This design comes from an exercise in tuning for small area, a short achievable clock period and few clock cycles per item on the open sky130 flow, not from production work. In this exercise RTL edits were held to simulation tests only and were not proved equivalent to the original. Some runs may be left out. An edit can pass the tests and still lose a function that they never use.

## flow/design.v in outline (module list and top-level ports)
// module INV: 1570 lines
// module FA: 4 lines
// module FAX: 6 lines
// module XOR2: 3 lines
// module MAJ3: 3 lines
// module HA: 4 lines
module INV #(
    parameter DATA_W    = 32,
    parameter INT_BITS  = 8,
    parameter FRAC_BITS = 24,
    parameter N_ITER    = 3
)(
    input  wire                 clk,
    input  wire                 rstn,
    input  wire                 start,
    input  wire [DATA_W-1:0]    dd,      
    output wire [DATA_W-1:0]    q,       
    output reg                  done
);
  // ...
==> flow/run.sh <==
#!/bin/bash
# synth_recipe.tcl (not shown) runs the flow's synth.tcl, then flattens the netlist and writes it again
# the make line also repeats each setting of config.mk as NAME=value (left out here)
make -C /OpenROAD-flow-scripts/flow DESIGN_CONFIG=/design/flow/config.mk WORK_HOME=/design/flow/orfs CLKGATE_MAP_FILE= SYNTH_SCRIPT=/design/flow/synth_recipe.tcl finish
==> flow/config.mk <==
export PLATFORM = sky130hd
export DESIGN_NAME = INV
export DESIGN_NICKNAME = INV
export VERILOG_FILES = /design/flow/design.v
export SDC_FILE = /design/flow/constraint.sdc
export NUM_CORES = 4
export LEC_CHECK = 0
export ABC_AREA = 1
export CAP_MARGIN = 20
export CORE_MARGIN = 2
export CORE_UTILIZATION = 40
export SETUP_SLACK_MARGIN = 5
export SLEW_MARGIN = 20
export SYNTH_HIERARCHICAL = 1
export SYNTH_MINIMUM_KEEP_SIZE = 0
==> flow/constraint.sdc <==
create_clock -name core_clock -period 12.0 [get_ports {clk}]
set_input_delay 2.4000 -clock core_clock [delete_from_list [all_inputs] [get_ports {clk}]]
set_output_delay 2.4000 -clock core_clock [all_outputs]
set_load 0.01 [all_outputs]
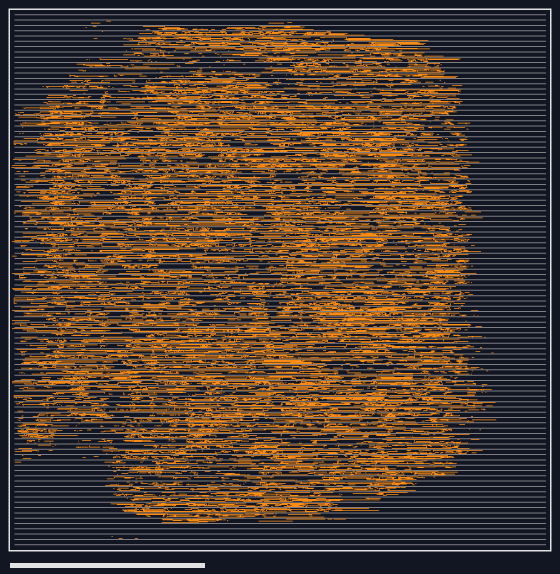
run_1/met1.png
Scale bar: 100 µm. Supply wires on this layer in gray.
share of all routed wire: 40%
longest straight run: 73.1 µm
nets with wire on the layer: 3,712
wire length on this layer: 46.1 mm
main direction: horizontal

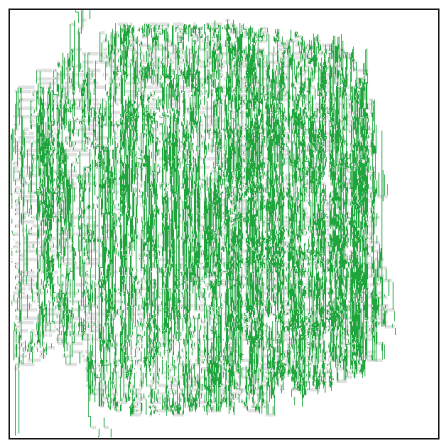
run_1/met2.png
longest straight run: 127 µm
nets with wire on the layer: 3,221
wire length on this layer: 50.7 mm
share of all routed wire: 44%
main direction: vertical
Post-Route WL: 116 mm
total vias in the final route: 26.7k
met2 demand-to-capacity share in global routing: 46.6%

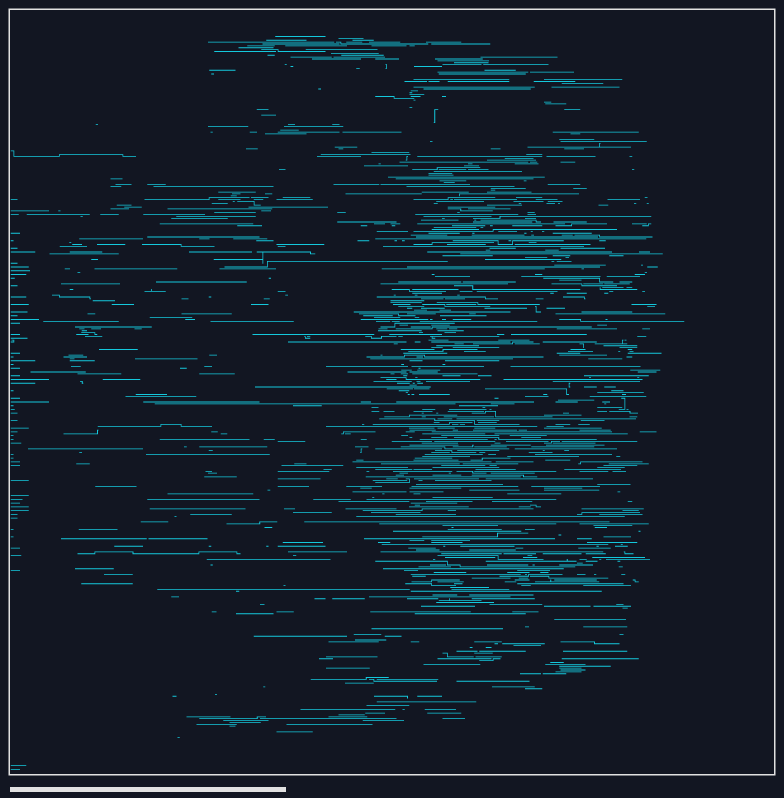
run_1/met3.png
Scale bar: 100 µm.
nets with wire on the layer: 366
share of all routed wire: 12%
longest straight run: 110 µm
wire length on this layer: 13,900 µm
met3 capacity usage during global routing: 8.08%

==> impl_results.md, run 1 <==
* Status: complete, no violations
* Worst-case clock skew at roughly 16 ps
* Share of cell area taken by muxes after synthesis at less than 1%
* RSZ-0062 raised after global routing: no
* Total Routing Usage GR at around 30%
* Residual DRC at 0
* Data arrival time at the worst-slack endpoint at slightly above 7000 ps
* Longest Clk Path Bufs at 2
* Number of diodes added for antenna fixing at 0
* IO Count at 68
* Final count of pins violating max slew at 0
* CTS tree: built
* Most common cell after layout, fill and taps aside: sky130_fd_sc_hd__nand2_1
* Launching element type of the critical path: flip-flop
* Post-layout nets at about 4.1k
* Routed wirelength normalized by instance count at between 20 and 30 µm
* Tightest slew margin relative to the limit at between 20% and 30%
* Worst setup EP type: flip-flop
* Chip Height at about 280 µm
* Post-synth EDFFs at 64
* Full die area at 0.0768 mm²
* Final hold viol count at 0
* Clock buffers created by TritonCTS at 17
* Hold path depth at 2
* Type of the worst setup path: flip-flop to flip-flop
* Simple logic cell fraction of the synthesized area at about 14%
* Seq/Total Area, Yosys at roughly 12%
* Commonest cells after routing, fill and taps aside: 682 x sky130_fd_sc_hd__nand2_1, 545 x sky130_fd_sc_hd__xor2_1, 485 x sky130_fd_sc_hd__o22ai_1
* CTS HTree Levels at 4
* Warnings, synthesis at 7
* Max-Cap Viols at 0
* 1st-pass router iterations at 6
* DRT antenna net count at 0
* Area fraction in compound gates after synthesis at approximately 14%
* Layout cells sized above 1 at between 5 and 6%
* Adder-Cell Fraction of Synth Area at between 30% and 40%
* CTS root buf: sky130_fd_sc_hd__clkbuf_16
* Top fanout value on the critical path at 32
* Layout Utilization at between 40% and 50%
* Synth Area in XOR/XNOR at between 10% and 20%
* Synthesized instance count at between 3k and 4k
* Count of routing violations after the opening detailed-route iteration at 3,055
* Main combinational cell family by area after synthesis: adder cells
* Post-route non-filler standard cell count at 4,506
* Top cell type's share of synthesized area at between 30% and 40%
* Post-synthesis average cell area at 8.25 µm²
* DP HPWL at 80.6 mm
* Die span in x at between 200 and 300 µm
* Initial antenna violation count at 0
* Cell area after technology mapping at 0.0299 mm²
* Starting density of the core at 40.2%
* Required time worst endpoint at ~12,000 ps
* Worst Reg-to-Reg Cells at 21
* Synthesis-stage register bit count at approximately 150
* Commonest register cell after synthesis: sky130_fd_sc_hd__dfxtp_1
* Mean number of vias per cell at 5.92
* Sum of negative setup slack at 0 ps
* Syn-to-layout area delta at 6.94%
* Tightest Pin Transition at around 1100 ps
* Path class of the lowest-slack min-delay path: flip-flop to flip-flop
* Latest clock arrival within the worst-skew pair at around 460 ps
* Clock transition at the registers of the reported paths at ~80 ps
* Crit path time final at just under 7000 ps
* Number of cell rows at 100
* Count of endpoints failing setup in the final report at 0
* Wire length of the first global-routing pass at ~170 mm
* Cell type contributing the most total cell area after synthesis: sky130_fd_sc_hd__fa_1
* Count of placed standard cells including taps at between 4k and 5k
* Worst setup slack for register-to-register paths at slightly above 5000 ps
* Fmax at about 150 MHz
* Pin count of the biggest net entering global routing at 80
* Largest cells by area after synthesis: sky130_fd_sc_hd__fa_1 30%, sky130_fd_sc_hd__xor2_1 16%, sky130_fd_sc_hd__o22ai_1 10%
* Clock sink total at approximately 150
* Total of buffers placed on input and output ports at between 60 and 70
* Async S/R FF share, synth at under 10%
* Total of hold buffers inserted after clock tree synthesis at 0
* Share of the clock period used by the worst path after layout at 57.0%
* Vias in the first global route at between 20k and 30k
* Area of the core at between 0.07 and 0.08 mm²
* Routability-driven placement congestion ratio at 1.00
* Number of distinct library cells after synthesis at approximately 50
* Total global routing overflow at 0
Testbench counts for the RTL of run 1, summed over its fixed seeds: cycles 9,600, items 1,600.
[run 1: Yosys cell counts (2+ instances only)]
cell type / instances
sky130_fd_sc_hd__o22ai_1: 485
sky130_fd_sc_hd__clkbuf_1: 207
sky130_fd_sc_hd__inv_4: 2
sky130_fd_sc_hd__xnor2_1: 23
sky130_fd_sc_hd__nor2_8: 2
sky130_fd_sc_hd__a221oi_4: 5
sky130_fd_sc_hd__o21ai_1: 17
sky130_fd_sc_hd__a31oi_4: 2
sky130_fd_sc_hd__clkinv_1: 7
sky130_fd_sc_hd__xor2_1: 545
sky130_fd_sc_hd__nand4_1: 14
sky130_fd_sc_hd__ha_1: 101
sky130_fd_sc_hd__nand3_1: 135
sky130_fd_sc_hd__inv_1: 402
sky130_fd_sc_hd__a21oi_2: 2
sky130_fd_sc_hd__nor2_2: 2
sky130_fd_sc_hd__buf_1: 32
sky130_fd_sc_hd__mux2i_1: 2
sky130_fd_sc_hd__nor3_1: 17
sky130_fd_sc_hd__nand3b_1: 6
sky130_fd_sc_hd__nand2_1: 682
sky130_fd_sc_hd__or2_2: 8
sky130_fd_sc_hd__o21ai_2: 8
sky130_fd_sc_hd__buf_4: 2
sky130_fd_sc_hd__dfrtp_1: 4
sky130_fd_sc_hd__buf_6: 3
sky130_fd_sc_hd__buf_2: 25
sky130_fd_sc_hd__o211ai_2: 4
sky130_fd_sc_hd__a22oi_1: 2
sky130_fd_sc_hd__fa_1: 450
sky130_fd_sc_hd__a21oi_1: 53
sky130_fd_sc_hd__nor4_1: 2
sky130_fd_sc_hd__o21ai_0: 52
sky130_fd_sc_hd__dfxtp_1: 81
sky130_fd_sc_hd__or2_1: 5
sky130_fd_sc_hd__nand2_8: 2
sky130_fd_sc_hd__nor2_1: 126
sky130_fd_sc_hd__inv_2: 6
sky130_fd_sc_hd__o211ai_1: 14
sky130_fd_sc_hd__edfxtp_1: 64
sky130_fd_sc_hd__or2_0: 6
[run 1: critical path: stages (launching register included)]
cell and delay, ps:
sky130_fd_sc_hd__dfxtp_1 360, sky130_fd_sc_hd__inv_2 760, sky130_fd_sc_hd__o22ai_1 170, sky130_fd_sc_hd__xor2_1 210, sky130_fd_sc_hd__fa_1 580, sky130_fd_sc_hd__fa_1 460, sky130_fd_sc_hd__fa_1 610, sky130_fd_sc_hd__fa_1 460
sky130_fd_sc_hd__fa_1 600, sky130_fd_sc_hd__fa_1 450, sky130_fd_sc_hd__ha_1 400, sky130_fd_sc_hd__nand2_1 130, sky130_fd_sc_hd__nor2_1 190, sky130_fd_sc_hd__inv_1 110, sky130_fd_sc_hd__nor2_2 270, sky130_fd_sc_hd__nand2_1 160
sky130_fd_sc_hd__inv_1 80, sky130_fd_sc_hd__nand2_1 50, sky130_fd_sc_hd__nand2_1 110, sky130_fd_sc_hd__xor2_1 290, sky130_fd_sc_hd__nand2_1 90, sky130_fd_sc_hd__nand2_1 110
[run 1: logic make-up (layout without fill, tap and decap cells)]
group	Yosys count	count (layout)
XOR/XNOR	568	568
adder cells (fa/ha/maj)	551	551
AND/OR/NAND/NOR	1011	1011
other	1	13
flip-flops	149	149
multiplexers	2	2
buffers and inverters	688	596
AO/OA/AOI/OAI	647	647
[run 1: metal layers]
| layer | GRT usage (%) | vias up | share of wire, % |
|---|---|---|---|
| met5 | 0 | - | 0 |
| met4 | 12.4 | 0 | 4.8 |
| met3 | 8.08 | 351 | 12 |
| met2 | 46.6 | 1872 | 44 |
| met1 | 40.5 | 12900 | 40 |
| li1 | - | 11600 | - |
[run 1: per-stage QoR]
stage	hold slack (ps)	setup slack, ps	cell area, µm²
detailed placement	475	5160	31300
finish	495	5160	31900
global placement	482	5140	31300
global route	521	5010	31900
CTS	491	5140	31900
floorplan	456	6220	29900
[run 1: timing repair]
item / CTS / global route
buffers inserted: 0 / 3
resized for setup: 0 / 11
endpoints found under the setup margin: 0 / 26
endpoints found under the hold margin: 0 / 0
[run 1: cell type report]
cell class	count	area, µm²
clock buffer	20	479
clock inverter	12	106
fill	7444	42300
inverter	419	1590
multi-input combinational	2792	23600
sequential	149	3670
tap	969	1210
timing repair buffer	145	1260
==> run 1 -> run 2 <==
--- a/flow/design.v
+++ b/flow/design.v
@@ -13,12 +13,11 @@
 );
     localparam [31:0] TWO = 32'h0200_0000;
     reg [2:0]  ph;      
-    reg [31:0] d;       
     reg [31:0] x;       
     reg [31:0] a;       
     reg [15:0] b_one, b_two, b_neg;    
     reg        tstep;   
-    wire [31:0] nb   = (ph == 3'd0) ? dd : (ph == 3'd2) ? d : x;
+    wire [31:0] nb   = (ph == 3'd0) | (ph == 3'd2) ? dd : x;
     wire        nneg = (ph == 3'd0) | (ph == 3'd2);
     wire [32:0] nbw  = {nb, 1'b0};
     wire [15:0] e_one, e_two, e_neg;
@@ -1562,7 +1561,7 @@
         tstep <= nneg;
         a     <= (ph == 3'd0) ? TWO - dd : r;
         case (ph)
-            3'd0: begin d <= dd; x <= TWO - dd; end
+            3'd0: x <= TWO - dd;
             3'd2, 3'd4: x <= r;
             default: ;
         endcase
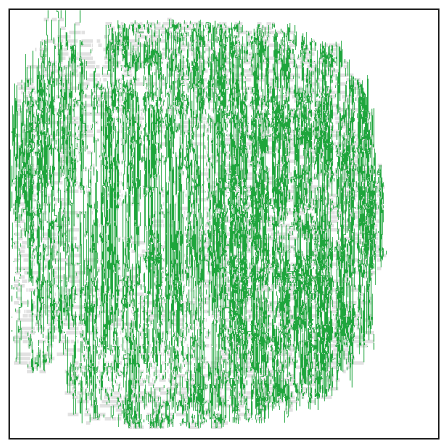
run_2/met2.png
nets with wire on the layer: 3,191
share of all routed wire: 44%
main direction: vertical
wire length on this layer: 51.4 mm
total vias in the final route: 26.0k
Post-Route WL: 116 mm
met2 demand-to-capacity share in global routing: 49.0%

==> run 2 against run 1 <==
  * Sequential share of layout area shrank 2.7 points
  * First-iteration DRC count rose by 16%
  * Synthesized area shrank 4.3%
  * Cell count is 2.1% lower
  * Highest routed layer is now met5
  * Worst setup slack gained 24 ps
  * Still clean on timing, DRC and antenna
  * Hold slack gained 11 ps
  * Cell area decreased by 3.8%
==> impl_results.md, run 2 <==
* Count leader, synth: sky130_fd_sc_hd__nand2_1
* DRT antenna net count at 0 (unchanged)
* Initial antenna violation count at 0 (unchanged)
* Sum of negative setup slack at 0 ps (unchanged)
* Data arrival time at the worst-slack endpoint at 7000 ps (-150 ps)
* Commonest cells in the netlist: 683 x sky130_fd_sc_hd__nand2_1, 538 x sky130_fd_sc_hd__xor2_1, 485 x sky130_fd_sc_hd__o22ai_1
* Count of routing violations after the opening detailed-route iteration at 3,533 (+16%)
* Worst Reg-to-Reg Cells at 20 (-4.8%)
* Path class of the lowest-slack min-delay path: flip-flop to flip-flop
* Post-layout nets at 4,044 (-1.6%)
* Commonest cells after routing, fill and taps aside: 683 x sky130_fd_sc_hd__nand2_1, 538 x sky130_fd_sc_hd__xor2_1, 485 x sky130_fd_sc_hd__o22ai_1
* Status: complete, no violations
* Synthesized instance count at 3,535 (-2.3%)
* Residual DRC at 0 (unchanged)
* Die span in x at 271 µm (-2.1%)
* Chip Height at 271 µm (-2.1%)
* Post-synthesis average cell area at 8.08 µm² (-2.1%)
* Syn-to-layout area delta at 7.48%
* Warnings, synthesis at 7 (unchanged)
* Number of cell rows at 97 (-3.0%)
* Worst-case clock skew at 9.60 ps (-6.24 ps)
* Top cell type's share of synthesized area at 31.5% (+1.4 points)
* Final hold viol count at 0 (unchanged)
* Full die area at 0.0736 mm² (-4.2%)
* Layout cells sized above 1 at 5.68% (+0.36 points)
* Total global routing overflow at 0 (unchanged)
* Required time worst endpoint at 12,190 ps (-120 ps)
* Largest cells by area after synthesis: sky130_fd_sc_hd__fa_1 32%, sky130_fd_sc_hd__xor2_1 16%, sky130_fd_sc_hd__o22ai_1 11%
* Async S/R FF share, synth at 3.42% (+0.73 points)
* Final count of pins violating max slew at 0 (unchanged)
* Type of the worst setup path: flip-flop to flip-flop
* Max-Cap Viols at 0 (unchanged)
* RSZ-0062 raised after global routing: no
* Starting density of the core at 40.6% (+0.36 points)
* Total of buffers placed on input and output ports at 67 (unchanged)
* Number of distinct library cells after synthesis at 43 (-16%)
* Vias in the first global route at 26.6k (-2.4%)
* Fmax at 147 MHz (+0.36%)
* Latest clock arrival within the worst-skew pair at 450 ps (about the same)
* Wire length of the first global-routing pass at 173 mm (-1.2%)
* Mean number of vias per cell at 5.89 (-0.46%)
* Area of the core at 0.0704 mm² (-5.1%)
* Count of endpoints failing setup in the final report at 0 (unchanged)
* Hold path depth at 2 (unchanged)
* Clock sink total at 117 (-21%)
* Post-synth EDFFs at 32 (-50%)
* CTS tree: built
* Pin count of the biggest net entering global routing at 44 (-45%)
* CTS root buf: sky130_fd_sc_hd__clkbuf_16
* Crit path time final at 6810 ps (-24.5 ps)
* Cell type contributing the most total cell area after synthesis: sky130_fd_sc_hd__fa_1
* Routed wirelength normalized by instance count at 26.2 µm (+1.6%)
* Launching element type of the critical path: flip-flop
* 1st-pass router iterations at 6 (unchanged)
* IO Count at 68 (unchanged)
* Worst setup EP type: flip-flop
* Hold WS at 506 ps (+10.8 ps)
* Longest Clk Path Bufs at 2 (unchanged)
* Seq/Total Area, Yosys at 9.39% (-2.8 points)
* Worst setup slack for register-to-register paths at 5190 ps (+20 ps)
* Routability-driven placement congestion ratio at 0.984 (-2.0%)
* DP HPWL at 82.5 mm (+2.3%)
* Most common cell after layout, fill and taps aside: sky130_fd_sc_hd__nand2_1
* Clock transition at the registers of the reported paths at 60 ps (-20 ps)
* Clock buffers created by TritonCTS at 17 (unchanged)
* Synthesis-stage register bit count at 117 (-21%)
* Commonest register cell after synthesis: sky130_fd_sc_hd__dfxtp_1
* Tightest Pin Transition at 1010 ps (-64.5 ps)
* Total Routing Usage GR at 31.4% (+1.1 points)
* Tightest slew margin relative to the limit at 31.7% (+3.7 points)
* CTS HTree Levels at 4 (unchanged)
* Top fanout value on the critical path at 34 (+6.3%)
* Cell area after technology mapping at 0.0286 mm² (-4.3%)
* Share of the clock period used by the worst path after layout at 56.8% (-0.20 points)
Testbench counts for the RTL of run 2, summed over its fixed seeds: cycles 9,600, items 1,600.
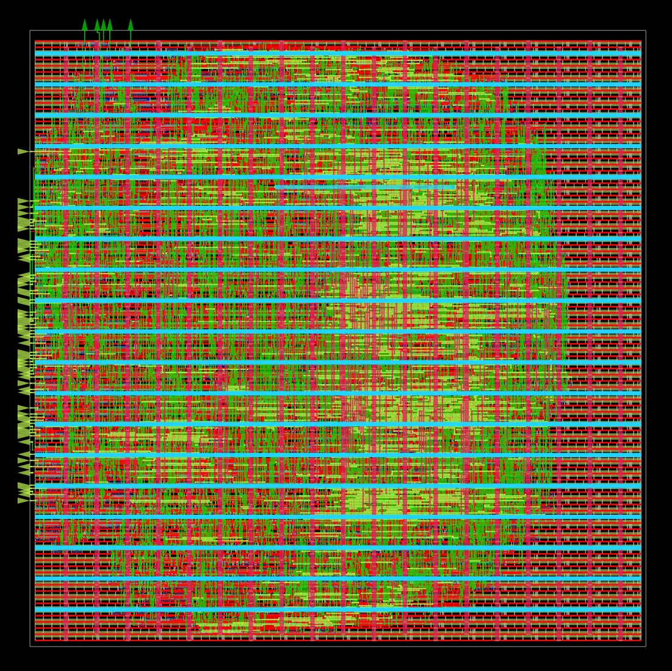
run_2/final_all.png
post-route design area: 0.0307 mm²
post-route non-filler standard cell count: 4,412

==> run 2: cell count changes in the layout (fill, tap and decap cells not counted), moves of 6 or more <==
cell | previous run | this run
sky130_fd_sc_hd__buf_4 | 77 | 86
sky130_fd_sc_hd__edfxtp_1 | 64 | 32
sky130_fd_sc_hd__inv_6 | 6 | 0
sky130_fd_sc_hd__mux2i_1 | 2 | 14
sky130_fd_sc_hd__nand2_4 | 0 | 10
sky130_fd_sc_hd__nand3_1 | 135 | 128
sky130_fd_sc_hd__o211ai_1 | 14 | 0
sky130_fd_sc_hd__o21ai_0 | 52 | 58
sky130_fd_sc_hd__o21ai_1 | 17 | 8
sky130_fd_sc_hd__o21ai_4 | 0 | 10
sky130_fd_sc_hd__xor2_1 | 545 | 538
==> run 2: per-layer routing <==
metal	global-route usage (%)	vias to the layer above	wire, µm
li1	-	11300	-
met1	41.8	12600	45800
met2	49.0	1747	51400
met3	7.39	336	13000
met4	13.0	2	5340
met5	0.770	-	77
==> run 2: cell families after synthesis <==
group	share of synthesized area (%)
buffers and inverters	9.09
multiplexers	0.490
AO/OA/AOI/OAI	13.5
adder cells (fa/ha/maj)	36.0
other	0.0131
AND/OR/NAND/NOR	14.5
XOR/XNOR	17.1
flip-flops	9.39
==> run 2: area by class of cell <==
class,count,area (µm²)
Tap cell,940,1180
Sequential cell,117,2710
Clock buffer,21,472
Fill cell,7210,39700
Antenna cell,1,2.50
Clock inverter,11,73.8
Multi-Input combinational cell,2757,23300
Inverter,407,1550
Timing Repair Buffer,158,1380
==> run 2: worst max-delay path, stage by stage (launching register included) <==
cell and delay [ps]:
sky130_fd_sc_hd__dfxtp_2 310, sky130_fd_sc_hd__buf_4 600, sky130_fd_sc_hd__xor2_1 500, sky130_fd_sc_hd__fa_1 520
sky130_fd_sc_hd__fa_1 490, sky130_fd_sc_hd__fa_1 580, sky130_fd_sc_hd__fa_1 460, sky130_fd_sc_hd__fa_1 590
sky130_fd_sc_hd__fa_1 470, sky130_fd_sc_hd__ha_1 470, sky130_fd_sc_hd__nand2_1 150, sky130_fd_sc_hd__nor2_1 220
sky130_fd_sc_hd__inv_1 80, sky130_fd_sc_hd__nor2_2 230, sky130_fd_sc_hd__nand2_1 170, sky130_fd_sc_hd__nor2_1 140
sky130_fd_sc_hd__nand2_1 110, sky130_fd_sc_hd__nand2_1 100, sky130_fd_sc_hd__nand2_1 60, sky130_fd_sc_hd__nand3_1 170
sky130_fd_sc_hd__nand2_1 100
==> run 2: timing repair <==
action	4_1_cts	5_1_grt
cloned	0	0
endpoints found under the hold margin	0	0
buffers inserted	2	8
endpoints found under the setup margin	4	16
hold buffers	0	0
gates resized for setup	4	14
==> run 2: stage by stage <==
stage / utilization (%) / area (µm²) / setup slack, ps / std cells
after detailed placement: 42.7 / 30000 / 4900 / 4369
after global routing: 43.6 / 30700 / 5000 / 4411
after floorplan: - / 28600 / 6240 / 3547
after global placement: 42.7 / 30000 / 4950 / 4369
final: 43.6 / 30700 / 5190 / 4412
after CTS: 43.5 / 30600 / 5010 / 4403
==> run 2 -> run 3 <==
--- a/flow/config.mk
+++ b/flow/config.mk
@@ -8,7 +8,8 @@
 export ABC_AREA = 1
 export CAP_MARGIN = 20
 export CORE_MARGIN = 2
-export CORE_UTILIZATION = 40
+export CORE_UTILIZATION = 60
+export PLACE_DENSITY = 0.75
 export SETUP_SLACK_MARGIN = 5
 export SLEW_MARGIN = 20
 export SYNTH_HIERARCHICAL = 1
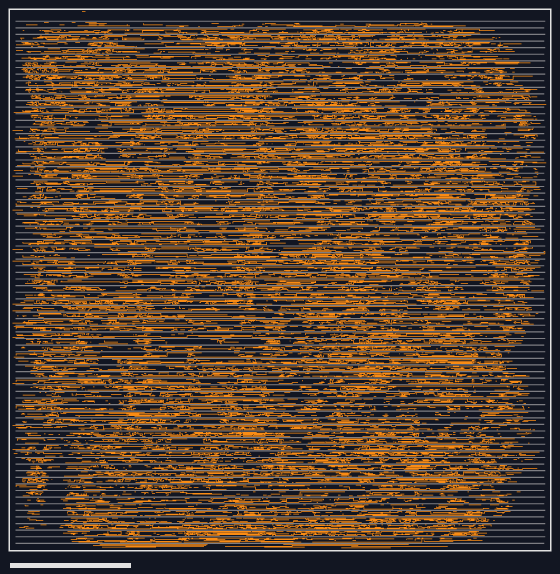
run_3/met1.png
Scale bar: 50 µm. Supply wires on this layer in gray.
wire length on this layer: 41.0 mm
share of all routed wire: 36%

==> run 3 against run 2 <==
  * Synthesized area did not move
  * Still clean on timing, DRC and antenna
  * Maximum frequency fell by 1.8%
  * Routed wire length down 0.59%
  * Highest routed layer unchanged
  * Cell count shrank 7.2%
==> impl_results.md, run 3 <==
* Top cell type's share of synthesized area at 31.5% (unchanged)
* Required time worst endpoint at 12,200 ps (about the same)
* Data arrival time at the worst-slack endpoint at 7140 ps (+140 ps)
* Count leader, synth: sky130_fd_sc_hd__nand2_1
* Post-route design area at 0.0304 mm² (-0.92%)
* Met2 WL at 47.1 mm (-8.2%)
* Commonest cells in the netlist: 683 x sky130_fd_sc_hd__nand2_1, 538 x sky130_fd_sc_hd__xor2_1, 485 x sky130_fd_sc_hd__o22ai_1
* Async S/R FF share, synth at 3.42% (unchanged)
* Commonest register cell after synthesis: sky130_fd_sc_hd__dfxtp_1
* Chip Height at 222 µm (-18%)
* Tightest Pin Transition at 1110 ps (+97.4 ps)
* Synthesized instance count at 3,535 (unchanged)
* Post-route non-filler standard cell count at 4,093 (-7.2%)
* Met3 WL at 18.3 mm (+41%)
* Syn-to-layout area delta at 6.49%
* Top fanout value on the critical path at 31 (-8.8%)
* Worst-case clock skew at 11.5 ps (+1.87 ps)
* Clock transition at the registers of the reported paths at 60 ps (about the same)
* Routed wirelength normalized by instance count at 28.1 µm (+7.2%)
* Post-synth EDFFs at 32 (unchanged)
* Area fraction in compound gates after synthesis at 13.5% (unchanged)
* Pin count of the biggest net entering global routing at 47 (+6.8%)
* Number of distinct library cells after synthesis at 43 (unchanged)
* Warnings, synthesis at 7 (unchanged)
* Vias in the first global route at 28.6k (+7.5%)
* DP HPWL at 79.6 mm (-3.4%)
* CTS HTree Levels at 4 (unchanged)
* Die span in x at 222 µm (-18%)
* Longest Clk Path Bufs at 2 (unchanged)
* Post-layout nets at 4,058 (+0.35%)
* Worst Reg-to-Reg Cells at 21 (+5.0%)
* Crit path time final at 6940 ps (+127 ps)
* Latest clock arrival within the worst-skew pair at 450 ps (about the same)
* Total of hold buffers inserted after clock tree synthesis at 0 (unchanged)
* Simple logic cell fraction of the synthesized area at 14.5% (unchanged)
* Cell type contributing the most total cell area after synthesis: sky130_fd_sc_hd__fa_1
* Area of the core at 0.0468 mm² (-34%)
* Share of cell area taken by muxes after synthesis at 0.490% (unchanged)
* Synth Area in XOR/XNOR at 17.1% (unchanged)
* Total of buffers placed on input and output ports at 67 (unchanged)
* Number of cell rows at 79 (-19%)
* Tightest slew margin relative to the limit at 25.8% (-5.9 points)
* CTS tree: built
* Worst setup slack for register-to-register paths at 5060 ps (-130 ps)
* Clock sink total at 117 (unchanged)
* Initial antenna violation count at 3 (+3)
* Layout cells sized above 1 at 6.28% (+0.61 points)
* Seq/Total Area, Yosys at 9.39% (unchanged)
* Post-synthesis average cell area at 8.08 µm² (unchanged)
* Largest cells by area after synthesis: sky130_fd_sc_hd__fa_1 32%, sky130_fd_sc_hd__xor2_1 16%, sky130_fd_sc_hd__o22ai_1 11%
* Clock buffers created by TritonCTS at 17 (unchanged)
* Final count of pins violating max slew at 0 (unchanged)
* Type of the worst setup path: flip-flop to flip-flop
* DRT antenna net count at 0 (unchanged)
* Status: complete, no violations
* Highest routed layer: met5
* Count of placed standard cells including taps at 4,035 (-7.6%)
* Total Routing Usage GR at 46.7% (+15 points)
* Fmax at 144 MHz (-1.8%)
* Wire length of the first global-routing pass at 172 mm (-0.38%)
* Cell area after technology mapping at 0.0286 mm² (unchanged)
* Worst setup EP type: flip-flop
* Starting density of the core at 61.1% (+21 points)
* Path class of the lowest-slack min-delay path: flip-flop to flip-flop
* Share of the clock period used by the worst path after layout at 57.8% (+1.1 points)
* RSZ-0062 raised after global routing: no
* Residual DRC at 0 (unchanged)
* Total global routing overflow at 0 (unchanged)
* Hold path depth at 2 (unchanged)
* 1st-pass router iterations at 7 (+1)
* Sum of negative setup slack at 0 ps (unchanged)
* Commonest cells after routing, fill and taps aside: 683 x sky130_fd_sc_hd__nand2_1, 538 x sky130_fd_sc_hd__xor2_1, 485 x sky130_fd_sc_hd__o22ai_1
* Adder-Cell Fraction of Synth Area at 36.0% (unchanged)
* Met1 wire length at 41.0 mm (-11%)
* Most common cell after layout, fill and taps aside: sky130_fd_sc_hd__nand2_1
* DP Area at 0.0296 mm² (-1.4%)
* Main combinational cell family by area after synthesis: adder cells
* Synthesis-stage register bit count at 117 (unchanged)
* Count of endpoints failing setup in the final report at 0 (unchanged)
* Routability-driven placement congestion ratio at 1.07 (+9.0%)
* CTS root buf: sky130_fd_sc_hd__clkbuf_16
* Full die area at 0.0494 mm² (-33%)
* IO Count at 68 (unchanged)
* Mean number of vias per cell at 6.76 (+15%)
* Max-Cap Viols at 0 (unchanged)
* Launching element type of the critical path: flip-flop
* Count of routing violations after the opening detailed-route iteration at 4,405 (+25%)
* Final hold viol count at 0 (unchanged)
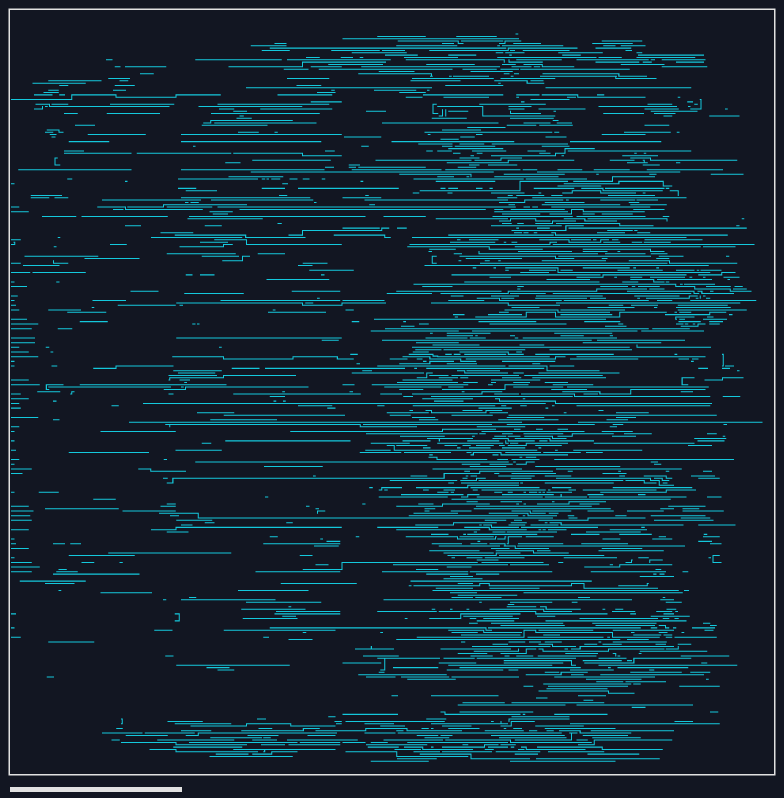
run_3/met3.png
Scale bar: 50 µm.
total vias in the final route: 27.7k
met3 capacity usage during global routing: 18.8%
Post-Route WL: 115 mm

[run 3: cell families (layout without fill, tap and decap cells)]
family | Yosys count | count (layout)
simple gates | 1003 | 1003
xor+xnor | 557 | 557
fa+ha+maj | 551 | 551
other cells | 1 | 14
flops | 117 | 117
compound gates | 619 | 619
buf+inv | 673 | 611
mux | 14 | 14
[run 3: what timing repair did]
| action | 4_1_cts | 5_1_grt |
|---|---|---|
| setup endpoints to repair | 20 | 33 |
| buffers inserted | 3 | 22 |
| gates resized for setup | 4 | 18 |
[run 3: stage by stage]
| step | setup WS, ps | hold slack (ps) | utilization [%] |
|---|---|---|---|
| floorplan | 6240 | 528 | - |
| global placement | 4620 | 489 | 63.3 |
| detailed placement | 4690 | 506 | 63.3 |
| CTS | 5050 | 525 | 64.6 |
| global route | 5000 | 561 | 65.1 |
| finish | 5060 | 520 | 65.1 |
[run 3: critical path, cell delays in order, from the launching register on]
cell                      delay, ps
sky130_fd_sc_hd__dfxtp_1        590
sky130_fd_sc_hd__inv_1           70
sky130_fd_sc_hd__buf_4          320
sky130_fd_sc_hd__o22ai_1        270
sky130_fd_sc_hd__xor2_1         200
sky130_fd_sc_hd__fa_1           490
sky130_fd_sc_hd__fa_1           510
sky130_fd_sc_hd__fa_1           550
sky130_fd_sc_hd__fa_1           510
sky130_fd_sc_hd__fa_1           660
sky130_fd_sc_hd__fa_1           450
sky130_fd_sc_hd__ha_1           450
sky130_fd_sc_hd__nand2_1        140
sky130_fd_sc_hd__nor2_1         230
sky130_fd_sc_hd__nand2_1        190
sky130_fd_sc_hd__nor3_2         260
sky130_fd_sc_hd__and2_1         170
sky130_fd_sc_hd__nand2_1        170
sky130_fd_sc_hd__nand2_1        130
sky130_fd_sc_hd__nand2_1         70
sky130_fd_sc_hd__nand3_1        130
sky130_fd_sc_hd__nand2_1         80
[run 3: area by class of cell]
class / count / area (µm²)
diodes: 1 / 2.50
clock buffers: 18 / 439
clock inverters: 14 / 128
fillers: 4019 / 16300
inverters: 407 / 1580
multi-input cells: 2757 / 23400
flip-flops and latches: 117 / 2710
well taps: 607 / 759
repair buffers: 172 / 1460
[run 3: per-layer routing]
layer | GRT usage, % | vias to the layer above
li1 | - | 11300
met1 | 59.0 | 13100
met2 | 68.3 | 2585
met3 | 18.8 | 666
met4 | 25.6 | 2
met5 | 0 | -
==> run 3 -> run 4 <==
==> flow/flow/run.sh (new file) <==
#!/bin/bash
set -euo pipefail
cat >> config.mk <<'EOC'
export SETUP_SLACK_MARGIN = 6.5
EOC
bash standard.sh > standard_flow.log 2>&1
==> flow/standard.sh (new file) <==
#!/bin/bash
# synth_recipe.tcl (not shown) runs the flow's synth.tcl, then flattens the netlist and writes it again
# the make line also repeats each setting of config.mk as NAME=value (left out here)
make -C /OpenROAD-flow-scripts/flow DESIGN_CONFIG=/design/flow/config.mk WORK_HOME=/design/flow/orfs CLKGATE_MAP_FILE= SYNTH_SCRIPT=/design/flow/synth_recipe.tcl "${@:-finish}"
--- a/flow/config.mk
+++ b/flow/config.mk
@@ -8,9 +8,8 @@
 export ABC_AREA = 1
 export CAP_MARGIN = 20
 export CORE_MARGIN = 2
-export CORE_UTILIZATION = 60
-export PLACE_DENSITY = 0.75
-export SETUP_SLACK_MARGIN = 5
+export CORE_UTILIZATION = 40
 export SLEW_MARGIN = 20
 export SYNTH_HIERARCHICAL = 1
 export SYNTH_MINIMUM_KEEP_SIZE = 0
+export SETUP_SLACK_MARGIN = 6.5
removed: flow/run.sh
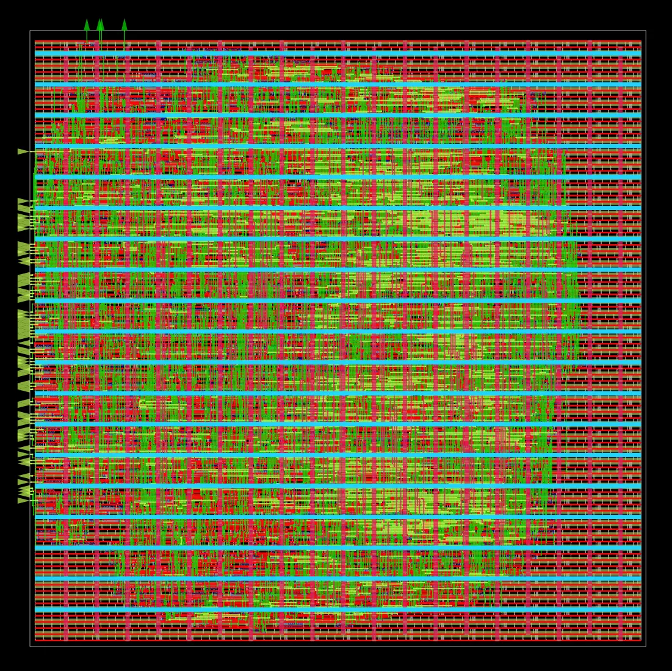
run_4/final_all.png
post-route non-filler standard cell count: 4,503
IO Count: 68
post-route design area: 0.0350 mm²

==> run 4 against run 3 <==
  * Clock-buffer cell count stayed put
  * Sequential share of layout area shrank 1.1 points
  * Flip-flop and latch count is the same
  * Synthesized cell count unchanged
  * Worst setup slack improved by 910 ps
  * Critical path type unchanged
==> impl_results.md, run 4 <==
* Number of distinct library cells after synthesis at 43 (unchanged)
* Top fanout value on the critical path at 32 (+3.2%)
* Adder-Cell Fraction of Synth Area at 36.0% (unchanged)
* Async S/R FF share, synth at 3.42% (unchanged)
* Mean number of vias per cell at 5.96 (-12%)
* DP Area at 0.0300 mm² (+1.4%)
* Final hold viol count at 0 (unchanged)
* Full die area at 0.0736 mm² (+49%)
* Post-layout nets at 4,136 (+1.9%)
* Required time worst endpoint at 12,200 ps (about the same)
* DRT antenna net count at 0 (unchanged)
* Routability-driven placement congestion ratio at 0.976 (-9.0%)
* Clock sink total at 117 (unchanged)
* DP HPWL at 80.6 mm (+1.2%)
* Most common cell after layout, fill and taps aside: sky130_fd_sc_hd__nand2_1
* Layout cells sized above 1 at 22.8% (+17 points)
* Share of cell area taken by muxes after synthesis at 0.490% (unchanged)
* Total global routing overflow at 0 (unchanged)
* Status: complete, no violations
* Area fraction in compound gates after synthesis at 13.5% (unchanged)
* Count of routing violations after the opening detailed-route iteration at 3,308 (-25%)
* Synthesis-stage register bit count at 117 (unchanged)
* Die span in x at 271 µm (+22%)
* Synth Area in XOR/XNOR at 17.1% (unchanged)
* Synthesized instance count at 3,535 (unchanged)
* Area of the core at 0.0704 mm² (+51%)
* CTS HTree Levels at 4 (unchanged)
* Commonest cells after routing, fill and taps aside: 527 x sky130_fd_sc_hd__nand2_1, 515 x sky130_fd_sc_hd__xor2_1, 440 x sky130_fd_sc_hd__o22ai_1
* 1st-pass router iterations at 6 (-1)
* Total of fill cells in the finished design at 6,695 (+67%)
* Post-synthesis average cell area at 8.08 µm² (unchanged)
* Launching element type of the critical path: flip-flop
* Worst setup slack for register-to-register paths at 5970 ps (+910 ps)
* Crit path time final at 6030 ps (-906 ps)
* Top cell type's share of synthesized area at 31.5% (unchanged)
* Number of diodes added for antenna fixing at 0 (-1)
* Routed wirelength normalized by instance count at 26.2 µm (-6.7%)
* Simple logic cell fraction of the synthesized area at 14.5% (unchanged)
* Warnings, synthesis at 7 (unchanged)
* Post-synth EDFFs at 32 (unchanged)
* Vias in the first global route at 27.1k (-5.4%)
* Share of the clock period used by the worst path after layout at 50.3% (-7.5 points)
* Residual DRC at 0 (unchanged)
* Wire length of the first global-routing pass at 176 mm (+2.1%)
* Worst setup EP type: flip-flop
* Max-Cap Viols at 0 (unchanged)
* Starting density of the core at 40.6% (-21 points)
* Cell area after technology mapping at 0.0286 mm² (unchanged)
* Sum of negative setup slack at 0 ps (unchanged)
* Fmax at 166 MHz (+15%)
* Worst Reg-to-Reg Cells at 23 (+9.5%)
* CTS tree: built
* Syn-to-layout area delta at 22.5%
* Commonest register cell after synthesis: sky130_fd_sc_hd__dfxtp_1
* Total of hold buffers inserted after clock tree synthesis at 0 (unchanged)
* Path class of the lowest-slack min-delay path: flip-flop to flip-flop
* CTS root buf: sky130_fd_sc_hd__clkbuf_16
* Number of cell rows at 97 (+23%)
* Count of endpoints failing setup in the final report at 0 (unchanged)
* Count leader, synth: sky130_fd_sc_hd__nand2_1
* Total of buffers placed on input and output ports at 67 (unchanged)
* Commonest cells in the netlist: 683 x sky130_fd_sc_hd__nand2_1, 538 x sky130_fd_sc_hd__xor2_1, 485 x sky130_fd_sc_hd__o22ai_1
* Chip Height at 271 µm (+22%)
* Seq/Total Area, Yosys at 9.39% (unchanged)
* Count of placed standard cells including taps at 4,368 (+8.3%)
* Type of the worst setup path: flip-flop to flip-flop
* Total Routing Usage GR at 31.9% (-15 points)
* Worst-case clock skew at 11.3 ps (-0.201 ps)
* Clock buffers created by TritonCTS at 17 (unchanged)
* Tightest Pin Transition at 1100 ps (-8.84 ps)
* Initial antenna violation count at 2 (-1)
* Tightest slew margin relative to the limit at 26.5% (+0.70 points)
* Main combinational cell family by area after synthesis: adder cells
* Latest clock arrival within the worst-skew pair at 450 ps (about the same)
* Final count of pins violating max slew at 0 (unchanged)
* Clock transition at the registers of the reported paths at 70 ps (about the same)
* Hold path depth at 2 (unchanged)
* Data arrival time at the worst-slack endpoint at 6230 ps (-910 ps)
* Largest cells by area after synthesis: sky130_fd_sc_hd__fa_1 32%, sky130_fd_sc_hd__xor2_1 16%, sky130_fd_sc_hd__o22ai_1 11%
* Longest Clk Path Bufs at 2 (unchanged)
* Pin count of the biggest net entering global routing at 44 (-6.4%)
* RSZ-0062 raised after global routing: yes
* Cell type contributing the most total cell area after synthesis: sky130_fd_sc_hd__fa_1
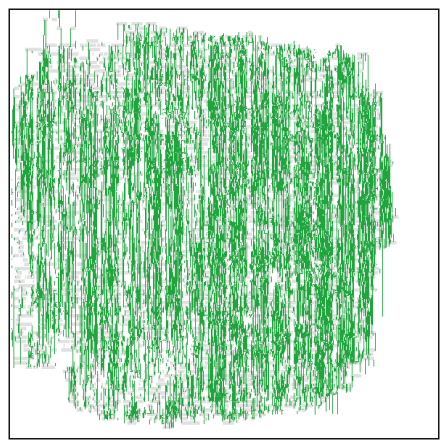
run_4/met2.png
main direction: vertical
longest straight run: 88.1 µm
met2 demand-to-capacity share in global routing: 48.8%
Post-Route WL: 118 mm
total vias in the final route: 26.8k

==> run 4: cell count changes in the layout (fill, tap and decap cells not counted), sizes merged <==
cell	change
diode	-1
buf	+66
clkbuf	+2
clkinv	-6
inv	+11
bufbuf	+8
clkinvlp	-3
==> run 4: cell families (layout without fill, tap and decap cells) <==
kind of cell               Yosys count  count (layout)
AOI/OAI and AO/OA                  619             619
xor gates and xnor gates           557             557
adders and majority gates          551             551
buffers and inverters              673             689
DFF                                117             117
muxes                               14              14
other                                1              13
and+or+nand+nor                   1003            1003
==> run 4: repair_timing <==
item,CTS,global route
endpoints found under the setup margin,64,64
pin swaps,222,127
endpoints found under the hold margin,0,0
resized for setup,634,235
gates cloned,11,0
setup buffers,69,23
==> run 4: critical path, stage by stage (launching register included) <==
cell and delay (ps):
sky130_fd_sc_hd__dfxtp_1 300, sky130_fd_sc_hd__inv_1 40, sky130_fd_sc_hd__clkbuf_8 230, sky130_fd_sc_hd__o22ai_1 320, sky130_fd_sc_hd__xor2_1 220, sky130_fd_sc_hd__fa_1 490, sky130_fd_sc_hd__fa_2 610, sky130_fd_sc_hd__fa_1 460
sky130_fd_sc_hd__fa_2 570, sky130_fd_sc_hd__fa_1 470, sky130_fd_sc_hd__fa_2 500, sky130_fd_sc_hd__ha_4 350, sky130_fd_sc_hd__nand2_4 90, sky130_fd_sc_hd__nor2_4 130, sky130_fd_sc_hd__inv_4 60, sky130_fd_sc_hd__nor2_4 100
sky130_fd_sc_hd__inv_2 80, sky130_fd_sc_hd__nor2_4 130, sky130_fd_sc_hd__and2_4 170, sky130_fd_sc_hd__nand2_4 60, sky130_fd_sc_hd__nand2_2 80, sky130_fd_sc_hd__nand2_2 70, sky130_fd_sc_hd__nand3_2 100, sky130_fd_sc_hd__nand2_2 60
==> run 4: through the flow <==
| stage | util, % | hold WS, ps | setup WS, ps |
|---|---|---|---|
| global placement | 42.6 | 507 | 5190 |
| global route | 49.7 | 563 | 5870 |
| detailed placement | 42.6 | 504 | 5160 |
| floorplan | - | 528 | 6490 |
| CTS | 48.1 | 525 | 6050 |
| finish | 49.7 | 515 | 5970 |
==> run 4: layout make-up <==
cell class | count | area [µm²] | area share [%]
multi-input combinational | 2757 | 26000 | 74.2
timing repair buffer | 248 | 2890 | 8.25
sequential | 117 | 2750 | 7.85
inverter | 407 | 1610 | 4.58
tap | 940 | 1180 | 3.36
clock buffer | 18 | 450 | 1.29
clock inverter | 14 | 139 | 0.397
timing repair inverter | 2 | 10.0 | 0.0286
==> run 4: routing by layer <==
metal	global-route usage, %	wire length, µm
met5	0	0
met3	8.37	13800
met4	15.1	6030
met2	48.8	52300
met1	42.0	45900
==> run 4 -> run 5 <==
--- a/flow/design.v
+++ b/flow/design.v
@@ -12,12 +12,13 @@
     output reg                  done
 );
     localparam [31:0] TWO = 32'h0200_0000;
+    localparam [31:0] ONE = 32'h0100_0000;
     reg [2:0]  ph;      
-    reg [31:0] x;       
     reg [31:0] a;       
     reg [15:0] b_one, b_two, b_neg;    
     reg        tstep;   
-    wire [31:0] nb   = (ph == 3'd0) | (ph == 3'd2) ? dd : x;
+    wire [31:0] nb   = (ph == 3'd0) | (ph == 3'd2) ? dd :
+                       (ph == 3'd4) | (ph == 3'd5) ? ONE : a;
     wire        nneg = (ph == 3'd0) | (ph == 3'd2);
     wire [32:0] nbw  = {nb, 1'b0};
     wire [15:0] e_one, e_two, e_neg;
@@ -1540,7 +1541,7 @@
     wire [55:0] s1 = {m1506, m1504, m1502, m1500, m1498, m1496, m1494, m1492, m1490, m1488, m1486, m1484, m1482, m1480, m1478, m1476, m1474, m1472, m1470, m1468, m1466, m1464, m1462, m1460, m1458, m1456, m1454, m1452, m1450, m1448, m1446, m1444, m1442, m1440, m1438, m1436, m1434, m1432, m1430, m1428, m1426, m1424, m1422, m1420, m1418, m1416, m1414, m1412, m1410, m1408, m1406, m1404, m1402, m1400, m1398, m1397};
     wire [55:0] p  = s0 + s1;
     wire [31:0] r  = p[55:24];
-    assign q = x;
+    assign q = a;
     always @(posedge clk or negedge rstn) begin
         if (!rstn) begin
             ph   <= 3'd0;
@@ -1560,11 +1561,6 @@
         b_neg <= e_neg;
         tstep <= nneg;
         a     <= (ph == 3'd0) ? TWO - dd : r;
-        case (ph)
-            3'd0: x <= TWO - dd;
-            3'd2, 3'd4: x <= r;
-            default: ;
-        endcase
     end
 endmodule
 module FA (input a, input b, input c, output s, output co);
==> flow/run.sh (new file) <==
#!/bin/bash
# synth_recipe.tcl (not shown) runs the flow's synth.tcl, then flattens the netlist and writes it again
# the make line also repeats each setting of config.mk as NAME=value (left out here)
make -C /OpenROAD-flow-scripts/flow DESIGN_CONFIG=/design/flow/config.mk WORK_HOME=/design/flow/orfs CLKGATE_MAP_FILE= SYNTH_SCRIPT=/design/flow/synth_recipe.tcl finish
--- a/flow/config.mk
+++ b/flow/config.mk
@@ -9,7 +9,7 @@
 export CAP_MARGIN = 20
 export CORE_MARGIN = 2
 export CORE_UTILIZATION = 40
+export SETUP_SLACK_MARGIN = 5
 export SLEW_MARGIN = 20
 export SYNTH_HIERARCHICAL = 1
 export SYNTH_MINIMUM_KEEP_SIZE = 0
-export SETUP_SLACK_MARGIN = 6.5
removed: flow/flow/run.sh
removed: flow/standard.sh
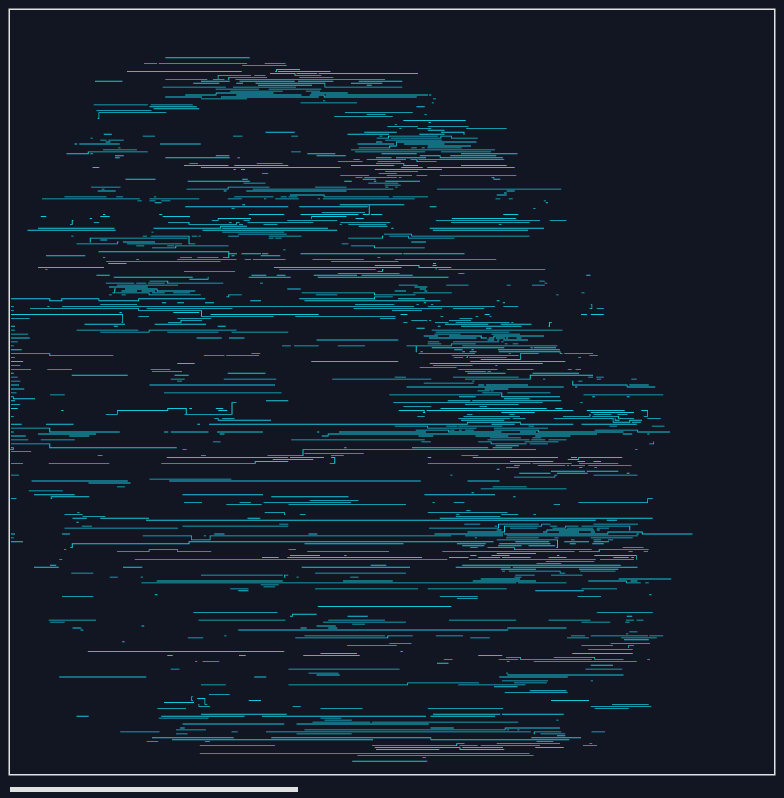
run_5/met3.png
Scale bar: 100 µm.
share of all routed wire: 12%
longest straight run: 156 µm

==> run 5 against run 4 <==
  * Global-route usage rose by 0.98 points
  * Synthesized cell count decreased by 3.9%
  * Register-to-register slack got worse by 740 ps
  * Utilization is 6.7 points lower
  * Flip-flop and latch count down 32
  * Synthesized area is 4.5% lower
  * Via count fell by 4.5%
  * First-iteration DRC count down 17%
  * Clock skew is 4.3 ps higher
  * Critical endpoint is now a[26]
  * Largest cell class unchanged
==> impl_results.md, run 5 <==
* Number of cell rows at 95 (-2.1%)
* Final hold viol count at 0 (unchanged)
* Slowest stage cell on the critical path: sky130_fd_sc_hd__dfxtp_2
* Count of placed standard cells including taps at 4,167 (-4.6%)
* Required time worst endpoint at 12,250 ps (+50 ps)
* Sum of negative setup slack at 0 ps (unchanged)
* Status: complete, no violations
* Max-Cap Viols at 0 (unchanged)
* Total of buffers placed on input and output ports at 67 (unchanged)
* CTS HTree Levels at 3 (-1)
* Cell type contributing the most total cell area after synthesis: sky130_fd_sc_hd__fa_1
* CTS root buf: sky130_fd_sc_hd__clkbuf_16
* Data arrival time at the worst-slack endpoint at 7020 ps (+790 ps)
* Seq/Total Area, Yosys at 6.31% (-3.1 points)
* Warnings, synthesis at 7 (unchanged)
* Starting density of the core at 40.5% (-0.12 points)
* Worst-case clock skew at 15.5 ps (+4.28 ps)
* Slowest Stage Delay on Critical Path at 600 ps (about the same)
* Total Routing Usage GR at 32.9% (+0.98 points)
* Clock sink total at 85 (-27%)
* Tightest Pin Transition at 965 ps (-138 ps)
* Syn-to-layout area delta at 6.48%
* Full die area at 0.0703 mm² (-4.5%)
* Worst setup EP type: flip-flop
* DRT antenna net count at 0 (unchanged)
* Post-route non-filler standard cell count at 4,189 (-7.0%)
* Post-synthesis average cell area at 8.03 µm² (-0.67%)
* Count of endpoints failing setup in the final report at 0 (unchanged)
* CTS tree: built
* Commonest register cell after synthesis: sky130_fd_sc_hd__dfxtp_1
* Worst setup slack for register-to-register paths at 5230 ps (-740 ps)
* Longest Clk Path Bufs at 2 (unchanged)
* Share of the clock period used by the worst path after layout at 56.4% (+6.1 points)
* Hold WS at 517 ps (+1.71 ps)
* Largest cells by area after synthesis: sky130_fd_sc_hd__fa_1 33%, sky130_fd_sc_hd__xor2_1 16%, sky130_fd_sc_hd__o22ai_1 12%
* Count of routing violations after the opening detailed-route iteration at 2,753 (-17%)
* 1st-pass router iterations at 8 (+2)
* Routability-driven placement congestion ratio at 1.06 (+8.7%)
* Chip Height at 265 µm (-2.3%)
* Final count of pins violating max slew at 0 (unchanged)
* Commonest cells in the netlist: 608 x sky130_fd_sc_hd__nand2_1, 510 x sky130_fd_sc_hd__xor2_1, 506 x sky130_fd_sc_hd__o22ai_1
* Mean number of vias per cell at 6.11 (+2.7%)
* Synthesis-stage register bit count at 85 (-27%)
* Tightest slew margin relative to the limit at 35.0% (+8.5 points)
* Residual DRC at 0 (unchanged)
* Total of fill cells in the finished design at 6,765 (+1.0%)
* RSZ-0062 raised after global routing: no
* Initial antenna violation count at 1 (-1)
* Cell area after technology mapping at 0.0273 mm² (-4.5%)
* Least setup slack across all paths after layout at 5230 ps (-736 ps)
* Post-layout nets at 3,897 (-5.8%)
* Vias in the first global route at 26.1k (-3.6%)
* Launching element type of the critical path: flip-flop
* Sequential cell area at 0.00175 mm² (-36%)
* Top cell type's share of synthesized area at 33.0% (+1.5 points)
* IO Count at 68 (unchanged)
* Commonest cells after routing, fill and taps aside: 608 x sky130_fd_sc_hd__nand2_1, 510 x sky130_fd_sc_hd__xor2_1, 506 x sky130_fd_sc_hd__o22ai_1
* Number of distinct library cells after synthesis at 50 (+16%)
* Path class of the lowest-slack min-delay path: flip-flop to flip-flop
* Number of diodes added for antenna fixing at 0 (unchanged)
* Die span in x at 265 µm (-2.3%)
* Worst Reg-to-Reg Cells at 19 (-17%)
* Async S/R FF share, synth at 4.71% (+1.3 points)
* Most common cell after layout, fill and taps aside: sky130_fd_sc_hd__nand2_1
* Footprint of the multi-input gates at 0.0230 mm² (-11%)
* Latest clock arrival within the worst-skew pair at 360 ps (-90 ps)
* Area of the core at 0.0674 mm² (-4.3%)
* Hold path depth at 1 (-1)
* Wire length of the first global-routing pass at 171 mm (-2.5%)
* Type of the worst setup path: flip-flop to flip-flop
Testbench counts for the RTL of run 5, summed over its fixed seeds: cycles 9,600, items 1,600.
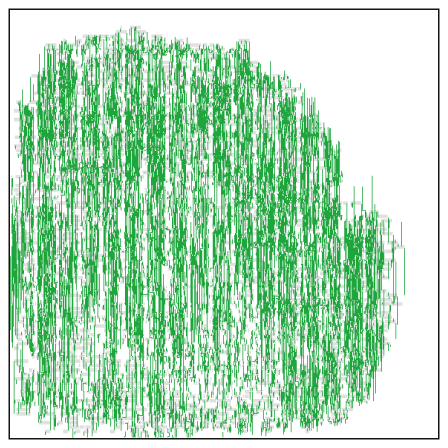
run_5/met2.png
longest straight run: 95.9 µm
main direction: vertical
total vias in the final route: 25.6k
Post-Route WL: 116 mm
met2 demand-to-capacity share in global routing: 50.8%

==> run 5: cell count changes after synthesis, sizes merged, moves of 28 or more <==
cell | previous run | this run
nand2 | 695 | 610
o21ai | 80 | 48
o22ai | 485 | 530
buf | 50 | 97
clkbuf | 216 | 167
edfxtp | 32 | 0
xor2 | 538 | 510
==> run 5: critical path: cells and delay by family (launching register included) <==
kind	cells	cell delay, ps
buffers and inverters	1	420
xor gates and xnor gates	1	570
DFF	1	600
and+or+nand+nor	10	1390
adders and majority gates	7	3660
==> run 5: cells by family after synthesis <==
| kind of cell | after synthesis | share of synthesized area (%) |
|---|---|---|
| adder cells (fa/ha/maj) | 551 | 37.7 |
| other | 1 | 0.0137 |
| flip-flops | 85 | 6.31 |
| multiplexers | 8 | 0.294 |
| XOR/XNOR | 532 | 17.1 |
| AO/OA/AOI/OAI | 645 | 15.0 |
| buffers and inverters | 658 | 9.45 |
| AND/OR/NAND/NOR | 917 | 14.1 |
==> run 5: per-stage QoR <==
stage	instance area (µm²)	util, %
after global routing	29000	43.1
final	29000	43.1
after CTS	29000	43.0
after global placement	28600	42.5
after detailed placement	28600	42.5
after floorplan	27300	-
==> run 5: area by class of cell <==
type	instances	share of cell area, %
Multi-Input combinational cell	2666	79.3
Sequential cell	85	6.01
Clock buffer	9	0.776
Tap cell	873	3.76
Clock inverter	7	0.353
Timing Repair Buffer	155	4.65
Inverter	394	5.17
==> run 5: repair_timing <==
item                                    CTS  global route
resized for setup                         0            12
setup buffers                             0             6
endpoints found under the setup margin    0            16
==> run 5: per-layer routing <==
layer,vias up,routed length (µm),track usage [%],part of all wire [%]
met2,1792,50100,50.8,43
met5,-,0,0,0
li1,10900,-,-,-
met4,0,7140,16.1,6.1
met3,427,13900,8.29,12
met1,12500,45100,43.0,39
==> run 5 -> run 6 <==
--- a/flow/config.mk
+++ b/flow/config.mk
@@ -5,10 +5,10 @@
 export SDC_FILE = /design/flow/constraint.sdc
 export NUM_CORES = 4
 export LEC_CHECK = 0
-export ABC_AREA = 1
 export CAP_MARGIN = 20
 export CORE_MARGIN = 2
 export CORE_UTILIZATION = 40
+export PLACE_DENSITY = 0.7
 export SETUP_SLACK_MARGIN = 5
 export SLEW_MARGIN = 20
 export SYNTH_HIERARCHICAL = 1
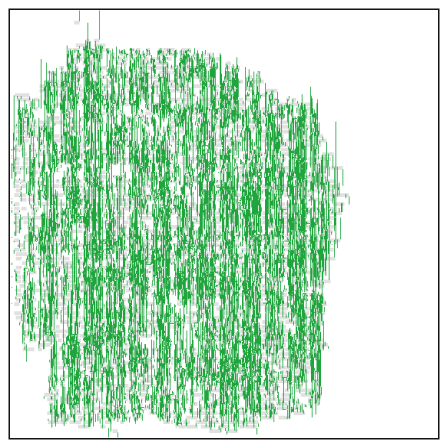
run_6/met2.png
main direction: vertical
nets with wire on the layer: 2,615

==> run 6 against run 5 <==
  * Global-route usage fell by 5.1 points
  * Utilization barely moved
  * Worst setup slack got worse by 87 ps
  * Clock skew fell by 6.7 ps
  * Critical endpoint is now a[10]
==> impl_results.md, run 6 <==
* Residual DRC at 0 (unchanged)
* IO Count at 68 (unchanged)
* Initial antenna violation count at 0 (-1)
* Total vias in the final route at 22.4k (-13%)
* Syn-to-layout area delta at 6.62%
* Commonest cells in the netlist: 537 x sky130_fd_sc_hd__xnor2_1, 496 x sky130_fd_sc_hd__a22oi_1, 450 x sky130_fd_sc_hd__fa_1
* DP Area at 0.0267 mm² (-6.7%)
* CTS tree: built
* 1st-pass router iterations at 7 (-1)
* Cell area after technology mapping at 0.0255 mm² (-6.6%)
* Clock sink total at 85 (unchanged)
* Longest Clk Path Bufs at 2 (unchanged)
* Path class of the lowest-slack min-delay path: flip-flop to flip-flop
* Max-Cap Viols at 0 (unchanged)
* Count of routing violations after the opening detailed-route iteration at 3,316 (+20%)
* Hold path depth at 2 (+1)
* Worst-case clock skew at 8.88 ps (-6.66 ps)
* Slowest stage cell on the critical path: sky130_fd_sc_hd__dfxtp_1
* Post-layout nets at 3,134 (-20%)
* Total Routing Usage GR at 27.8% (-5.1 points)
* Required time worst endpoint at 12,230 ps (-20 ps)
* Tightest Pin Transition at 889 ps (-75.1 ps)
* Count of endpoints failing setup in the final report at 0 (unchanged)
* CTS root buf: sky130_fd_sc_hd__clkbuf_16
* Warnings, synthesis at 7 (unchanged)
* Tightest slew margin relative to the limit at 40.7% (+5.7 points)
* Sum of negative setup slack at 0 ps (unchanged)
* Cell type contributing the most total cell area after synthesis: sky130_fd_sc_hd__fa_1
* Commonest register cell after synthesis: sky130_fd_sc_hd__dfxtp_1
* Vias in the first global route at 22.9k (-12%)
* Total of buffers placed on input and output ports at 67 (unchanged)
* Data arrival time at the worst-slack endpoint at 7090 ps (+70 ps)
* Clock transition at the registers of the reported paths at 80 ps
* Worst setup slack for register-to-register paths at 5140 ps (-90 ps)
* Largest cells by area after synthesis: sky130_fd_sc_hd__fa_1 35%, sky130_fd_sc_hd__xnor2_1 18%, sky130_fd_sc_hd__a22oi_1 15%
* Top cell type's share of synthesized area at 35.4% (+2.3 points)
* Routability-driven placement congestion ratio at 0.966 (-9.0%)
* Commonest cells after routing, fill and taps aside: 537 x sky130_fd_sc_hd__xnor2_1, 496 x sky130_fd_sc_hd__a22oi_1, 450 x sky130_fd_sc_hd__fa_1
* Mean number of vias per cell at 6.58 (+7.6%)
* Post-synthesis average cell area at 9.45 µm² (+18%)
* Latest clock arrival within the worst-skew pair at 350 ps (about the same)
* Synthesis-stage register bit count at 85 (unchanged)
* RSZ-0062 raised after global routing: no
* Clock buffers created by TritonCTS at 9
* Final hold viol count at 0 (unchanged)
* Worst Reg-to-Reg Cells at 17 (-2)
* Number of diodes added for antenna fixing at 0 (unchanged)
* Post-synth EDFFs at 0
* Type of the worst setup path: flip-flop to flip-flop
* Status: complete, no violations
* Final count of pins violating max slew at 0 (unchanged)
* DRT antenna net count at 0 (unchanged)
* Seq/Total Area, Yosys at 6.76% (+0.44 points)
* Async S/R FF share, synth at 4.71% (unchanged)
* Wire length of the first global-routing pass at 140 mm (-18%)
* Most common cell after layout, fill and taps aside: sky130_fd_sc_hd__xnor2_1
* Post-Route WL at 92.5 mm (-20%)
* CTS HTree Levels at 3 (unchanged)
* Number of buffers inserted to repair setup after CTS at 0 (unchanged)
* Worst setup EP type: flip-flop
* Number of cell rows at 92 (-3.2%)
* Starting density of the core at 40.4% (-0.072 points)
* Full die area at 0.0657 mm² (-6.5%)
* Slowest Stage Delay on Critical Path at 700 ps (+100 ps)
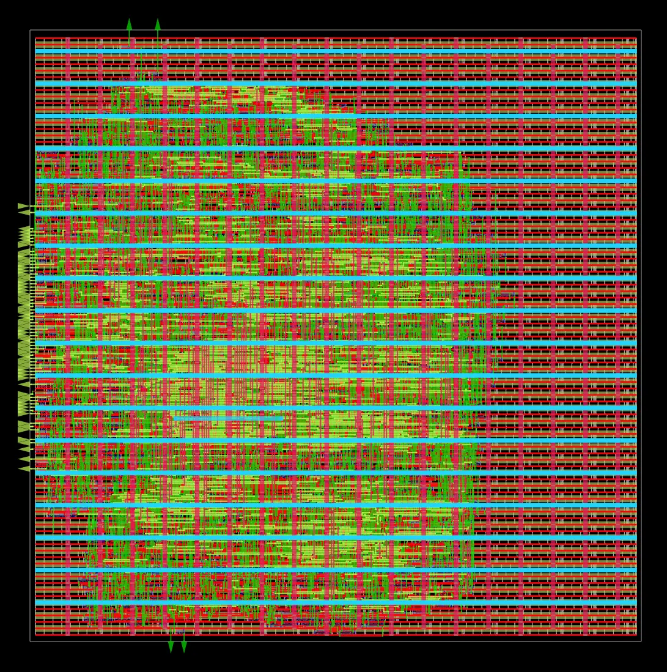
run_6/final_all.png
die span in x: 256 µm
post-route design area: 0.0272 mm²

[run 6: logic make-up after synthesis]
logic type	after synthesis	share of synthesized area [%]
buffers and inverters	350	5.27
AO/OA/AOI/OAI	779	21.4
AND/OR/NAND/NOR	354	6.36
other	1	0.0147
multiplexers	2	0.0786
XOR/XNOR	575	19.8
flip-flops	85	6.76
adder cells (fa/ha/maj)	551	40.3
[run 6: area by class of cell]
type	count	area, µm²
Timing Repair Buffer	156	1470
Tap cell	846	1060
Fill cell	6205	35900
Clock inverter	7	75.1
Inverter	22	82.6
Clock buffer	9	225
Multi-Input combinational cell	2274	22500
Sequential cell	85	1770
[run 6: critical path: cells and delay by family (launching register included)]
family	cells	cell delay (ps)
adder cells (fa/ha/maj)	6	3040
AO/OA/AOI/OAI	8	1820
buffers and inverters	1	510
XOR/XNOR	2	650
flip-flops	1	700
[run 6: metrics by stage]
stage               utilization [%]  cells  hold WS [ps]  setup WS, ps
floorplan                         -   2709           512          5700
global placement               42.3   3383           459          5010
detailed placement             42.3   3383           461          4910
CTS                            42.8   3399           486          5000
global route                   43.1   3399           549          4990
finish                         43.1   3399           487          5140
[run 6: what timing repair did]
action,CTS,global route
pin swaps,0,2
resized for setup,3,55
hold buffers,0,0
endpoints found under the setup margin,8,17
[run 6: routing by layer]
metal  vias to the layer above  global-route usage (%)  share of wire [%]
met1                     11100                    37.3                 38
li1                       9075                       -                  -
met5                         -                   0.512              0.048
met3                       348                    9.30                 15
met4                         2                    11.1                4.9
met2                      1898                    41.0                 42
==> run 6 -> run 7 <==
--- a/flow/config.mk
+++ b/flow/config.mk
@@ -8,7 +8,6 @@
 export CAP_MARGIN = 20
 export CORE_MARGIN = 2
 export CORE_UTILIZATION = 40
-export PLACE_DENSITY = 0.7
 export SETUP_SLACK_MARGIN = 5
 export SLEW_MARGIN = 20
 export SYNTH_HIERARCHICAL = 1
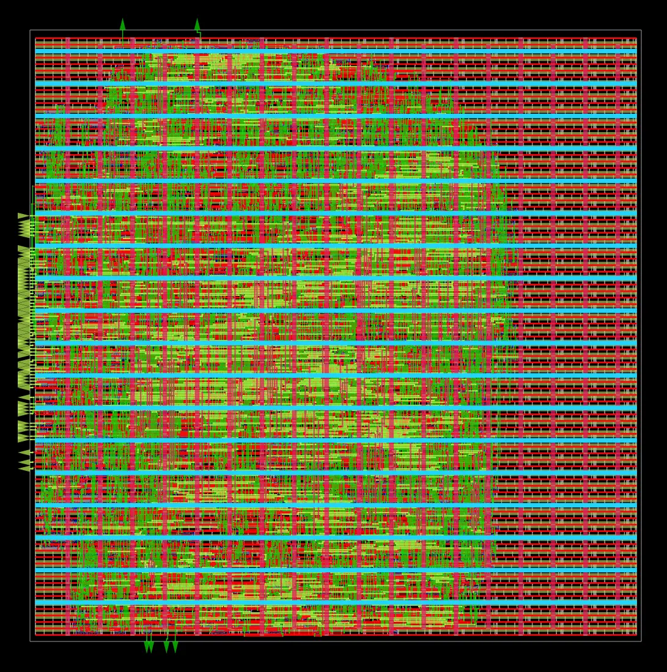
run_7/final_all.png
Post-Route WL: 102 mm
Layout Utilization: 43.1%
Chip Height: 256 µm
post-route non-filler standard cell count: 3,396
post-route design area: 0.0272 mm²

==> run 7 against run 6 <==
  * Still clean
  * Die area did not move
  * Critical path type unchanged
  * Clock skew rose by 8.0 ps
==> impl_results.md, run 7 <==
* Commonest cells after routing, fill and taps aside: 537 x sky130_fd_sc_hd__xnor2_1, 496 x sky130_fd_sc_hd__a22oi_1, 450 x sky130_fd_sc_hd__fa_1
* Fmax at 147 MHz
* Worst-case clock skew at 16.9 ps (+7.98 ps)
* Residual DRC at 0 (unchanged)
* 1st-pass router iterations at 6 (-1)
* Worst setup EP type: flip-flop
* Routability-driven placement congestion ratio at 0.977 (+1.1%)
* Status: complete, no violations
* Commonest register cell after synthesis: sky130_fd_sc_hd__dfxtp_1
* Placement Setup Slack at 4830 ps (-79.9 ps)
* Number of cell rows at 92 (unchanged)
* Area of the core at 0.0631 mm²
* Synthesized instance count at about 2.7k
* Starting density of the core at 40.4% (unchanged)
* Top cell type's share of synthesized area at 35.4% (unchanged)
* CTS HTree Levels at 3 (unchanged)
* Sum of negative setup slack at 0 ps (unchanged)
* Commonest cells in the netlist: 537 x sky130_fd_sc_hd__xnor2_1, 496 x sky130_fd_sc_hd__a22oi_1, 450 x sky130_fd_sc_hd__fa_1
* Die span in x at 256 µm (unchanged)
* Top delay family on crit path: adder cells
* Worst Reg-to-Reg Cells at 18 (+1)
* Clock sink total at 85 (unchanged)
* Latest clock arrival within the worst-skew pair at 360 ps (about the same)
* Clock buffers created by TritonCTS at 9 (unchanged)
* Max reg flops at 32
* Cell type contributing the most total cell area after synthesis: sky130_fd_sc_hd__fa_1
* Number of diodes added for antenna fixing at 0 (unchanged)
* Share of the clock period used by the worst path after layout at between 50% and 60%
* Data arrival time at the worst-slack endpoint at 7070 ps (-20 ps)
* Critical path buffers and inverters at 1 (unchanged)
* Vias in the first global route at 24.3k (+5.9%)
* Final hold viol count at 0 (unchanged)
* Async S/R FF share, synth at 4.71% (unchanged)
* Seq/Total Area, Yosys at 6.76% (unchanged)
* Total Routing Usage GR at 31.0% (+3.2 points)
* Count of placed standard cells including taps at 3,381 (-0.059%)
* Launching element type of the critical path: flip-flop
* Total of hold buffers inserted after clock tree synthesis at 0 (unchanged)
* Total global routing overflow at 0
* CTS tree: built
* Path class of the lowest-slack min-delay path: flip-flop to flip-flop
* Count of endpoints failing setup in the final report at 0 (unchanged)
* DRT antenna net count at 0 (unchanged)
* Type of the worst setup path: flip-flop to flip-flop
* Max-Cap Viols at 0 (unchanged)
* Count leader, synth: sky130_fd_sc_hd__xnor2_1
* Tightest Pin Transition at 951 ps (+62.0 ps)
* Cell area after technology mapping at 0.0255 mm² (unchanged)
* Slowest stage cell on the critical path: sky130_fd_sc_hd__fa_1
* Routed wirelength normalized by instance count at 30.2 µm
* Least setup slack across all paths after layout at 5180 ps (+39.0 ps)
* Warnings, synthesis at 7 (unchanged)
* RSZ-0062 raised after global routing: no
* Required time worst endpoint at 12,250 ps (+20 ps)
* Hold path depth at 2 (unchanged)
* Top fanout value on the critical path at 32
* Pin count of the biggest net entering global routing at between 40 and 50
* Largest cells by area after synthesis: sky130_fd_sc_hd__fa_1 35%, sky130_fd_sc_hd__xnor2_1 18%, sky130_fd_sc_hd__a22oi_1 15%
* Crit path time final at slightly below 7000 ps
* Full die area at 0.0657 mm² (unchanged)
* CTS root buf: sky130_fd_sc_hd__clkbuf_16
* Most common cell after layout, fill and taps aside: sky130_fd_sc_hd__xnor2_1
* Post-synth EDFFs at 0 (unchanged)
* Initial antenna violation count at 0 (unchanged)
* Wire length of the first global-routing pass at 154 mm (+10%)
* Number of buffers inserted to repair setup after CTS at 0 (unchanged)
* DP HPWL at between 60 and 70 mm
* Post-synthesis average cell area at 9.45 µm² (unchanged)
* CP dominant cell by count: sky130_fd_sc_hd__fa_1
* Longest Clk Path Bufs at 2 (unchanged)
* Post-layout nets at 3,132 (-0.064%)
* Total of buffers placed on input and output ports at 67 (unchanged)
* Syn-to-layout area delta at 6.78%
* Number of distinct library cells after synthesis at 68
* Final count of pins violating max slew at 0 (unchanged)
* Mean number of vias per cell at 6.69 (+1.6%)
* Slowest Stage Delay on Critical Path at 600 ps (-100 ps)
* IO Count at 68 (unchanged)
* Tightest slew margin relative to the limit at 36.6% (-4.1 points)
* Clock transition at the registers of the reported paths at 70 ps (about the same)
* Synthesis-stage register bit count at 85 (unchanged)
* Worst setup slack for register-to-register paths at 5180 ps (+40 ps)
* Layout cells sized above 1 at roughly 7%
* Count of routing violations after the opening detailed-route iteration at 3,065 (-7.6%)
* Ordered cell list for the critical path: buf_4, a22oi_1, xnor2_1, ha_1, fa_1, fa_1, fa_1, fa_1, fa_1, ha_1, nand4_1, nor2_1, nor4b_1, a21oi_2, o31ai_4, nor2_1, o21a_1, o311a_1
* Number of stages on the worst setup path at 18 (+1)
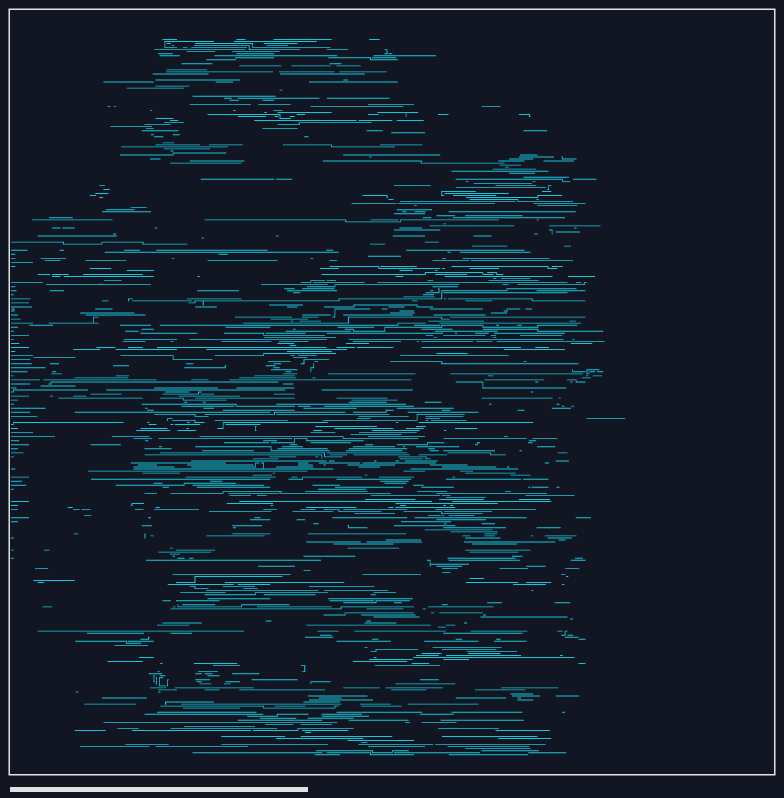
run_7/met3.png
Scale bar: 100 µm.
total vias in the final route: 22.7k
met3 capacity usage during global routing: 9.06%

[run 7: cell counts after synthesis]
No cell type changed its count.
[run 7: cells by family after synthesis]
| family | Yosys count | share of synthesized area, % |
|---|---|---|
| AOI/OAI and AO/OA | 779 | 21.4 |
| xor gates and xnor gates | 575 | 19.8 |
| adders and majority gates | 551 | 40.3 |
| buffers and inverters | 350 | 5.27 |
| DFF | 85 | 6.76 |
| muxes | 2 | 0.0786 |
| other | 1 | 0.0147 |
| and+or+nand+nor | 354 | 6.36 |
[run 7: tightest hold or removal path, delay by kind of cell (launching register included)]
kind             cells  cell delay, ps
AO/OA/AOI/OAI        1              70
AND/OR/NAND/NOR      1              90
flip-flops           1             360
[run 7: area by class of cell]
class,instances,area [µm²]
Fill cell,6226,35900
Multi-Input combinational cell,2274,22500
Timing Repair Buffer,154,1470
Inverter,22,82.6
Sequential cell,85,1800
Tap cell,846,1060
Clock buffer,11,243
Clock inverter,4,56.3
[run 7: layer usage]
metal	GRT usage (%)	wire, µm
met5	0	0
met4	13.5	4420
met3	9.06	13700
met2	46.6	45000
met1	41.4	39200
[run 7: what timing repair did]
action                                 CTS  global route
setup endpoints to repair                9            21
gates resized for setup                 11            64
pin swaps                                0             1
endpoints found under the hold margin    0             0
gates cloned                             0             0
[run 7: through the flow]
| stage | hold slack [ps] | instance area (µm²) | util [%] |
|---|---|---|---|
| 2_1_floorplan | 512 | 25500 | - |
| 3_3_place_gp | 522 | 26700 | 42.3 |
| 3_5_place_dp | 531 | 26700 | 42.3 |
| 4_1_cts | 545 | 27000 | 42.8 |
| 5_1_grt | 619 | 27200 | 43.1 |
| 6_report | 571 | 27200 | 43.1 |
==> run 7 -> run 8 <==
--- a/flow/config.mk
+++ b/flow/config.mk
@@ -7,7 +7,7 @@
 export LEC_CHECK = 0
 export CAP_MARGIN = 20
 export CORE_MARGIN = 2
-export CORE_UTILIZATION = 40
+export CORE_UTILIZATION = 30
 export SETUP_SLACK_MARGIN = 5
 export SLEW_MARGIN = 20
 export SYNTH_HIERARCHICAL = 1
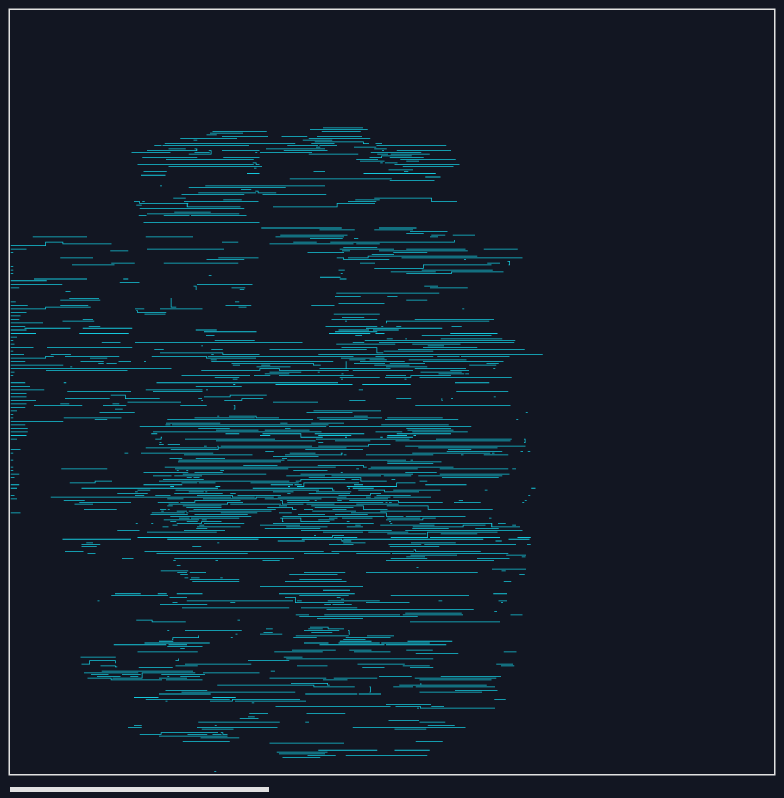
run_8/met3.png
Scale bar: 100 µm.
total vias in the final route: 22.2k
Post-Route WL: 97.4 mm
met3 capacity usage during global routing: 6.21%

==> run 8 against run 7 <==
  * Still clean
  * Flip-flop and latch count unchanged
  * Die area increased by 33%
  * First-iteration DRC count decreased by 4.2%
  * Non-clock buffer count increased by 6
  * Worst setup slack got worse by 4.3 ps
  * Synthesized area unchanged
  * Clock skew decreased by 4.0 ps
  * Maximum frequency about the same
  * Global-route usage decreased by 8.5 points
  * Critical path depth unchanged
  * Cell count increased by 8.7%
==> impl_results.md, run 8 <==
* Status: complete, no violations
* Die span in x at 295 µm (+15%)
* Ordered cell list for the critical path: buf_4, a22oi_1, xnor2_1, fa_1, fa_1, fa_1, fa_1, fa_1, fa_1, ha_1, a21oi_1, o21ai_0, or4_1, o21ai_1, a211oi_1, o21ai_1, a21oi_1, o31a_1
* Crit path time final at 6820 ps (+4.29 ps)
* Slowest Stage Delay on Critical Path at 670 ps (+70 ps)
* Least setup slack across all paths after layout at 5180 ps (-4.29 ps)
* Routability-driven placement congestion ratio at 0.994 (+1.7%)
* Post-synth EDFFs at 0 (unchanged)
* Tightest Pin Transition at 993 ps (+41.4 ps)
* Warnings, synthesis at 7 (unchanged)
* Clock sink total at 85 (unchanged)
* Sum of negative setup slack at 0 ps (unchanged)
* Max-Cap Viols at 0 (unchanged)
* Residual DRC at 0 (unchanged)
* Total of buffers placed on input and output ports at 67 (unchanged)
* DRT antenna net count at 0 (unchanged)
* Critical path buffers and inverters at 1 (unchanged)
* Total of hold buffers inserted after clock tree synthesis at 0 (unchanged)
* CTS root buf: sky130_fd_sc_hd__clkbuf_16
* Top fanout value on the critical path at 33 (+3.1%)
* Placement Setup Slack at 4880 ps (+48.3 ps)
* Routed wirelength normalized by instance count at 26.4 µm (-12%)
* Final hold viol count at 0 (unchanged)
* Async S/R FF share, synth at 4.71% (unchanged)
* Full die area at 0.0873 mm² (+33%)
* DP HPWL at 62.9 mm (-5.0%)
* Cell type contributing the most total cell area after synthesis: sky130_fd_sc_hd__fa_1
* 1st-pass router iterations at 7 (+1)
* Worst-case clock skew at 12.9 ps (-3.99 ps)
* Layout cells sized above 1 at 6.34% (-0.53 points)
* Chip Height at 295 µm (+15%)
* Final count of pins violating max slew at 0 (unchanged)
* DP Area at 0.0271 mm² (+1.5%)
* Launching element type of the critical path: flip-flop
* Latest clock arrival within the worst-skew pair at 360 ps (about the same)
* Total Routing Usage GR at 22.5% (-8.5 points)
* Required time worst endpoint at 12,250 ps (about the same)
* Worst Reg-to-Reg Cells at 18 (unchanged)
* Commonest cells after routing, fill and taps aside: 537 x sky130_fd_sc_hd__xnor2_1, 496 x sky130_fd_sc_hd__a22oi_1, 450 x sky130_fd_sc_hd__fa_1
* Count of routing violations after the opening detailed-route iteration at 2,937 (-4.2%)
* CTS HTree Levels at 3 (unchanged)
* Most common cell after layout, fill and taps aside: sky130_fd_sc_hd__xnor2_1
* Number of stages on the worst setup path at 18 (unchanged)
* Area of the core at 0.0838 mm² (+33%)
* Count of endpoints failing setup in the final report at 0 (unchanged)
* Starting density of the core at 30.4% (-10 points)
* Path class of the lowest-slack min-delay path: flip-flop to flip-flop
* Fmax at 147 MHz (about the same)
* Cell area after technology mapping at 0.0255 mm² (unchanged)
* Total global routing overflow at 0 (unchanged)
* Hold path depth at 2 (unchanged)
* Worst setup EP type: flip-flop
* IO Count at 68 (unchanged)
* Pin count of the biggest net entering global routing at 43 (unchanged)
* Clock buffers created by TritonCTS at 9 (unchanged)
* Post-layout nets at 3,138 (+0.19%)
* CP dominant cell by count: sky130_fd_sc_hd__fa_1
* Share of the clock period used by the worst path after layout at 56.8% (about the same)
* Slowest stage cell on the critical path: sky130_fd_sc_hd__or4_1
* Tightest slew margin relative to the limit at 33.7% (-2.9 points)
* Worst setup slack for register-to-register paths at 5180 ps (about the same)
* Initial antenna violation count at 0 (unchanged)
* Layout Utilization at 32.9% (-10 points)
* Type of the worst setup path: flip-flop to flip-flop
* Longest Clk Path Bufs at 2 (unchanged)
* Clock transition at the registers of the reported paths at 80 ps (about the same)
* Seq/Total Area, Yosys at 6.76% (unchanged)
* Number of distinct library cells after synthesis at 68 (unchanged)
* Total of fill cells in the finished design at 8,713 (+40%)
* Post-route design area at 0.0276 mm² (+1.3%)
* Number of diodes added for antenna fixing at 0 (unchanged)
* Top cell type's share of synthesized area at 35.4% (unchanged)
* Data arrival time at the worst-slack endpoint at 7070 ps (about the same)
* Syn-to-layout area delta at 8.21%
* Largest cells by area after synthesis: sky130_fd_sc_hd__fa_1 35%, sky130_fd_sc_hd__xnor2_1 18%, sky130_fd_sc_hd__a22oi_1 15%
* RSZ-0062 raised after global routing: no
* CTS tree: built
* Commonest register cell after synthesis: sky130_fd_sc_hd__dfxtp_1
* Number of cell rows at 106 (+15%)
* Synthesized instance count at 2,697 (unchanged)
* Count leader, synth: sky130_fd_sc_hd__xnor2_1
* Number of buffers inserted to repair setup after CTS at 0 (unchanged)
* Vias in the first global route at 22.9k (-5.5%)
* Commonest cells in the netlist: 537 x sky130_fd_sc_hd__xnor2_1, 496 x sky130_fd_sc_hd__a22oi_1, 450 x sky130_fd_sc_hd__fa_1
* Synthesis-stage register bit count at 85 (unchanged)
* Post-synthesis average cell area at 9.45 µm² (unchanged)
* Top delay family on crit path: adder cells
* Max reg flops at 32 (unchanged)
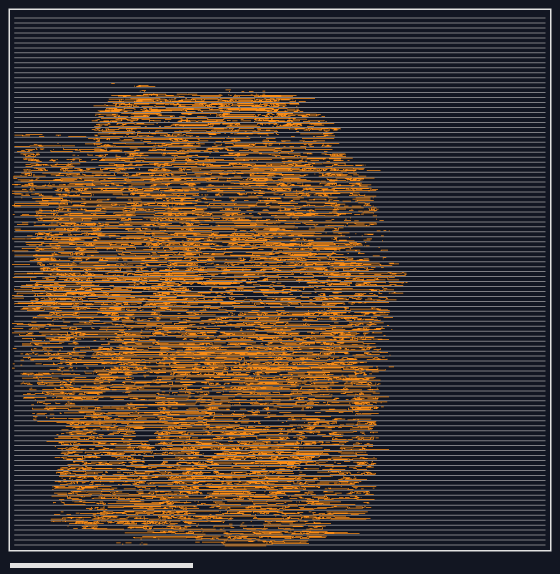
run_8/met1.png
Scale bar: 100 µm. Supply wires on this layer in gray.
nets with wire on the layer: 2,730
share of all routed wire: 40%
wire length on this layer: 39.3 mm
main direction: horizontal
longest straight run: 71.3 µm

run 8: cell counts after synthesis:
No cell type changed its count.
run 8: layout make-up:
type / instances / area (µm²) / share of cell area [%]
Tap cell: 1134 / 1420 / 5.15
Clock inverter: 7 / 86.3 / 0.313
Multi-Input combinational cell: 2274 / 22500 / 81.5
Sequential cell: 85 / 1770 / 6.42
Clock buffer: 9 / 225 / 0.817
Inverter: 22 / 82.6 / 0.299
Timing Repair Buffer: 160 / 1510 / 5.47
run 8: kinds of logic (layout without fill, tap and decap cells):
kind of cell / after synthesis / in the layout / share of synthesized area (%)
mux: 2 / 2 / 0.0786
simple gates: 354 / 354 / 6.36
flops: 85 / 85 / 6.76
buf+inv: 350 / 198 / 5.27
fa+ha+maj: 551 / 551 / 40.3
compound gates: 779 / 779 / 21.4
other cells: 1 / 13 / 0.0147
xor+xnor: 575 / 575 / 19.8
run 8: worst min-delay path, stage by stage, from the launching register on:
cell and delay (ps):
sky130_fd_sc_hd__dfxtp_1 340, sky130_fd_sc_hd__nand2_1 70, sky130_fd_sc_hd__o21ai_0 70
run 8: routing by layer:
metal  GRT usage (%)  wire [µm]  vias to the layer above  part of all wire [%]
li1                -          -                     9082                     -
met1            31.7      39300                    11100                    40
met2            32.9      41300                     1709                    42
met3            6.21      13300                      251                    14
met4            7.52       3610                        0                   3.7
met5               0          0                        -                     0
run 8: metrics by stage:
step / hold slack [ps] / std cells
floorplan: 512 / 2709
global placement: 507 / 3675
detailed placement: 512 / 3675
CTS: 509 / 3691
global route: 549 / 3691
finish: 514 / 3691
run 8: what timing repair did:
item                                    CTS  global route
hold endpoints to repair                  0             0
resized for setup                         5            51
endpoints found under the setup margin    6            18
==> run 8 -> run 9 <==
==> flow/flow/run.sh (new file) <==
#!/bin/bash
set -euo pipefail
cat >> config.mk <<'EOC'
export SETUP_SLACK_MARGIN = 6.0
EOC
bash standard.sh > standard_flow.log 2>&1
==> flow/standard.sh (new file) <==
#!/bin/bash
# synth_recipe.tcl (not shown) runs the flow's synth.tcl, then flattens the netlist and writes it again
# the make line also repeats each setting of config.mk as NAME=value (left out here)
make -C /OpenROAD-flow-scripts/flow DESIGN_CONFIG=/design/flow/config.mk WORK_HOME=/design/flow/orfs CLKGATE_MAP_FILE= SYNTH_SCRIPT=/design/flow/synth_recipe.tcl "${@:-finish}"
==> flow/config.mk (replaced) <==
export PLATFORM = sky130hd
export DESIGN_NAME = INV
export DESIGN_NICKNAME = INV
export VERILOG_FILES = /design/flow/design.v
export SDC_FILE = /design/flow/constraint.sdc
export NUM_CORES = 4
export LEC_CHECK = 0
export ABC_AREA = 1
export CAP_MARGIN = 20
export CORE_MARGIN = 2
export CORE_UTILIZATION = 40
export SLEW_MARGIN = 20
export SYNTH_HIERARCHICAL = 1
export SYNTH_MINIMUM_KEEP_SIZE = 0
export SETUP_SLACK_MARGIN = 6.0
removed: flow/run.sh
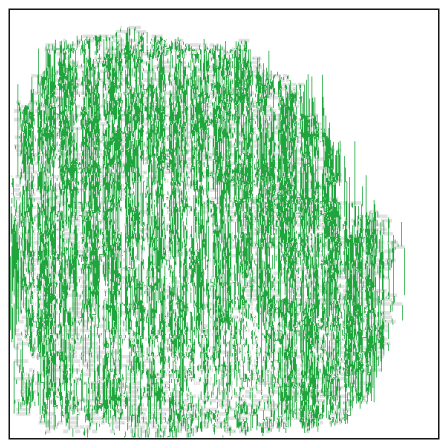
run_9/met2.png
share of all routed wire: 43%
wire length on this layer: 51.8 mm
longest straight run: 97.2 µm
main direction: vertical

==> run 9 against run 8 <==
  * Maximum frequency is 14% higher
  * Cell count grew 14%
  * Via count increased by 17%
  * Clock skew grew 2.0 ps
  * Die area down 19%
==> impl_results.md, run 9 <==
* Total global routing overflow at 0 (unchanged)
* Full die area at 0.0703 mm² (-19%)
* IO Count at 68 (unchanged)
* Chip Height at 265 µm (-10%)
* Routability-driven placement congestion ratio at 1.06 (+6.8%)
* Commonest cells in the netlist: 608 x sky130_fd_sc_hd__nand2_1, 510 x sky130_fd_sc_hd__xor2_1, 506 x sky130_fd_sc_hd__o22ai_1
* Initial antenna violation count at 1 (+1)
* DP HPWL at 80.4 mm (+28%)
* Worst setup slack for register-to-register paths at 6010 ps (+830 ps)
* Worst setup EP type: flip-flop
* Layout cells sized above 1 at 11.8% (+5.5 points)
* Post-synth EDFFs at 0 (unchanged)
* Required time worst endpoint at 12,250 ps (about the same)
* Total of fill cells in the finished design at 6,535 (-25%)
* Post-synthesis average cell area at 8.03 µm² (-15%)
* Commonest cells after routing, fill and taps aside: 594 x sky130_fd_sc_hd__nand2_1, 493 x sky130_fd_sc_hd__xor2_1, 469 x sky130_fd_sc_hd__o22ai_1
* Most common cell after layout, fill and taps aside: sky130_fd_sc_hd__nand2_1
* Async S/R FF share, synth at 4.71% (unchanged)
* Total of buffers placed on input and output ports at 67 (unchanged)
* Critical path buffers and inverters at 3 (+2)
* Top cell type's share of synthesized area at 33.0% (-2.3 points)
* Warnings, synthesis at 7 (unchanged)
* Data arrival time at the worst-slack endpoint at 6240 ps (-830 ps)
* Path class of the lowest-slack min-delay path: flip-flop to flip-flop
* Starting density of the core at 40.5% (+10 points)
* Sum of negative setup slack at 0 ps (unchanged)
* RSZ-0062 raised after global routing: yes
* Worst-case clock skew at 14.9 ps (+1.99 ps)
* Longest Clk Path Bufs at 2 (unchanged)
* Total Routing Usage GR at 33.1% (+11 points)
* Seq/Total Area, Yosys at 6.31% (-0.44 points)
* 1st-pass router iterations at 7 (unchanged)
* Max-Cap Viols at 0 (unchanged)
* Cell type contributing the most total cell area after synthesis: sky130_fd_sc_hd__fa_1
* Max reg flops at 32 (unchanged)
* Status: complete, no violations
* Wire length of the first global-routing pass at roughly 170 mm
* Top delay family on crit path: adder cells
* Syn-to-layout area delta at 13.7%
* Count of endpoints failing setup in the final report at 0 (unchanged)
* Residual DRC at 0 (unchanged)
* Ordered cell list for the critical path: clkinvlp_4, buf_12, o22ai_1, xor2_1, fa_1, fa_1, fa_1, fa_1, fa_1, fa_1, ha_4, nand2_2, nor2_2, inv_1, nor2_2, nand2_1, nor2_1, nand2_1, nand3_1, nand2_1, nand3_1, nand2_1
* Clock transition at the registers of the reported paths at 80 ps (about the same)
* Number of cell rows at 95 (-10%)
* Crit path time final at 5990 ps (-829 ps)
* CTS HTree Levels at 3 (unchanged)
* Share of the clock period used by the worst path after layout at 49.9% (-6.9 points)
* Number of distinct library cells after synthesis at 50 (-26%)
* Die span in x at 265 µm (-10%)
* Tightest Pin Transition at 918 ps (-74.8 ps)
* Final count of pins violating max slew at 0 (unchanged)
* Pin count of the biggest net entering global routing at 46 (+7.0%)
* Synthesized instance count at 3,397 (+26%)
* Launching element type of the critical path: flip-flop
* Final hold viol count at 0 (unchanged)
* Area of the core at 0.0674 mm² (-20%)
* Largest cells by area after synthesis: sky130_fd_sc_hd__fa_1 33%, sky130_fd_sc_hd__xor2_1 16%, sky130_fd_sc_hd__o22ai_1 12%
* Routed wirelength normalized by instance count at 28.3 µm (+7.2%)
* Number of stages on the worst setup path at 22 (+4)
* Post-layout nets at 3,931 (+25%)
* Worst Reg-to-Reg Cells at 22 (+4)
* Sequential cell area at 0.00181 mm² (+2.0%)
* Hold path depth at 1 (-1)
* Top fanout value on the critical path at 16 (-52%)
* Count leader, synth: sky130_fd_sc_hd__nand2_1
* Type of the worst setup path: flip-flop to flip-flop
* CTS root buf: sky130_fd_sc_hd__clkbuf_16
* Count of routing violations after the opening detailed-route iteration at 3,068 (+4.5%)
* Tightest slew margin relative to the limit at 38.7% (+5.0 points)
* CTS tree: built
* Commonest register cell after synthesis: sky130_fd_sc_hd__dfxtp_1
* Fmax at 167 MHz (+14%)
* Synthesis-stage register bit count at 85 (unchanged)
* Slowest stage cell on the critical path: sky130_fd_sc_hd__fa_1
* CP dominant cell by count: sky130_fd_sc_hd__fa_1
* Slowest Stage Delay on Critical Path at 680 ps (about the same)
* Latest clock arrival within the worst-skew pair at 370 ps (about the same)
* Footprint of the multi-input gates at 0.0239 mm² (+6.2%)
* Mean number of vias per cell at around 6.1
* Clock buffers created by TritonCTS at 9 (unchanged)
* Clock sink total at 85 (unchanged)
* Cell area after technology mapping at 0.0273 mm² (+7.0%)
* Vias in the first global route at 26.2k (+14%)
* Layout Utilization at 46.0% (+13 points)
* DRT antenna net count at 0 (unchanged)
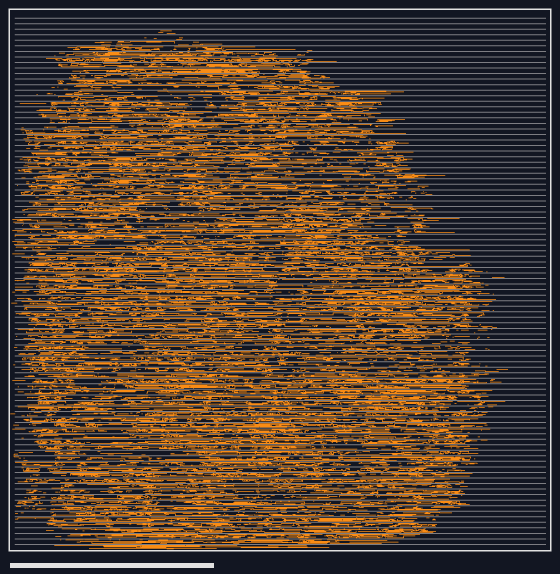
run_9/met1.png
Scale bar: 100 µm. Supply wires on this layer in gray.
Post-Route WL: 120 mm
global-route met1 utilization: 42.7%
total vias in the final route: 26.0k

run 9: worst reg2reg max path, cell delays in order (launching register included):
cell	delay (ps)
sky130_fd_sc_hd__dfxtp_2	390
sky130_fd_sc_hd__clkinvlp_4	140
sky130_fd_sc_hd__buf_12	170
sky130_fd_sc_hd__o22ai_1	270
sky130_fd_sc_hd__xor2_1	120
sky130_fd_sc_hd__fa_1	680
sky130_fd_sc_hd__fa_1	480
sky130_fd_sc_hd__fa_1	570
sky130_fd_sc_hd__fa_1	450
sky130_fd_sc_hd__fa_1	580
sky130_fd_sc_hd__fa_1	490
sky130_fd_sc_hd__ha_4	350
sky130_fd_sc_hd__nand2_2	100
sky130_fd_sc_hd__nor2_2	130
sky130_fd_sc_hd__inv_1	80
sky130_fd_sc_hd__nor2_2	140
sky130_fd_sc_hd__nand2_1	130
sky130_fd_sc_hd__nor2_1	120
sky130_fd_sc_hd__nand2_1	110
sky130_fd_sc_hd__nand3_1	110
sky130_fd_sc_hd__nand2_1	50
sky130_fd_sc_hd__nand3_1	140
sky130_fd_sc_hd__nand2_1	70
run 9: what timing repair did:
item | in CTS | in global routing
endpoints found under the setup margin | 32 | 31
hold buffers | 0 | 0
pin swaps | 1 | 50
cloned | 1 | 8
buffers inserted | 11 | 20
endpoints found under the hold margin | 0 | 0
gates resized for setup | 152 | 239
run 9: final cells by class:
type / count / share of cell area (%)
Clock buffer: 9 / 0.726
Timing Repair Buffer: 189 / 7.62
Tap cell: 873 / 3.52
Antenna cell: 1 / 0.00807
Clock inverter: 7 / 0.331
Multi-Input combinational cell: 2666 / 77.0
Sequential cell: 85 / 5.83
Inverter: 394 / 5.00
run 9: per-stage QoR:
step	cells	hold WS, ps	setup WS [ps]	area, µm²
floorplan	3409	544	6390	27300
global placement	4167	504	5040	28600
detailed placement	4167	509	5080	28600
CTS	4195	527	6000	29700
global route	4223	536	5910	31000
finish	4224	517	6010	31000
run 9: logic make-up after synthesis:
kind of cell / after synthesis / share of synthesized area (%)
flip-flops: 85 / 6.31
other: 1 / 0.0137
multiplexers: 8 / 0.294
AND/OR/NAND/NOR: 917 / 14.1
XOR/XNOR: 532 / 17.1
adder cells (fa/ha/maj): 551 / 37.7
buffers and inverters: 658 / 9.45
AO/OA/AOI/OAI: 645 / 15.0
run 9: metal layers:
layer	share of wire, %	wire [µm]	track usage (%)
met1	38	45400	42.7
met2	43	51800	50.2
met3	13	15000	9.07
met4	6.0	7200	18.4
met5	0	0	0.208
==> run 9 -> run 10 <==
--- a/flow/config.mk
+++ b/flow/config.mk
@@ -5,7 +5,6 @@
 export SDC_FILE = /design/flow/constraint.sdc
 export NUM_CORES = 4
 export LEC_CHECK = 0
-export ABC_AREA = 1
 export CAP_MARGIN = 20
 export CORE_MARGIN = 2
 export CORE_UTILIZATION = 40
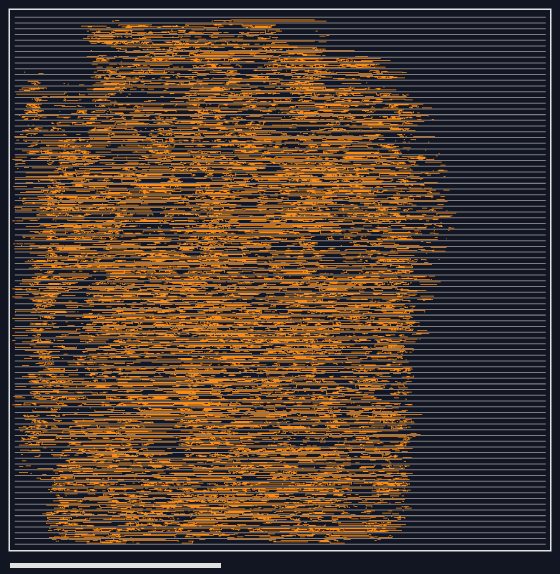
run_10/met1.png
Scale bar: 100 µm. Supply wires on this layer in gray.
longest straight run: 71.3 µm
main direction: horizontal

==> run 10 against run 9 <==
  * Register-to-register slack got worse by 210 ps
  * Maximum frequency is 3.4% lower
  * Sequential share of layout area rose by 0.31 points
  * Utilization grew 3.0 points
  * Largest cell class unchanged
  * First-iteration DRC count increased by 27%
  * Die area fell by 6.5%
  * Still clean on timing, DRC and antenna
  * Hold slack gained 45 ps
  * Via count down 7.0%
  * Cell area shrank 0.39%
  * Synthesized cell count fell by 21%
  * Cell count shrank 16%
==> impl_results.md, run 10 <==
* Wire length of the first global-routing pass at 165 mm (-3.8%)
* 1st-pass router iterations at 10 (+3)
* Area of the core at 0.0631 mm² (-6.4%)
* Layout cells sized above 1 at 17.9% (+6.1 points)
* CTS tree: built
* Clock buffers created by TritonCTS at 9 (unchanged)
* Clock transition at the registers of the reported paths at 80 ps (about the same)
* Placement Setup Slack at 4650 ps (-435 ps)
* Total Routing Usage GR at 33.7% (+0.63 points)
* Post-synthesis average cell area at 9.45 µm² (+18%)
* Syn-to-layout area delta at 21.2%
* Adder-Cell Fraction of Synth Area at 40.3% (+2.6 points)
* Die span in x at 256 µm (-3.3%)
* Total vias in the final route at 24.2k (-7.0%)
* Commonest cells in the netlist: 537 x sky130_fd_sc_hd__xnor2_1, 496 x sky130_fd_sc_hd__a22oi_1, 450 x sky130_fd_sc_hd__fa_1
* Worst Reg-to-Reg Cells at 21 (-4.5%)
* Fmax at 161 MHz (-3.4%)
* Worst setup EP type: flip-flop
* Count leader, synth: sky130_fd_sc_hd__xnor2_1
* Ordered cell list for the critical path: buf_12, buf_12, buf_4, a22oi_2, xnor2_2, fa_1, fa_1, fa_1, fa_1, fa_1, fa_1, ha_4, nand4_1, nor2_2, nand3_1, nor2_2, o21ai_4, a211oi_2, o21ai_2, and3_1, o31a_1
* Number of distinct library cells after synthesis at 68 (+36%)
* Pin count of the biggest net entering global routing at 43 (-6.5%)
* Tightest Pin Transition at 815 ps (-103 ps)
* Residual DRC at 0 (unchanged)
* Total global routing overflow at 0 (unchanged)
* Share of cell area taken by muxes after synthesis at 0.0786% (-0.22 points)
* DRT antenna net count at 0 (unchanged)
* Max reg flops at 32 (unchanged)
* Final hold viol count at 0 (unchanged)
* Worst-case clock skew at 17.7 ps (+2.81 ps)
* DP HPWL at 66.1 mm (-18%)
* Share of the clock period used by the worst path after layout at 51.7% (+1.8 points)
* Path class of the lowest-slack min-delay path: flip-flop to flip-flop
* Crit path time final at 6200 ps (+211 ps)
* Routed wirelength normalized by instance count at 32.1 µm (+13%)
* Slowest stage cell on the critical path: sky130_fd_sc_hd__fa_1
* Footprint of the multi-input gates at 0.0234 mm² (-1.8%)
* Main combinational cell family by area after synthesis: adder cells
* Longest Clk Path Bufs at 2 (unchanged)
* Vias in the first global route at 25.0k (-4.5%)
* Full die area at 0.0657 mm² (-6.5%)
* Required time worst endpoint at 12,260 ps (about the same)
* Largest cells by area after synthesis: sky130_fd_sc_hd__fa_1 35%, sky130_fd_sc_hd__xnor2_1 18%, sky130_fd_sc_hd__a22oi_1 15%
* Least setup slack across all paths after layout at 5800 ps (-211 ps)
* Commonest cells after routing, fill and taps aside: 525 x sky130_fd_sc_hd__xnor2_1, 451 x sky130_fd_sc_hd__a22oi_1, 425 x sky130_fd_sc_hd__fa_1
* Warnings, synthesis at 7 (unchanged)
* Top cell type's share of synthesized area at 35.4% (+2.3 points)
* Worst setup slack for register-to-register paths at 5800 ps (-210 ps)
* Synthesis-stage register bit count at 85 (unchanged)
* Cell type contributing the most total cell area after synthesis: sky130_fd_sc_hd__fa_1
* Slowest Stage Delay on Critical Path at 570 ps (-110 ps)
* Count of placed standard cells including taps at 3,387 (-19%)
* Initial antenna violation count at 3 (+2)
* Count of routing violations after the opening detailed-route iteration at 3,909 (+27%)
* Type of the worst setup path: flip-flop to flip-flop
* Top fanout value on the critical path at 4 (-12)
* Status: complete, no violations
* DP Area at 0.0267 mm² (-6.6%)
* Post-layout nets at 3,269 (-17%)
* Cell area after technology mapping at 0.0255 mm² (-6.6%)
* Post-route design area at 0.0309 mm² (-0.39%)
* Sum of negative setup slack at 0 ps (unchanged)
* Data arrival time at the worst-slack endpoint at 6470 ps (+230 ps)
* Max-Cap Viols at 0 (unchanged)
* Launching element type of the critical path: flip-flop
* Simple logic cell fraction of the synthesized area at 6.36% (-7.8 points)
* Chip Height at 256 µm (-3.3%)
* Starting density of the core at 40.4% (-0.072 points)
* RSZ-0062 raised after global routing: yes
* Commonest register cell after synthesis: sky130_fd_sc_hd__dfxtp_1
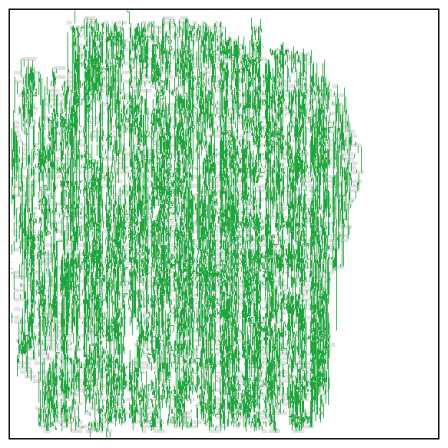
run_10/met2.png
longest straight run: 82.3 µm
wire length on this layer: 47.7 mm
main direction: vertical

run 10: cell types whose count changed after synthesis, moves of 67 or more:
cell and delta:
sky130_fd_sc_hd__a22oi_1 +495, sky130_fd_sc_hd__clkbuf_1 +91, sky130_fd_sc_hd__inv_1 -342, sky130_fd_sc_hd__nand2_1 -441, sky130_fd_sc_hd__nand3_1 -67, sky130_fd_sc_hd__o22ai_1 -500
sky130_fd_sc_hd__xnor2_1 +515, sky130_fd_sc_hd__xor2_1 -472
run 10: cell type report:
type / instances / share of cell area (%)
multi-input combinational: 2274 / 75.8
inverter: 22 / 0.267
antenna: 4 / 0.0324
clock buffer: 12 / 0.798
clock inverter: 4 / 0.178
tap: 846 / 3.43
sequential: 85 / 6.13
timing repair buffer: 291 / 13.3
run 10: logic make-up (layout without fill, tap and decap cells):
| kind of cell | count (synthesis) | in the layout |
|---|---|---|
| xor+xnor | 575 | 575 |
| fa+ha+maj | 551 | 551 |
| other cells | 1 | 17 |
| buf+inv | 350 | 329 |
| compound gates | 779 | 779 |
| simple gates | 354 | 354 |
| mux | 2 | 2 |
| flops | 85 | 85 |
run 10: per-stage QoR:
step / hold slack [ps] / util (%)
3_3_place_gp: 531 / 42.4
3_5_place_dp: 537 / 42.4
5_1_grt: 603 / 49.0
4_1_cts: 571 / 47.4
2_1_floorplan: 512 / -
6_report: 562 / 49.0
run 10: repair_timing:
| item | in CTS | in global routing |
|---|---|---|
| setup buffers | 66 | 33 |
| gates resized for setup | 309 | 146 |
| pin swaps | 73 | 118 |
| hold buffers | 0 | 0 |
| setup endpoints to repair | 32 | 25 |
| cloned | 28 | 4 |
run 10: layer usage:
metal | wire length [µm] | GRT usage (%) | vias up
met2 | 47700 | 48.7 | 2177
met3 | 17700 | 12.4 | 514
met1 | 40900 | 43.9 | 12100
li1 | - | - | 9363
met5 | 139 | 1.10 | -
met4 | 7060 | 17.3 | 6
run 10: worst max-delay path: cells and delay by family, from the launching register on:
kind / cells / cell delay [ps]
AO/OA/AOI/OAI: 5 / 900
AND/OR/NAND/NOR: 5 / 890
flip-flops: 1 / 400
XOR/XNOR: 1 / 140
adder cells (fa/ha/maj): 7 / 3350
buffers and inverters: 3 / 400
==> run 10 -> run 11 <==
==> flow/flow/run.sh (replaced) <==
#!/bin/bash
set -euo pipefail
cat >> config.mk <<'EOC'
export SETUP_SLACK_MARGIN = 5.3
EOC
bash standard.sh > standard_flow.log 2>&1
--- a/flow/config.mk
+++ b/flow/config.mk
@@ -11,4 +11,4 @@
 export SLEW_MARGIN = 20
 export SYNTH_HIERARCHICAL = 1
 export SYNTH_MINIMUM_KEEP_SIZE = 0
-export SETUP_SLACK_MARGIN = 6.0
+export SETUP_SLACK_MARGIN = 5.3
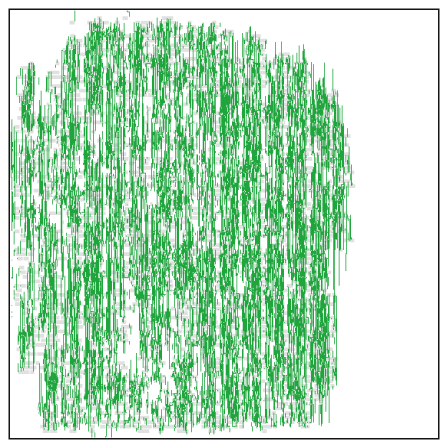
run_11/met2.png
longest straight run: 75.1 µm
main direction: vertical
share of all routed wire: 43%
Post-Route WL: 103 mm
total vias in the final route: 22.8k

==> run 11 against run 10 <==
  * Sequential share of layout area increased by 0.50 points
  * Hold slack improved by 15 ps
  * Non-clock buffer count is 131 lower
  * Routed wire length fell by 9.2%
  * Critical endpoint unchanged
==> impl_results.md, run 11 <==
* Status: complete, no violations
* Top cell type's share of synthesized area at 35.4% (unchanged)
* Chip Height at 256 µm (unchanged)
* IO Count at slightly below 70
* Count of routing violations after the opening detailed-route iteration at 3,318 (-15%)
* Seq/Total Area, Yosys at 6.76%
* Top fanout value on the critical path at 20 (+16)
* Placement Setup Slack at 4830 ps (+184 ps)
* DP HPWL at 66.1 mm (about the same)
* Sum of negative setup slack at 0 ps (unchanged)
* Commonest register cell after synthesis: sky130_fd_sc_hd__dfxtp_1
* Share of cell area taken by muxes after synthesis at 0.0786% (unchanged)
* Fmax at 153 MHz (-5.0%)
* Initial antenna violation count at 0 (-3)
* Largest cells by area after synthesis: sky130_fd_sc_hd__fa_1 35%, sky130_fd_sc_hd__xnor2_1 18%, sky130_fd_sc_hd__a22oi_1 15%
* Commonest cells in the netlist: 537 x sky130_fd_sc_hd__xnor2_1, 496 x sky130_fd_sc_hd__a22oi_1, 450 x sky130_fd_sc_hd__fa_1
* Path class of the lowest-slack min-delay path: flip-flop to flip-flop
* Total of buffers placed on input and output ports at 67
* Post-synthesis average cell area at 9.45 µm² (unchanged)
* Tightest Pin Transition at 941 ps (+126 ps)
* Number of cell rows at 92
* CTS tree: built
* Wire length of the first global-routing pass at 154 mm (-6.7%)
* Final count of pins violating max slew at 0
* Latest clock arrival within the worst-skew pair at 360 ps
* Cell type contributing the most total cell area after synthesis: sky130_fd_sc_hd__fa_1
* Async S/R FF share, synth at between 4 and 5%
* Post-synth EDFFs at 0
* Routed wirelength normalized by instance count at 30.3 µm (-5.6%)
* Post-layout nets at 3,138 (-4.0%)
* Hold path depth at 1
* Count leader, synth: sky130_fd_sc_hd__xnor2_1
* Synthesis-stage register bit count at 85 (unchanged)
* 1st-pass router iterations at 8 (-2)
* Clock transition at the registers of the reported paths at 80 ps (about the same)
* Most common cell after layout, fill and taps aside: sky130_fd_sc_hd__xnor2_1
* Adder-Cell Fraction of Synth Area at 40.3% (unchanged)
* Worst setup slack for register-to-register paths at 5470 ps (-330 ps)
* Worst Reg-to-Reg Cells at 17 (-19%)
* Worst setup EP type: flip-flop
* Share of the clock period used by the worst path after layout at 54.4% (+2.7 points)
* Full die area at 0.0657 mm² (unchanged)
* Max reg flops at 32 (unchanged)
* Launching element type of the critical path: flip-flop
* Count of placed standard cells including taps at 3,381 (-0.18%)
* Area fraction in compound gates after synthesis at 21.4%
* Data arrival time at the worst-slack endpoint at 6780 ps (+310 ps)
* RSZ-0062 raised after global routing: yes
* Synth Area in XOR/XNOR at between 10% and 20%
* Cell area after technology mapping at 0.0255 mm² (unchanged)
* Area of the core at 0.0631 mm² (unchanged)
* Tightest slew margin relative to the limit at between 30% and 40%
* Post-route design area at 0.0276 mm² (-11%)
* Die span in x at 256 µm (unchanged)
* Least setup slack across all paths after layout at 5470 ps (-327 ps)
* Routability-driven placement congestion ratio at between 0.9 and 1
* Final hold viol count at 0 (unchanged)
* Total Routing Usage GR at 31.0% (-2.7 points)
* Count of endpoints failing setup in the final report at 0
* Simple logic cell fraction of the synthesized area at 6.36% (unchanged)
* Type of the worst setup path: flip-flop to flip-flop
* Clock buffers created by TritonCTS at 9 (unchanged)
* Syn-to-layout area delta at 8.18%
* Layout cells sized above 1 at 7.55% (-10 points)
* Number of distinct library cells after synthesis at 68 (unchanged)
* CTS root buf: sky130_fd_sc_hd__clkbuf_16
* Clock sink total at 85
* Synthesized instance count at about 2.7k
* Residual DRC at 0 (unchanged)
* Hold WS at 576 ps (+14.5 ps)
* Required time worst endpoint at 12,250 ps (about the same)
* CTS HTree Levels at 3
* Starting density of the core at 40.4% (unchanged)
* Max-Cap Viols at 0 (unchanged)
* Number of diodes added for antenna fixing at 0 (-4)
* Post-route non-filler standard cell count at roughly 3.4k
* Worst-case clock skew at 14.2 ps (-3.46 ps)
* DRT antenna net count at 0 (unchanged)
* Warnings, synthesis at 7 (unchanged)
* Vias in the first global route at 24.3k (-2.9%)
* Pin count of the biggest net entering global routing at 43 (unchanged)
* DP Area at 0.0267 mm² (-0.16%)
* Mean number of vias per cell at between 6 and 7
* Commonest cells after routing, fill and taps aside: 537 x sky130_fd_sc_hd__xnor2_1, 495 x sky130_fd_sc_hd__a22oi_1, 449 x sky130_fd_sc_hd__fa_1
* Longest Clk Path Bufs at 2 (unchanged)
* Total global routing overflow at 0 (unchanged)
* Crit path time final at 6530 ps (+327 ps)
* Main combinational cell family by area after synthesis: adder cells
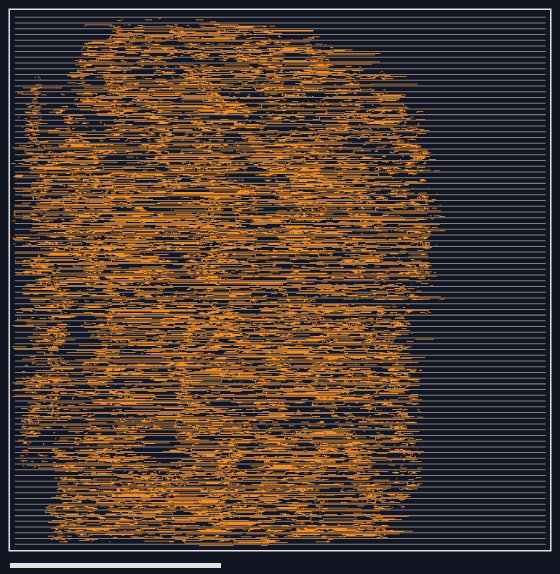
run_11/met1.png
Scale bar: 100 µm. Supply wires on this layer in gray.
share of all routed wire: 38%
longest straight run: 75.0 µm
main direction: horizontal

-- run 11: final cells by class --
type | count | area, µm²
fill | 6190 | 35500
multi-input combinational | 2274 | 22500
sequential | 85 | 1830
timing repair buffer | 160 | 1750
tap | 846 | 1060
clock buffer | 11 | 243
inverter | 22 | 82.6
clock inverter | 4 | 56.3
-- run 11: routing by layer --
metal / global-route usage (%) / share of wire [%]
met2: 46.5 / 43
met4: 13.9 / 4.7
met3: 8.71 / 14
met5: 0 / 0
met1: 41.6 / 38
-- run 11: cells by family after synthesis --
kind of cell / count (synthesis)
fa+ha+maj: 551
compound gates: 779
buf+inv: 350
xor+xnor: 575
mux: 2
simple gates: 354
flops: 85
other cells: 1
-- run 11: what timing repair did --
item                                    4_1_cts  5_1_grt
resized for setup                            55      105
endpoints found under the setup margin       23       23
buffers inserted                              0        4
pin swaps                                     0        3
hold buffers                                  0        0
gates cloned                                  0        2
-- run 11: worst max-delay path, stage by stage, from the launching register on --
cell and delay (ps):
sky130_fd_sc_hd__dfxtp_2 790, sky130_fd_sc_hd__buf_4 530, sky130_fd_sc_hd__xnor2_1 190, sky130_fd_sc_hd__fa_1 560, sky130_fd_sc_hd__fa_1 460, sky130_fd_sc_hd__fa_1 520
sky130_fd_sc_hd__fa_1 600, sky130_fd_sc_hd__fa_1 500, sky130_fd_sc_hd__ha_1 440, sky130_fd_sc_hd__a21o_1 220, sky130_fd_sc_hd__a21o_1 170, sky130_fd_sc_hd__a21oi_1 310
sky130_fd_sc_hd__o21bai_1 100, sky130_fd_sc_hd__a31oi_1 220, sky130_fd_sc_hd__o21ai_0 170, sky130_fd_sc_hd__o21ai_1 220, sky130_fd_sc_hd__a21oi_1 90, sky130_fd_sc_hd__o31a_1 290
-- run 11: stage by stage --
stage,utilization [%]
after global routing,43.7
after floorplan,-
after global placement,42.3
after detailed placement,42.3
after CTS,43.0
final,43.7

==> screenshots <==
Metal 1.
Scale bar: 100 µm. Supply wires on this layer in gray.
image #1
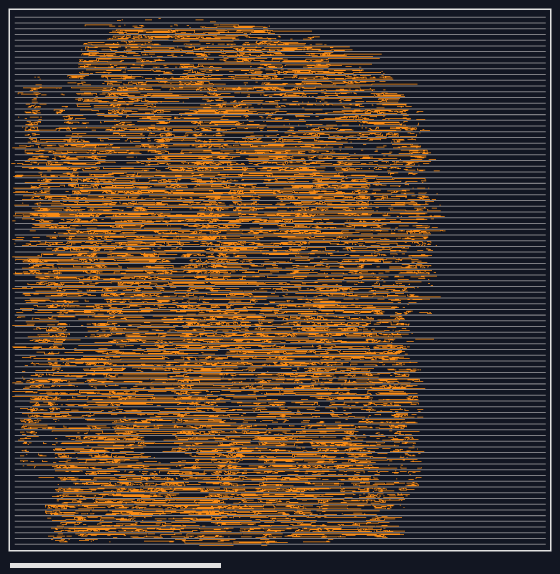
image #2
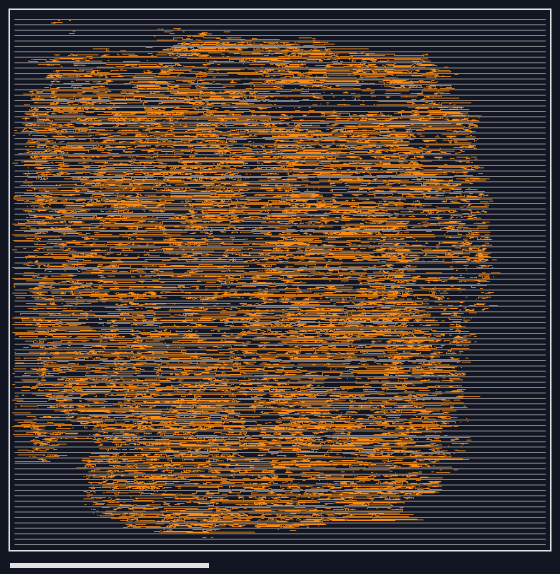
image #3
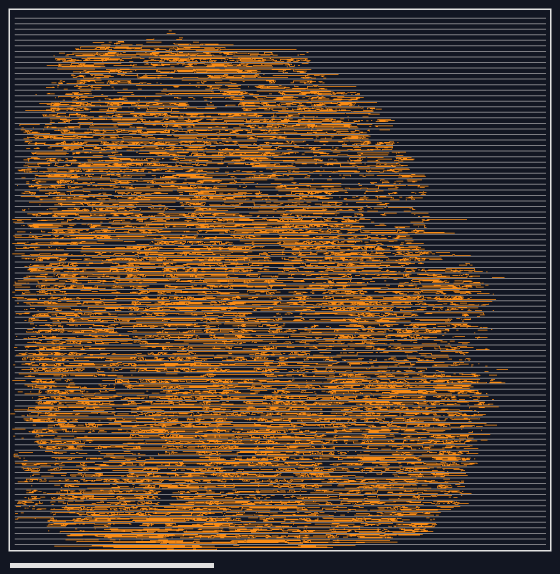
- image #3 = run 5
- image #2 = run 4
- image #1 = run 7

Key to image #1:
longest straight run: 75.0 µm
main direction: horizontal


==> layout pictures side by side <==
M2 wires.
panel A
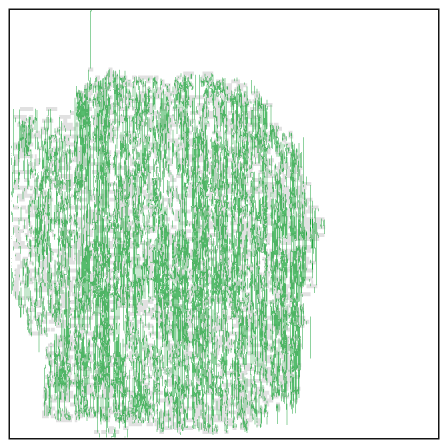
panel B
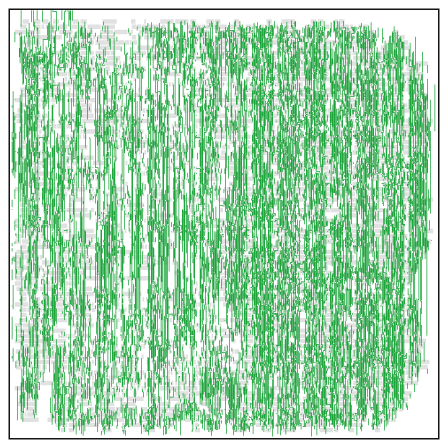
panel C
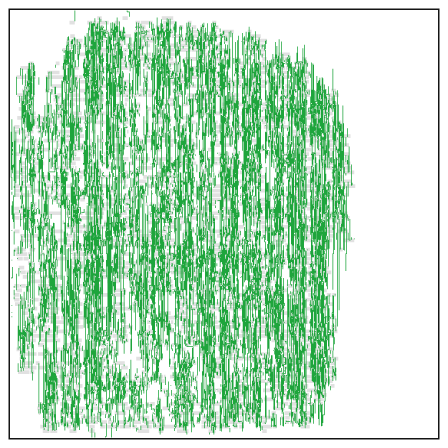
For run 3, see panel B.
For run 7, see panel C.
For run 8, see panel A.

Key to panel B:
longest straight run: 101 µm
wire length on this layer: 47.1 mm
nets with wire on the layer: 3,382
share of all routed wire: 41%
main direction: vertical

what the ideal ports hide:
In the flow no input, the clock included, has a driving cell. The finished layouts below were timed again as built, in two steps. Step 1 sets driving cells, clkbuf_16 on the clock port and buf_2 on the other inputs (assumed; they add their load-dependent delay and slew). Step 2 also shifts input and output timing later by t, the mid clock arrival at the registers, as if the neighbouring blocks saw the same clock. Three values: ideal ports, drivers, drivers and shift; two values: the first two.
run | shift t [ns] | slack for setup (ns) | pins driven straight from the clock port
run 1 | 0.506 | 5.164 / 5.164 / 5.164 | 1
run 2 | 0.490 | 5.189 / 5.189 / 5.189 | 1
run 3 | 0.493 | 5.062 / 5.062 / 5.062 | 1
run 4 | 0.490 | 5.968 / 5.968 / 5.968 | 1
run 5 | 0.409 | 5.231 / 5.231 / 5.231 | 1
run 6 | 0.396 | 5.144 / 5.144 / 5.144 | 1
run 7 | 0.398 | 5.183 / 5.183 / 5.183 | 1
run 8 | 0.394 | 5.179 / 5.179 / 5.179 | 1
run 9 | 0.413 | 6.007 / 6.007 / 6.007 | 1
run 10 | 0.402 | 5.796 / 5.796 / 5.796 | 1
run 11 | 0.394 | 5.470 / 5.470 / 5.470 | 1
After both steps every run listed still meets setup and hold.
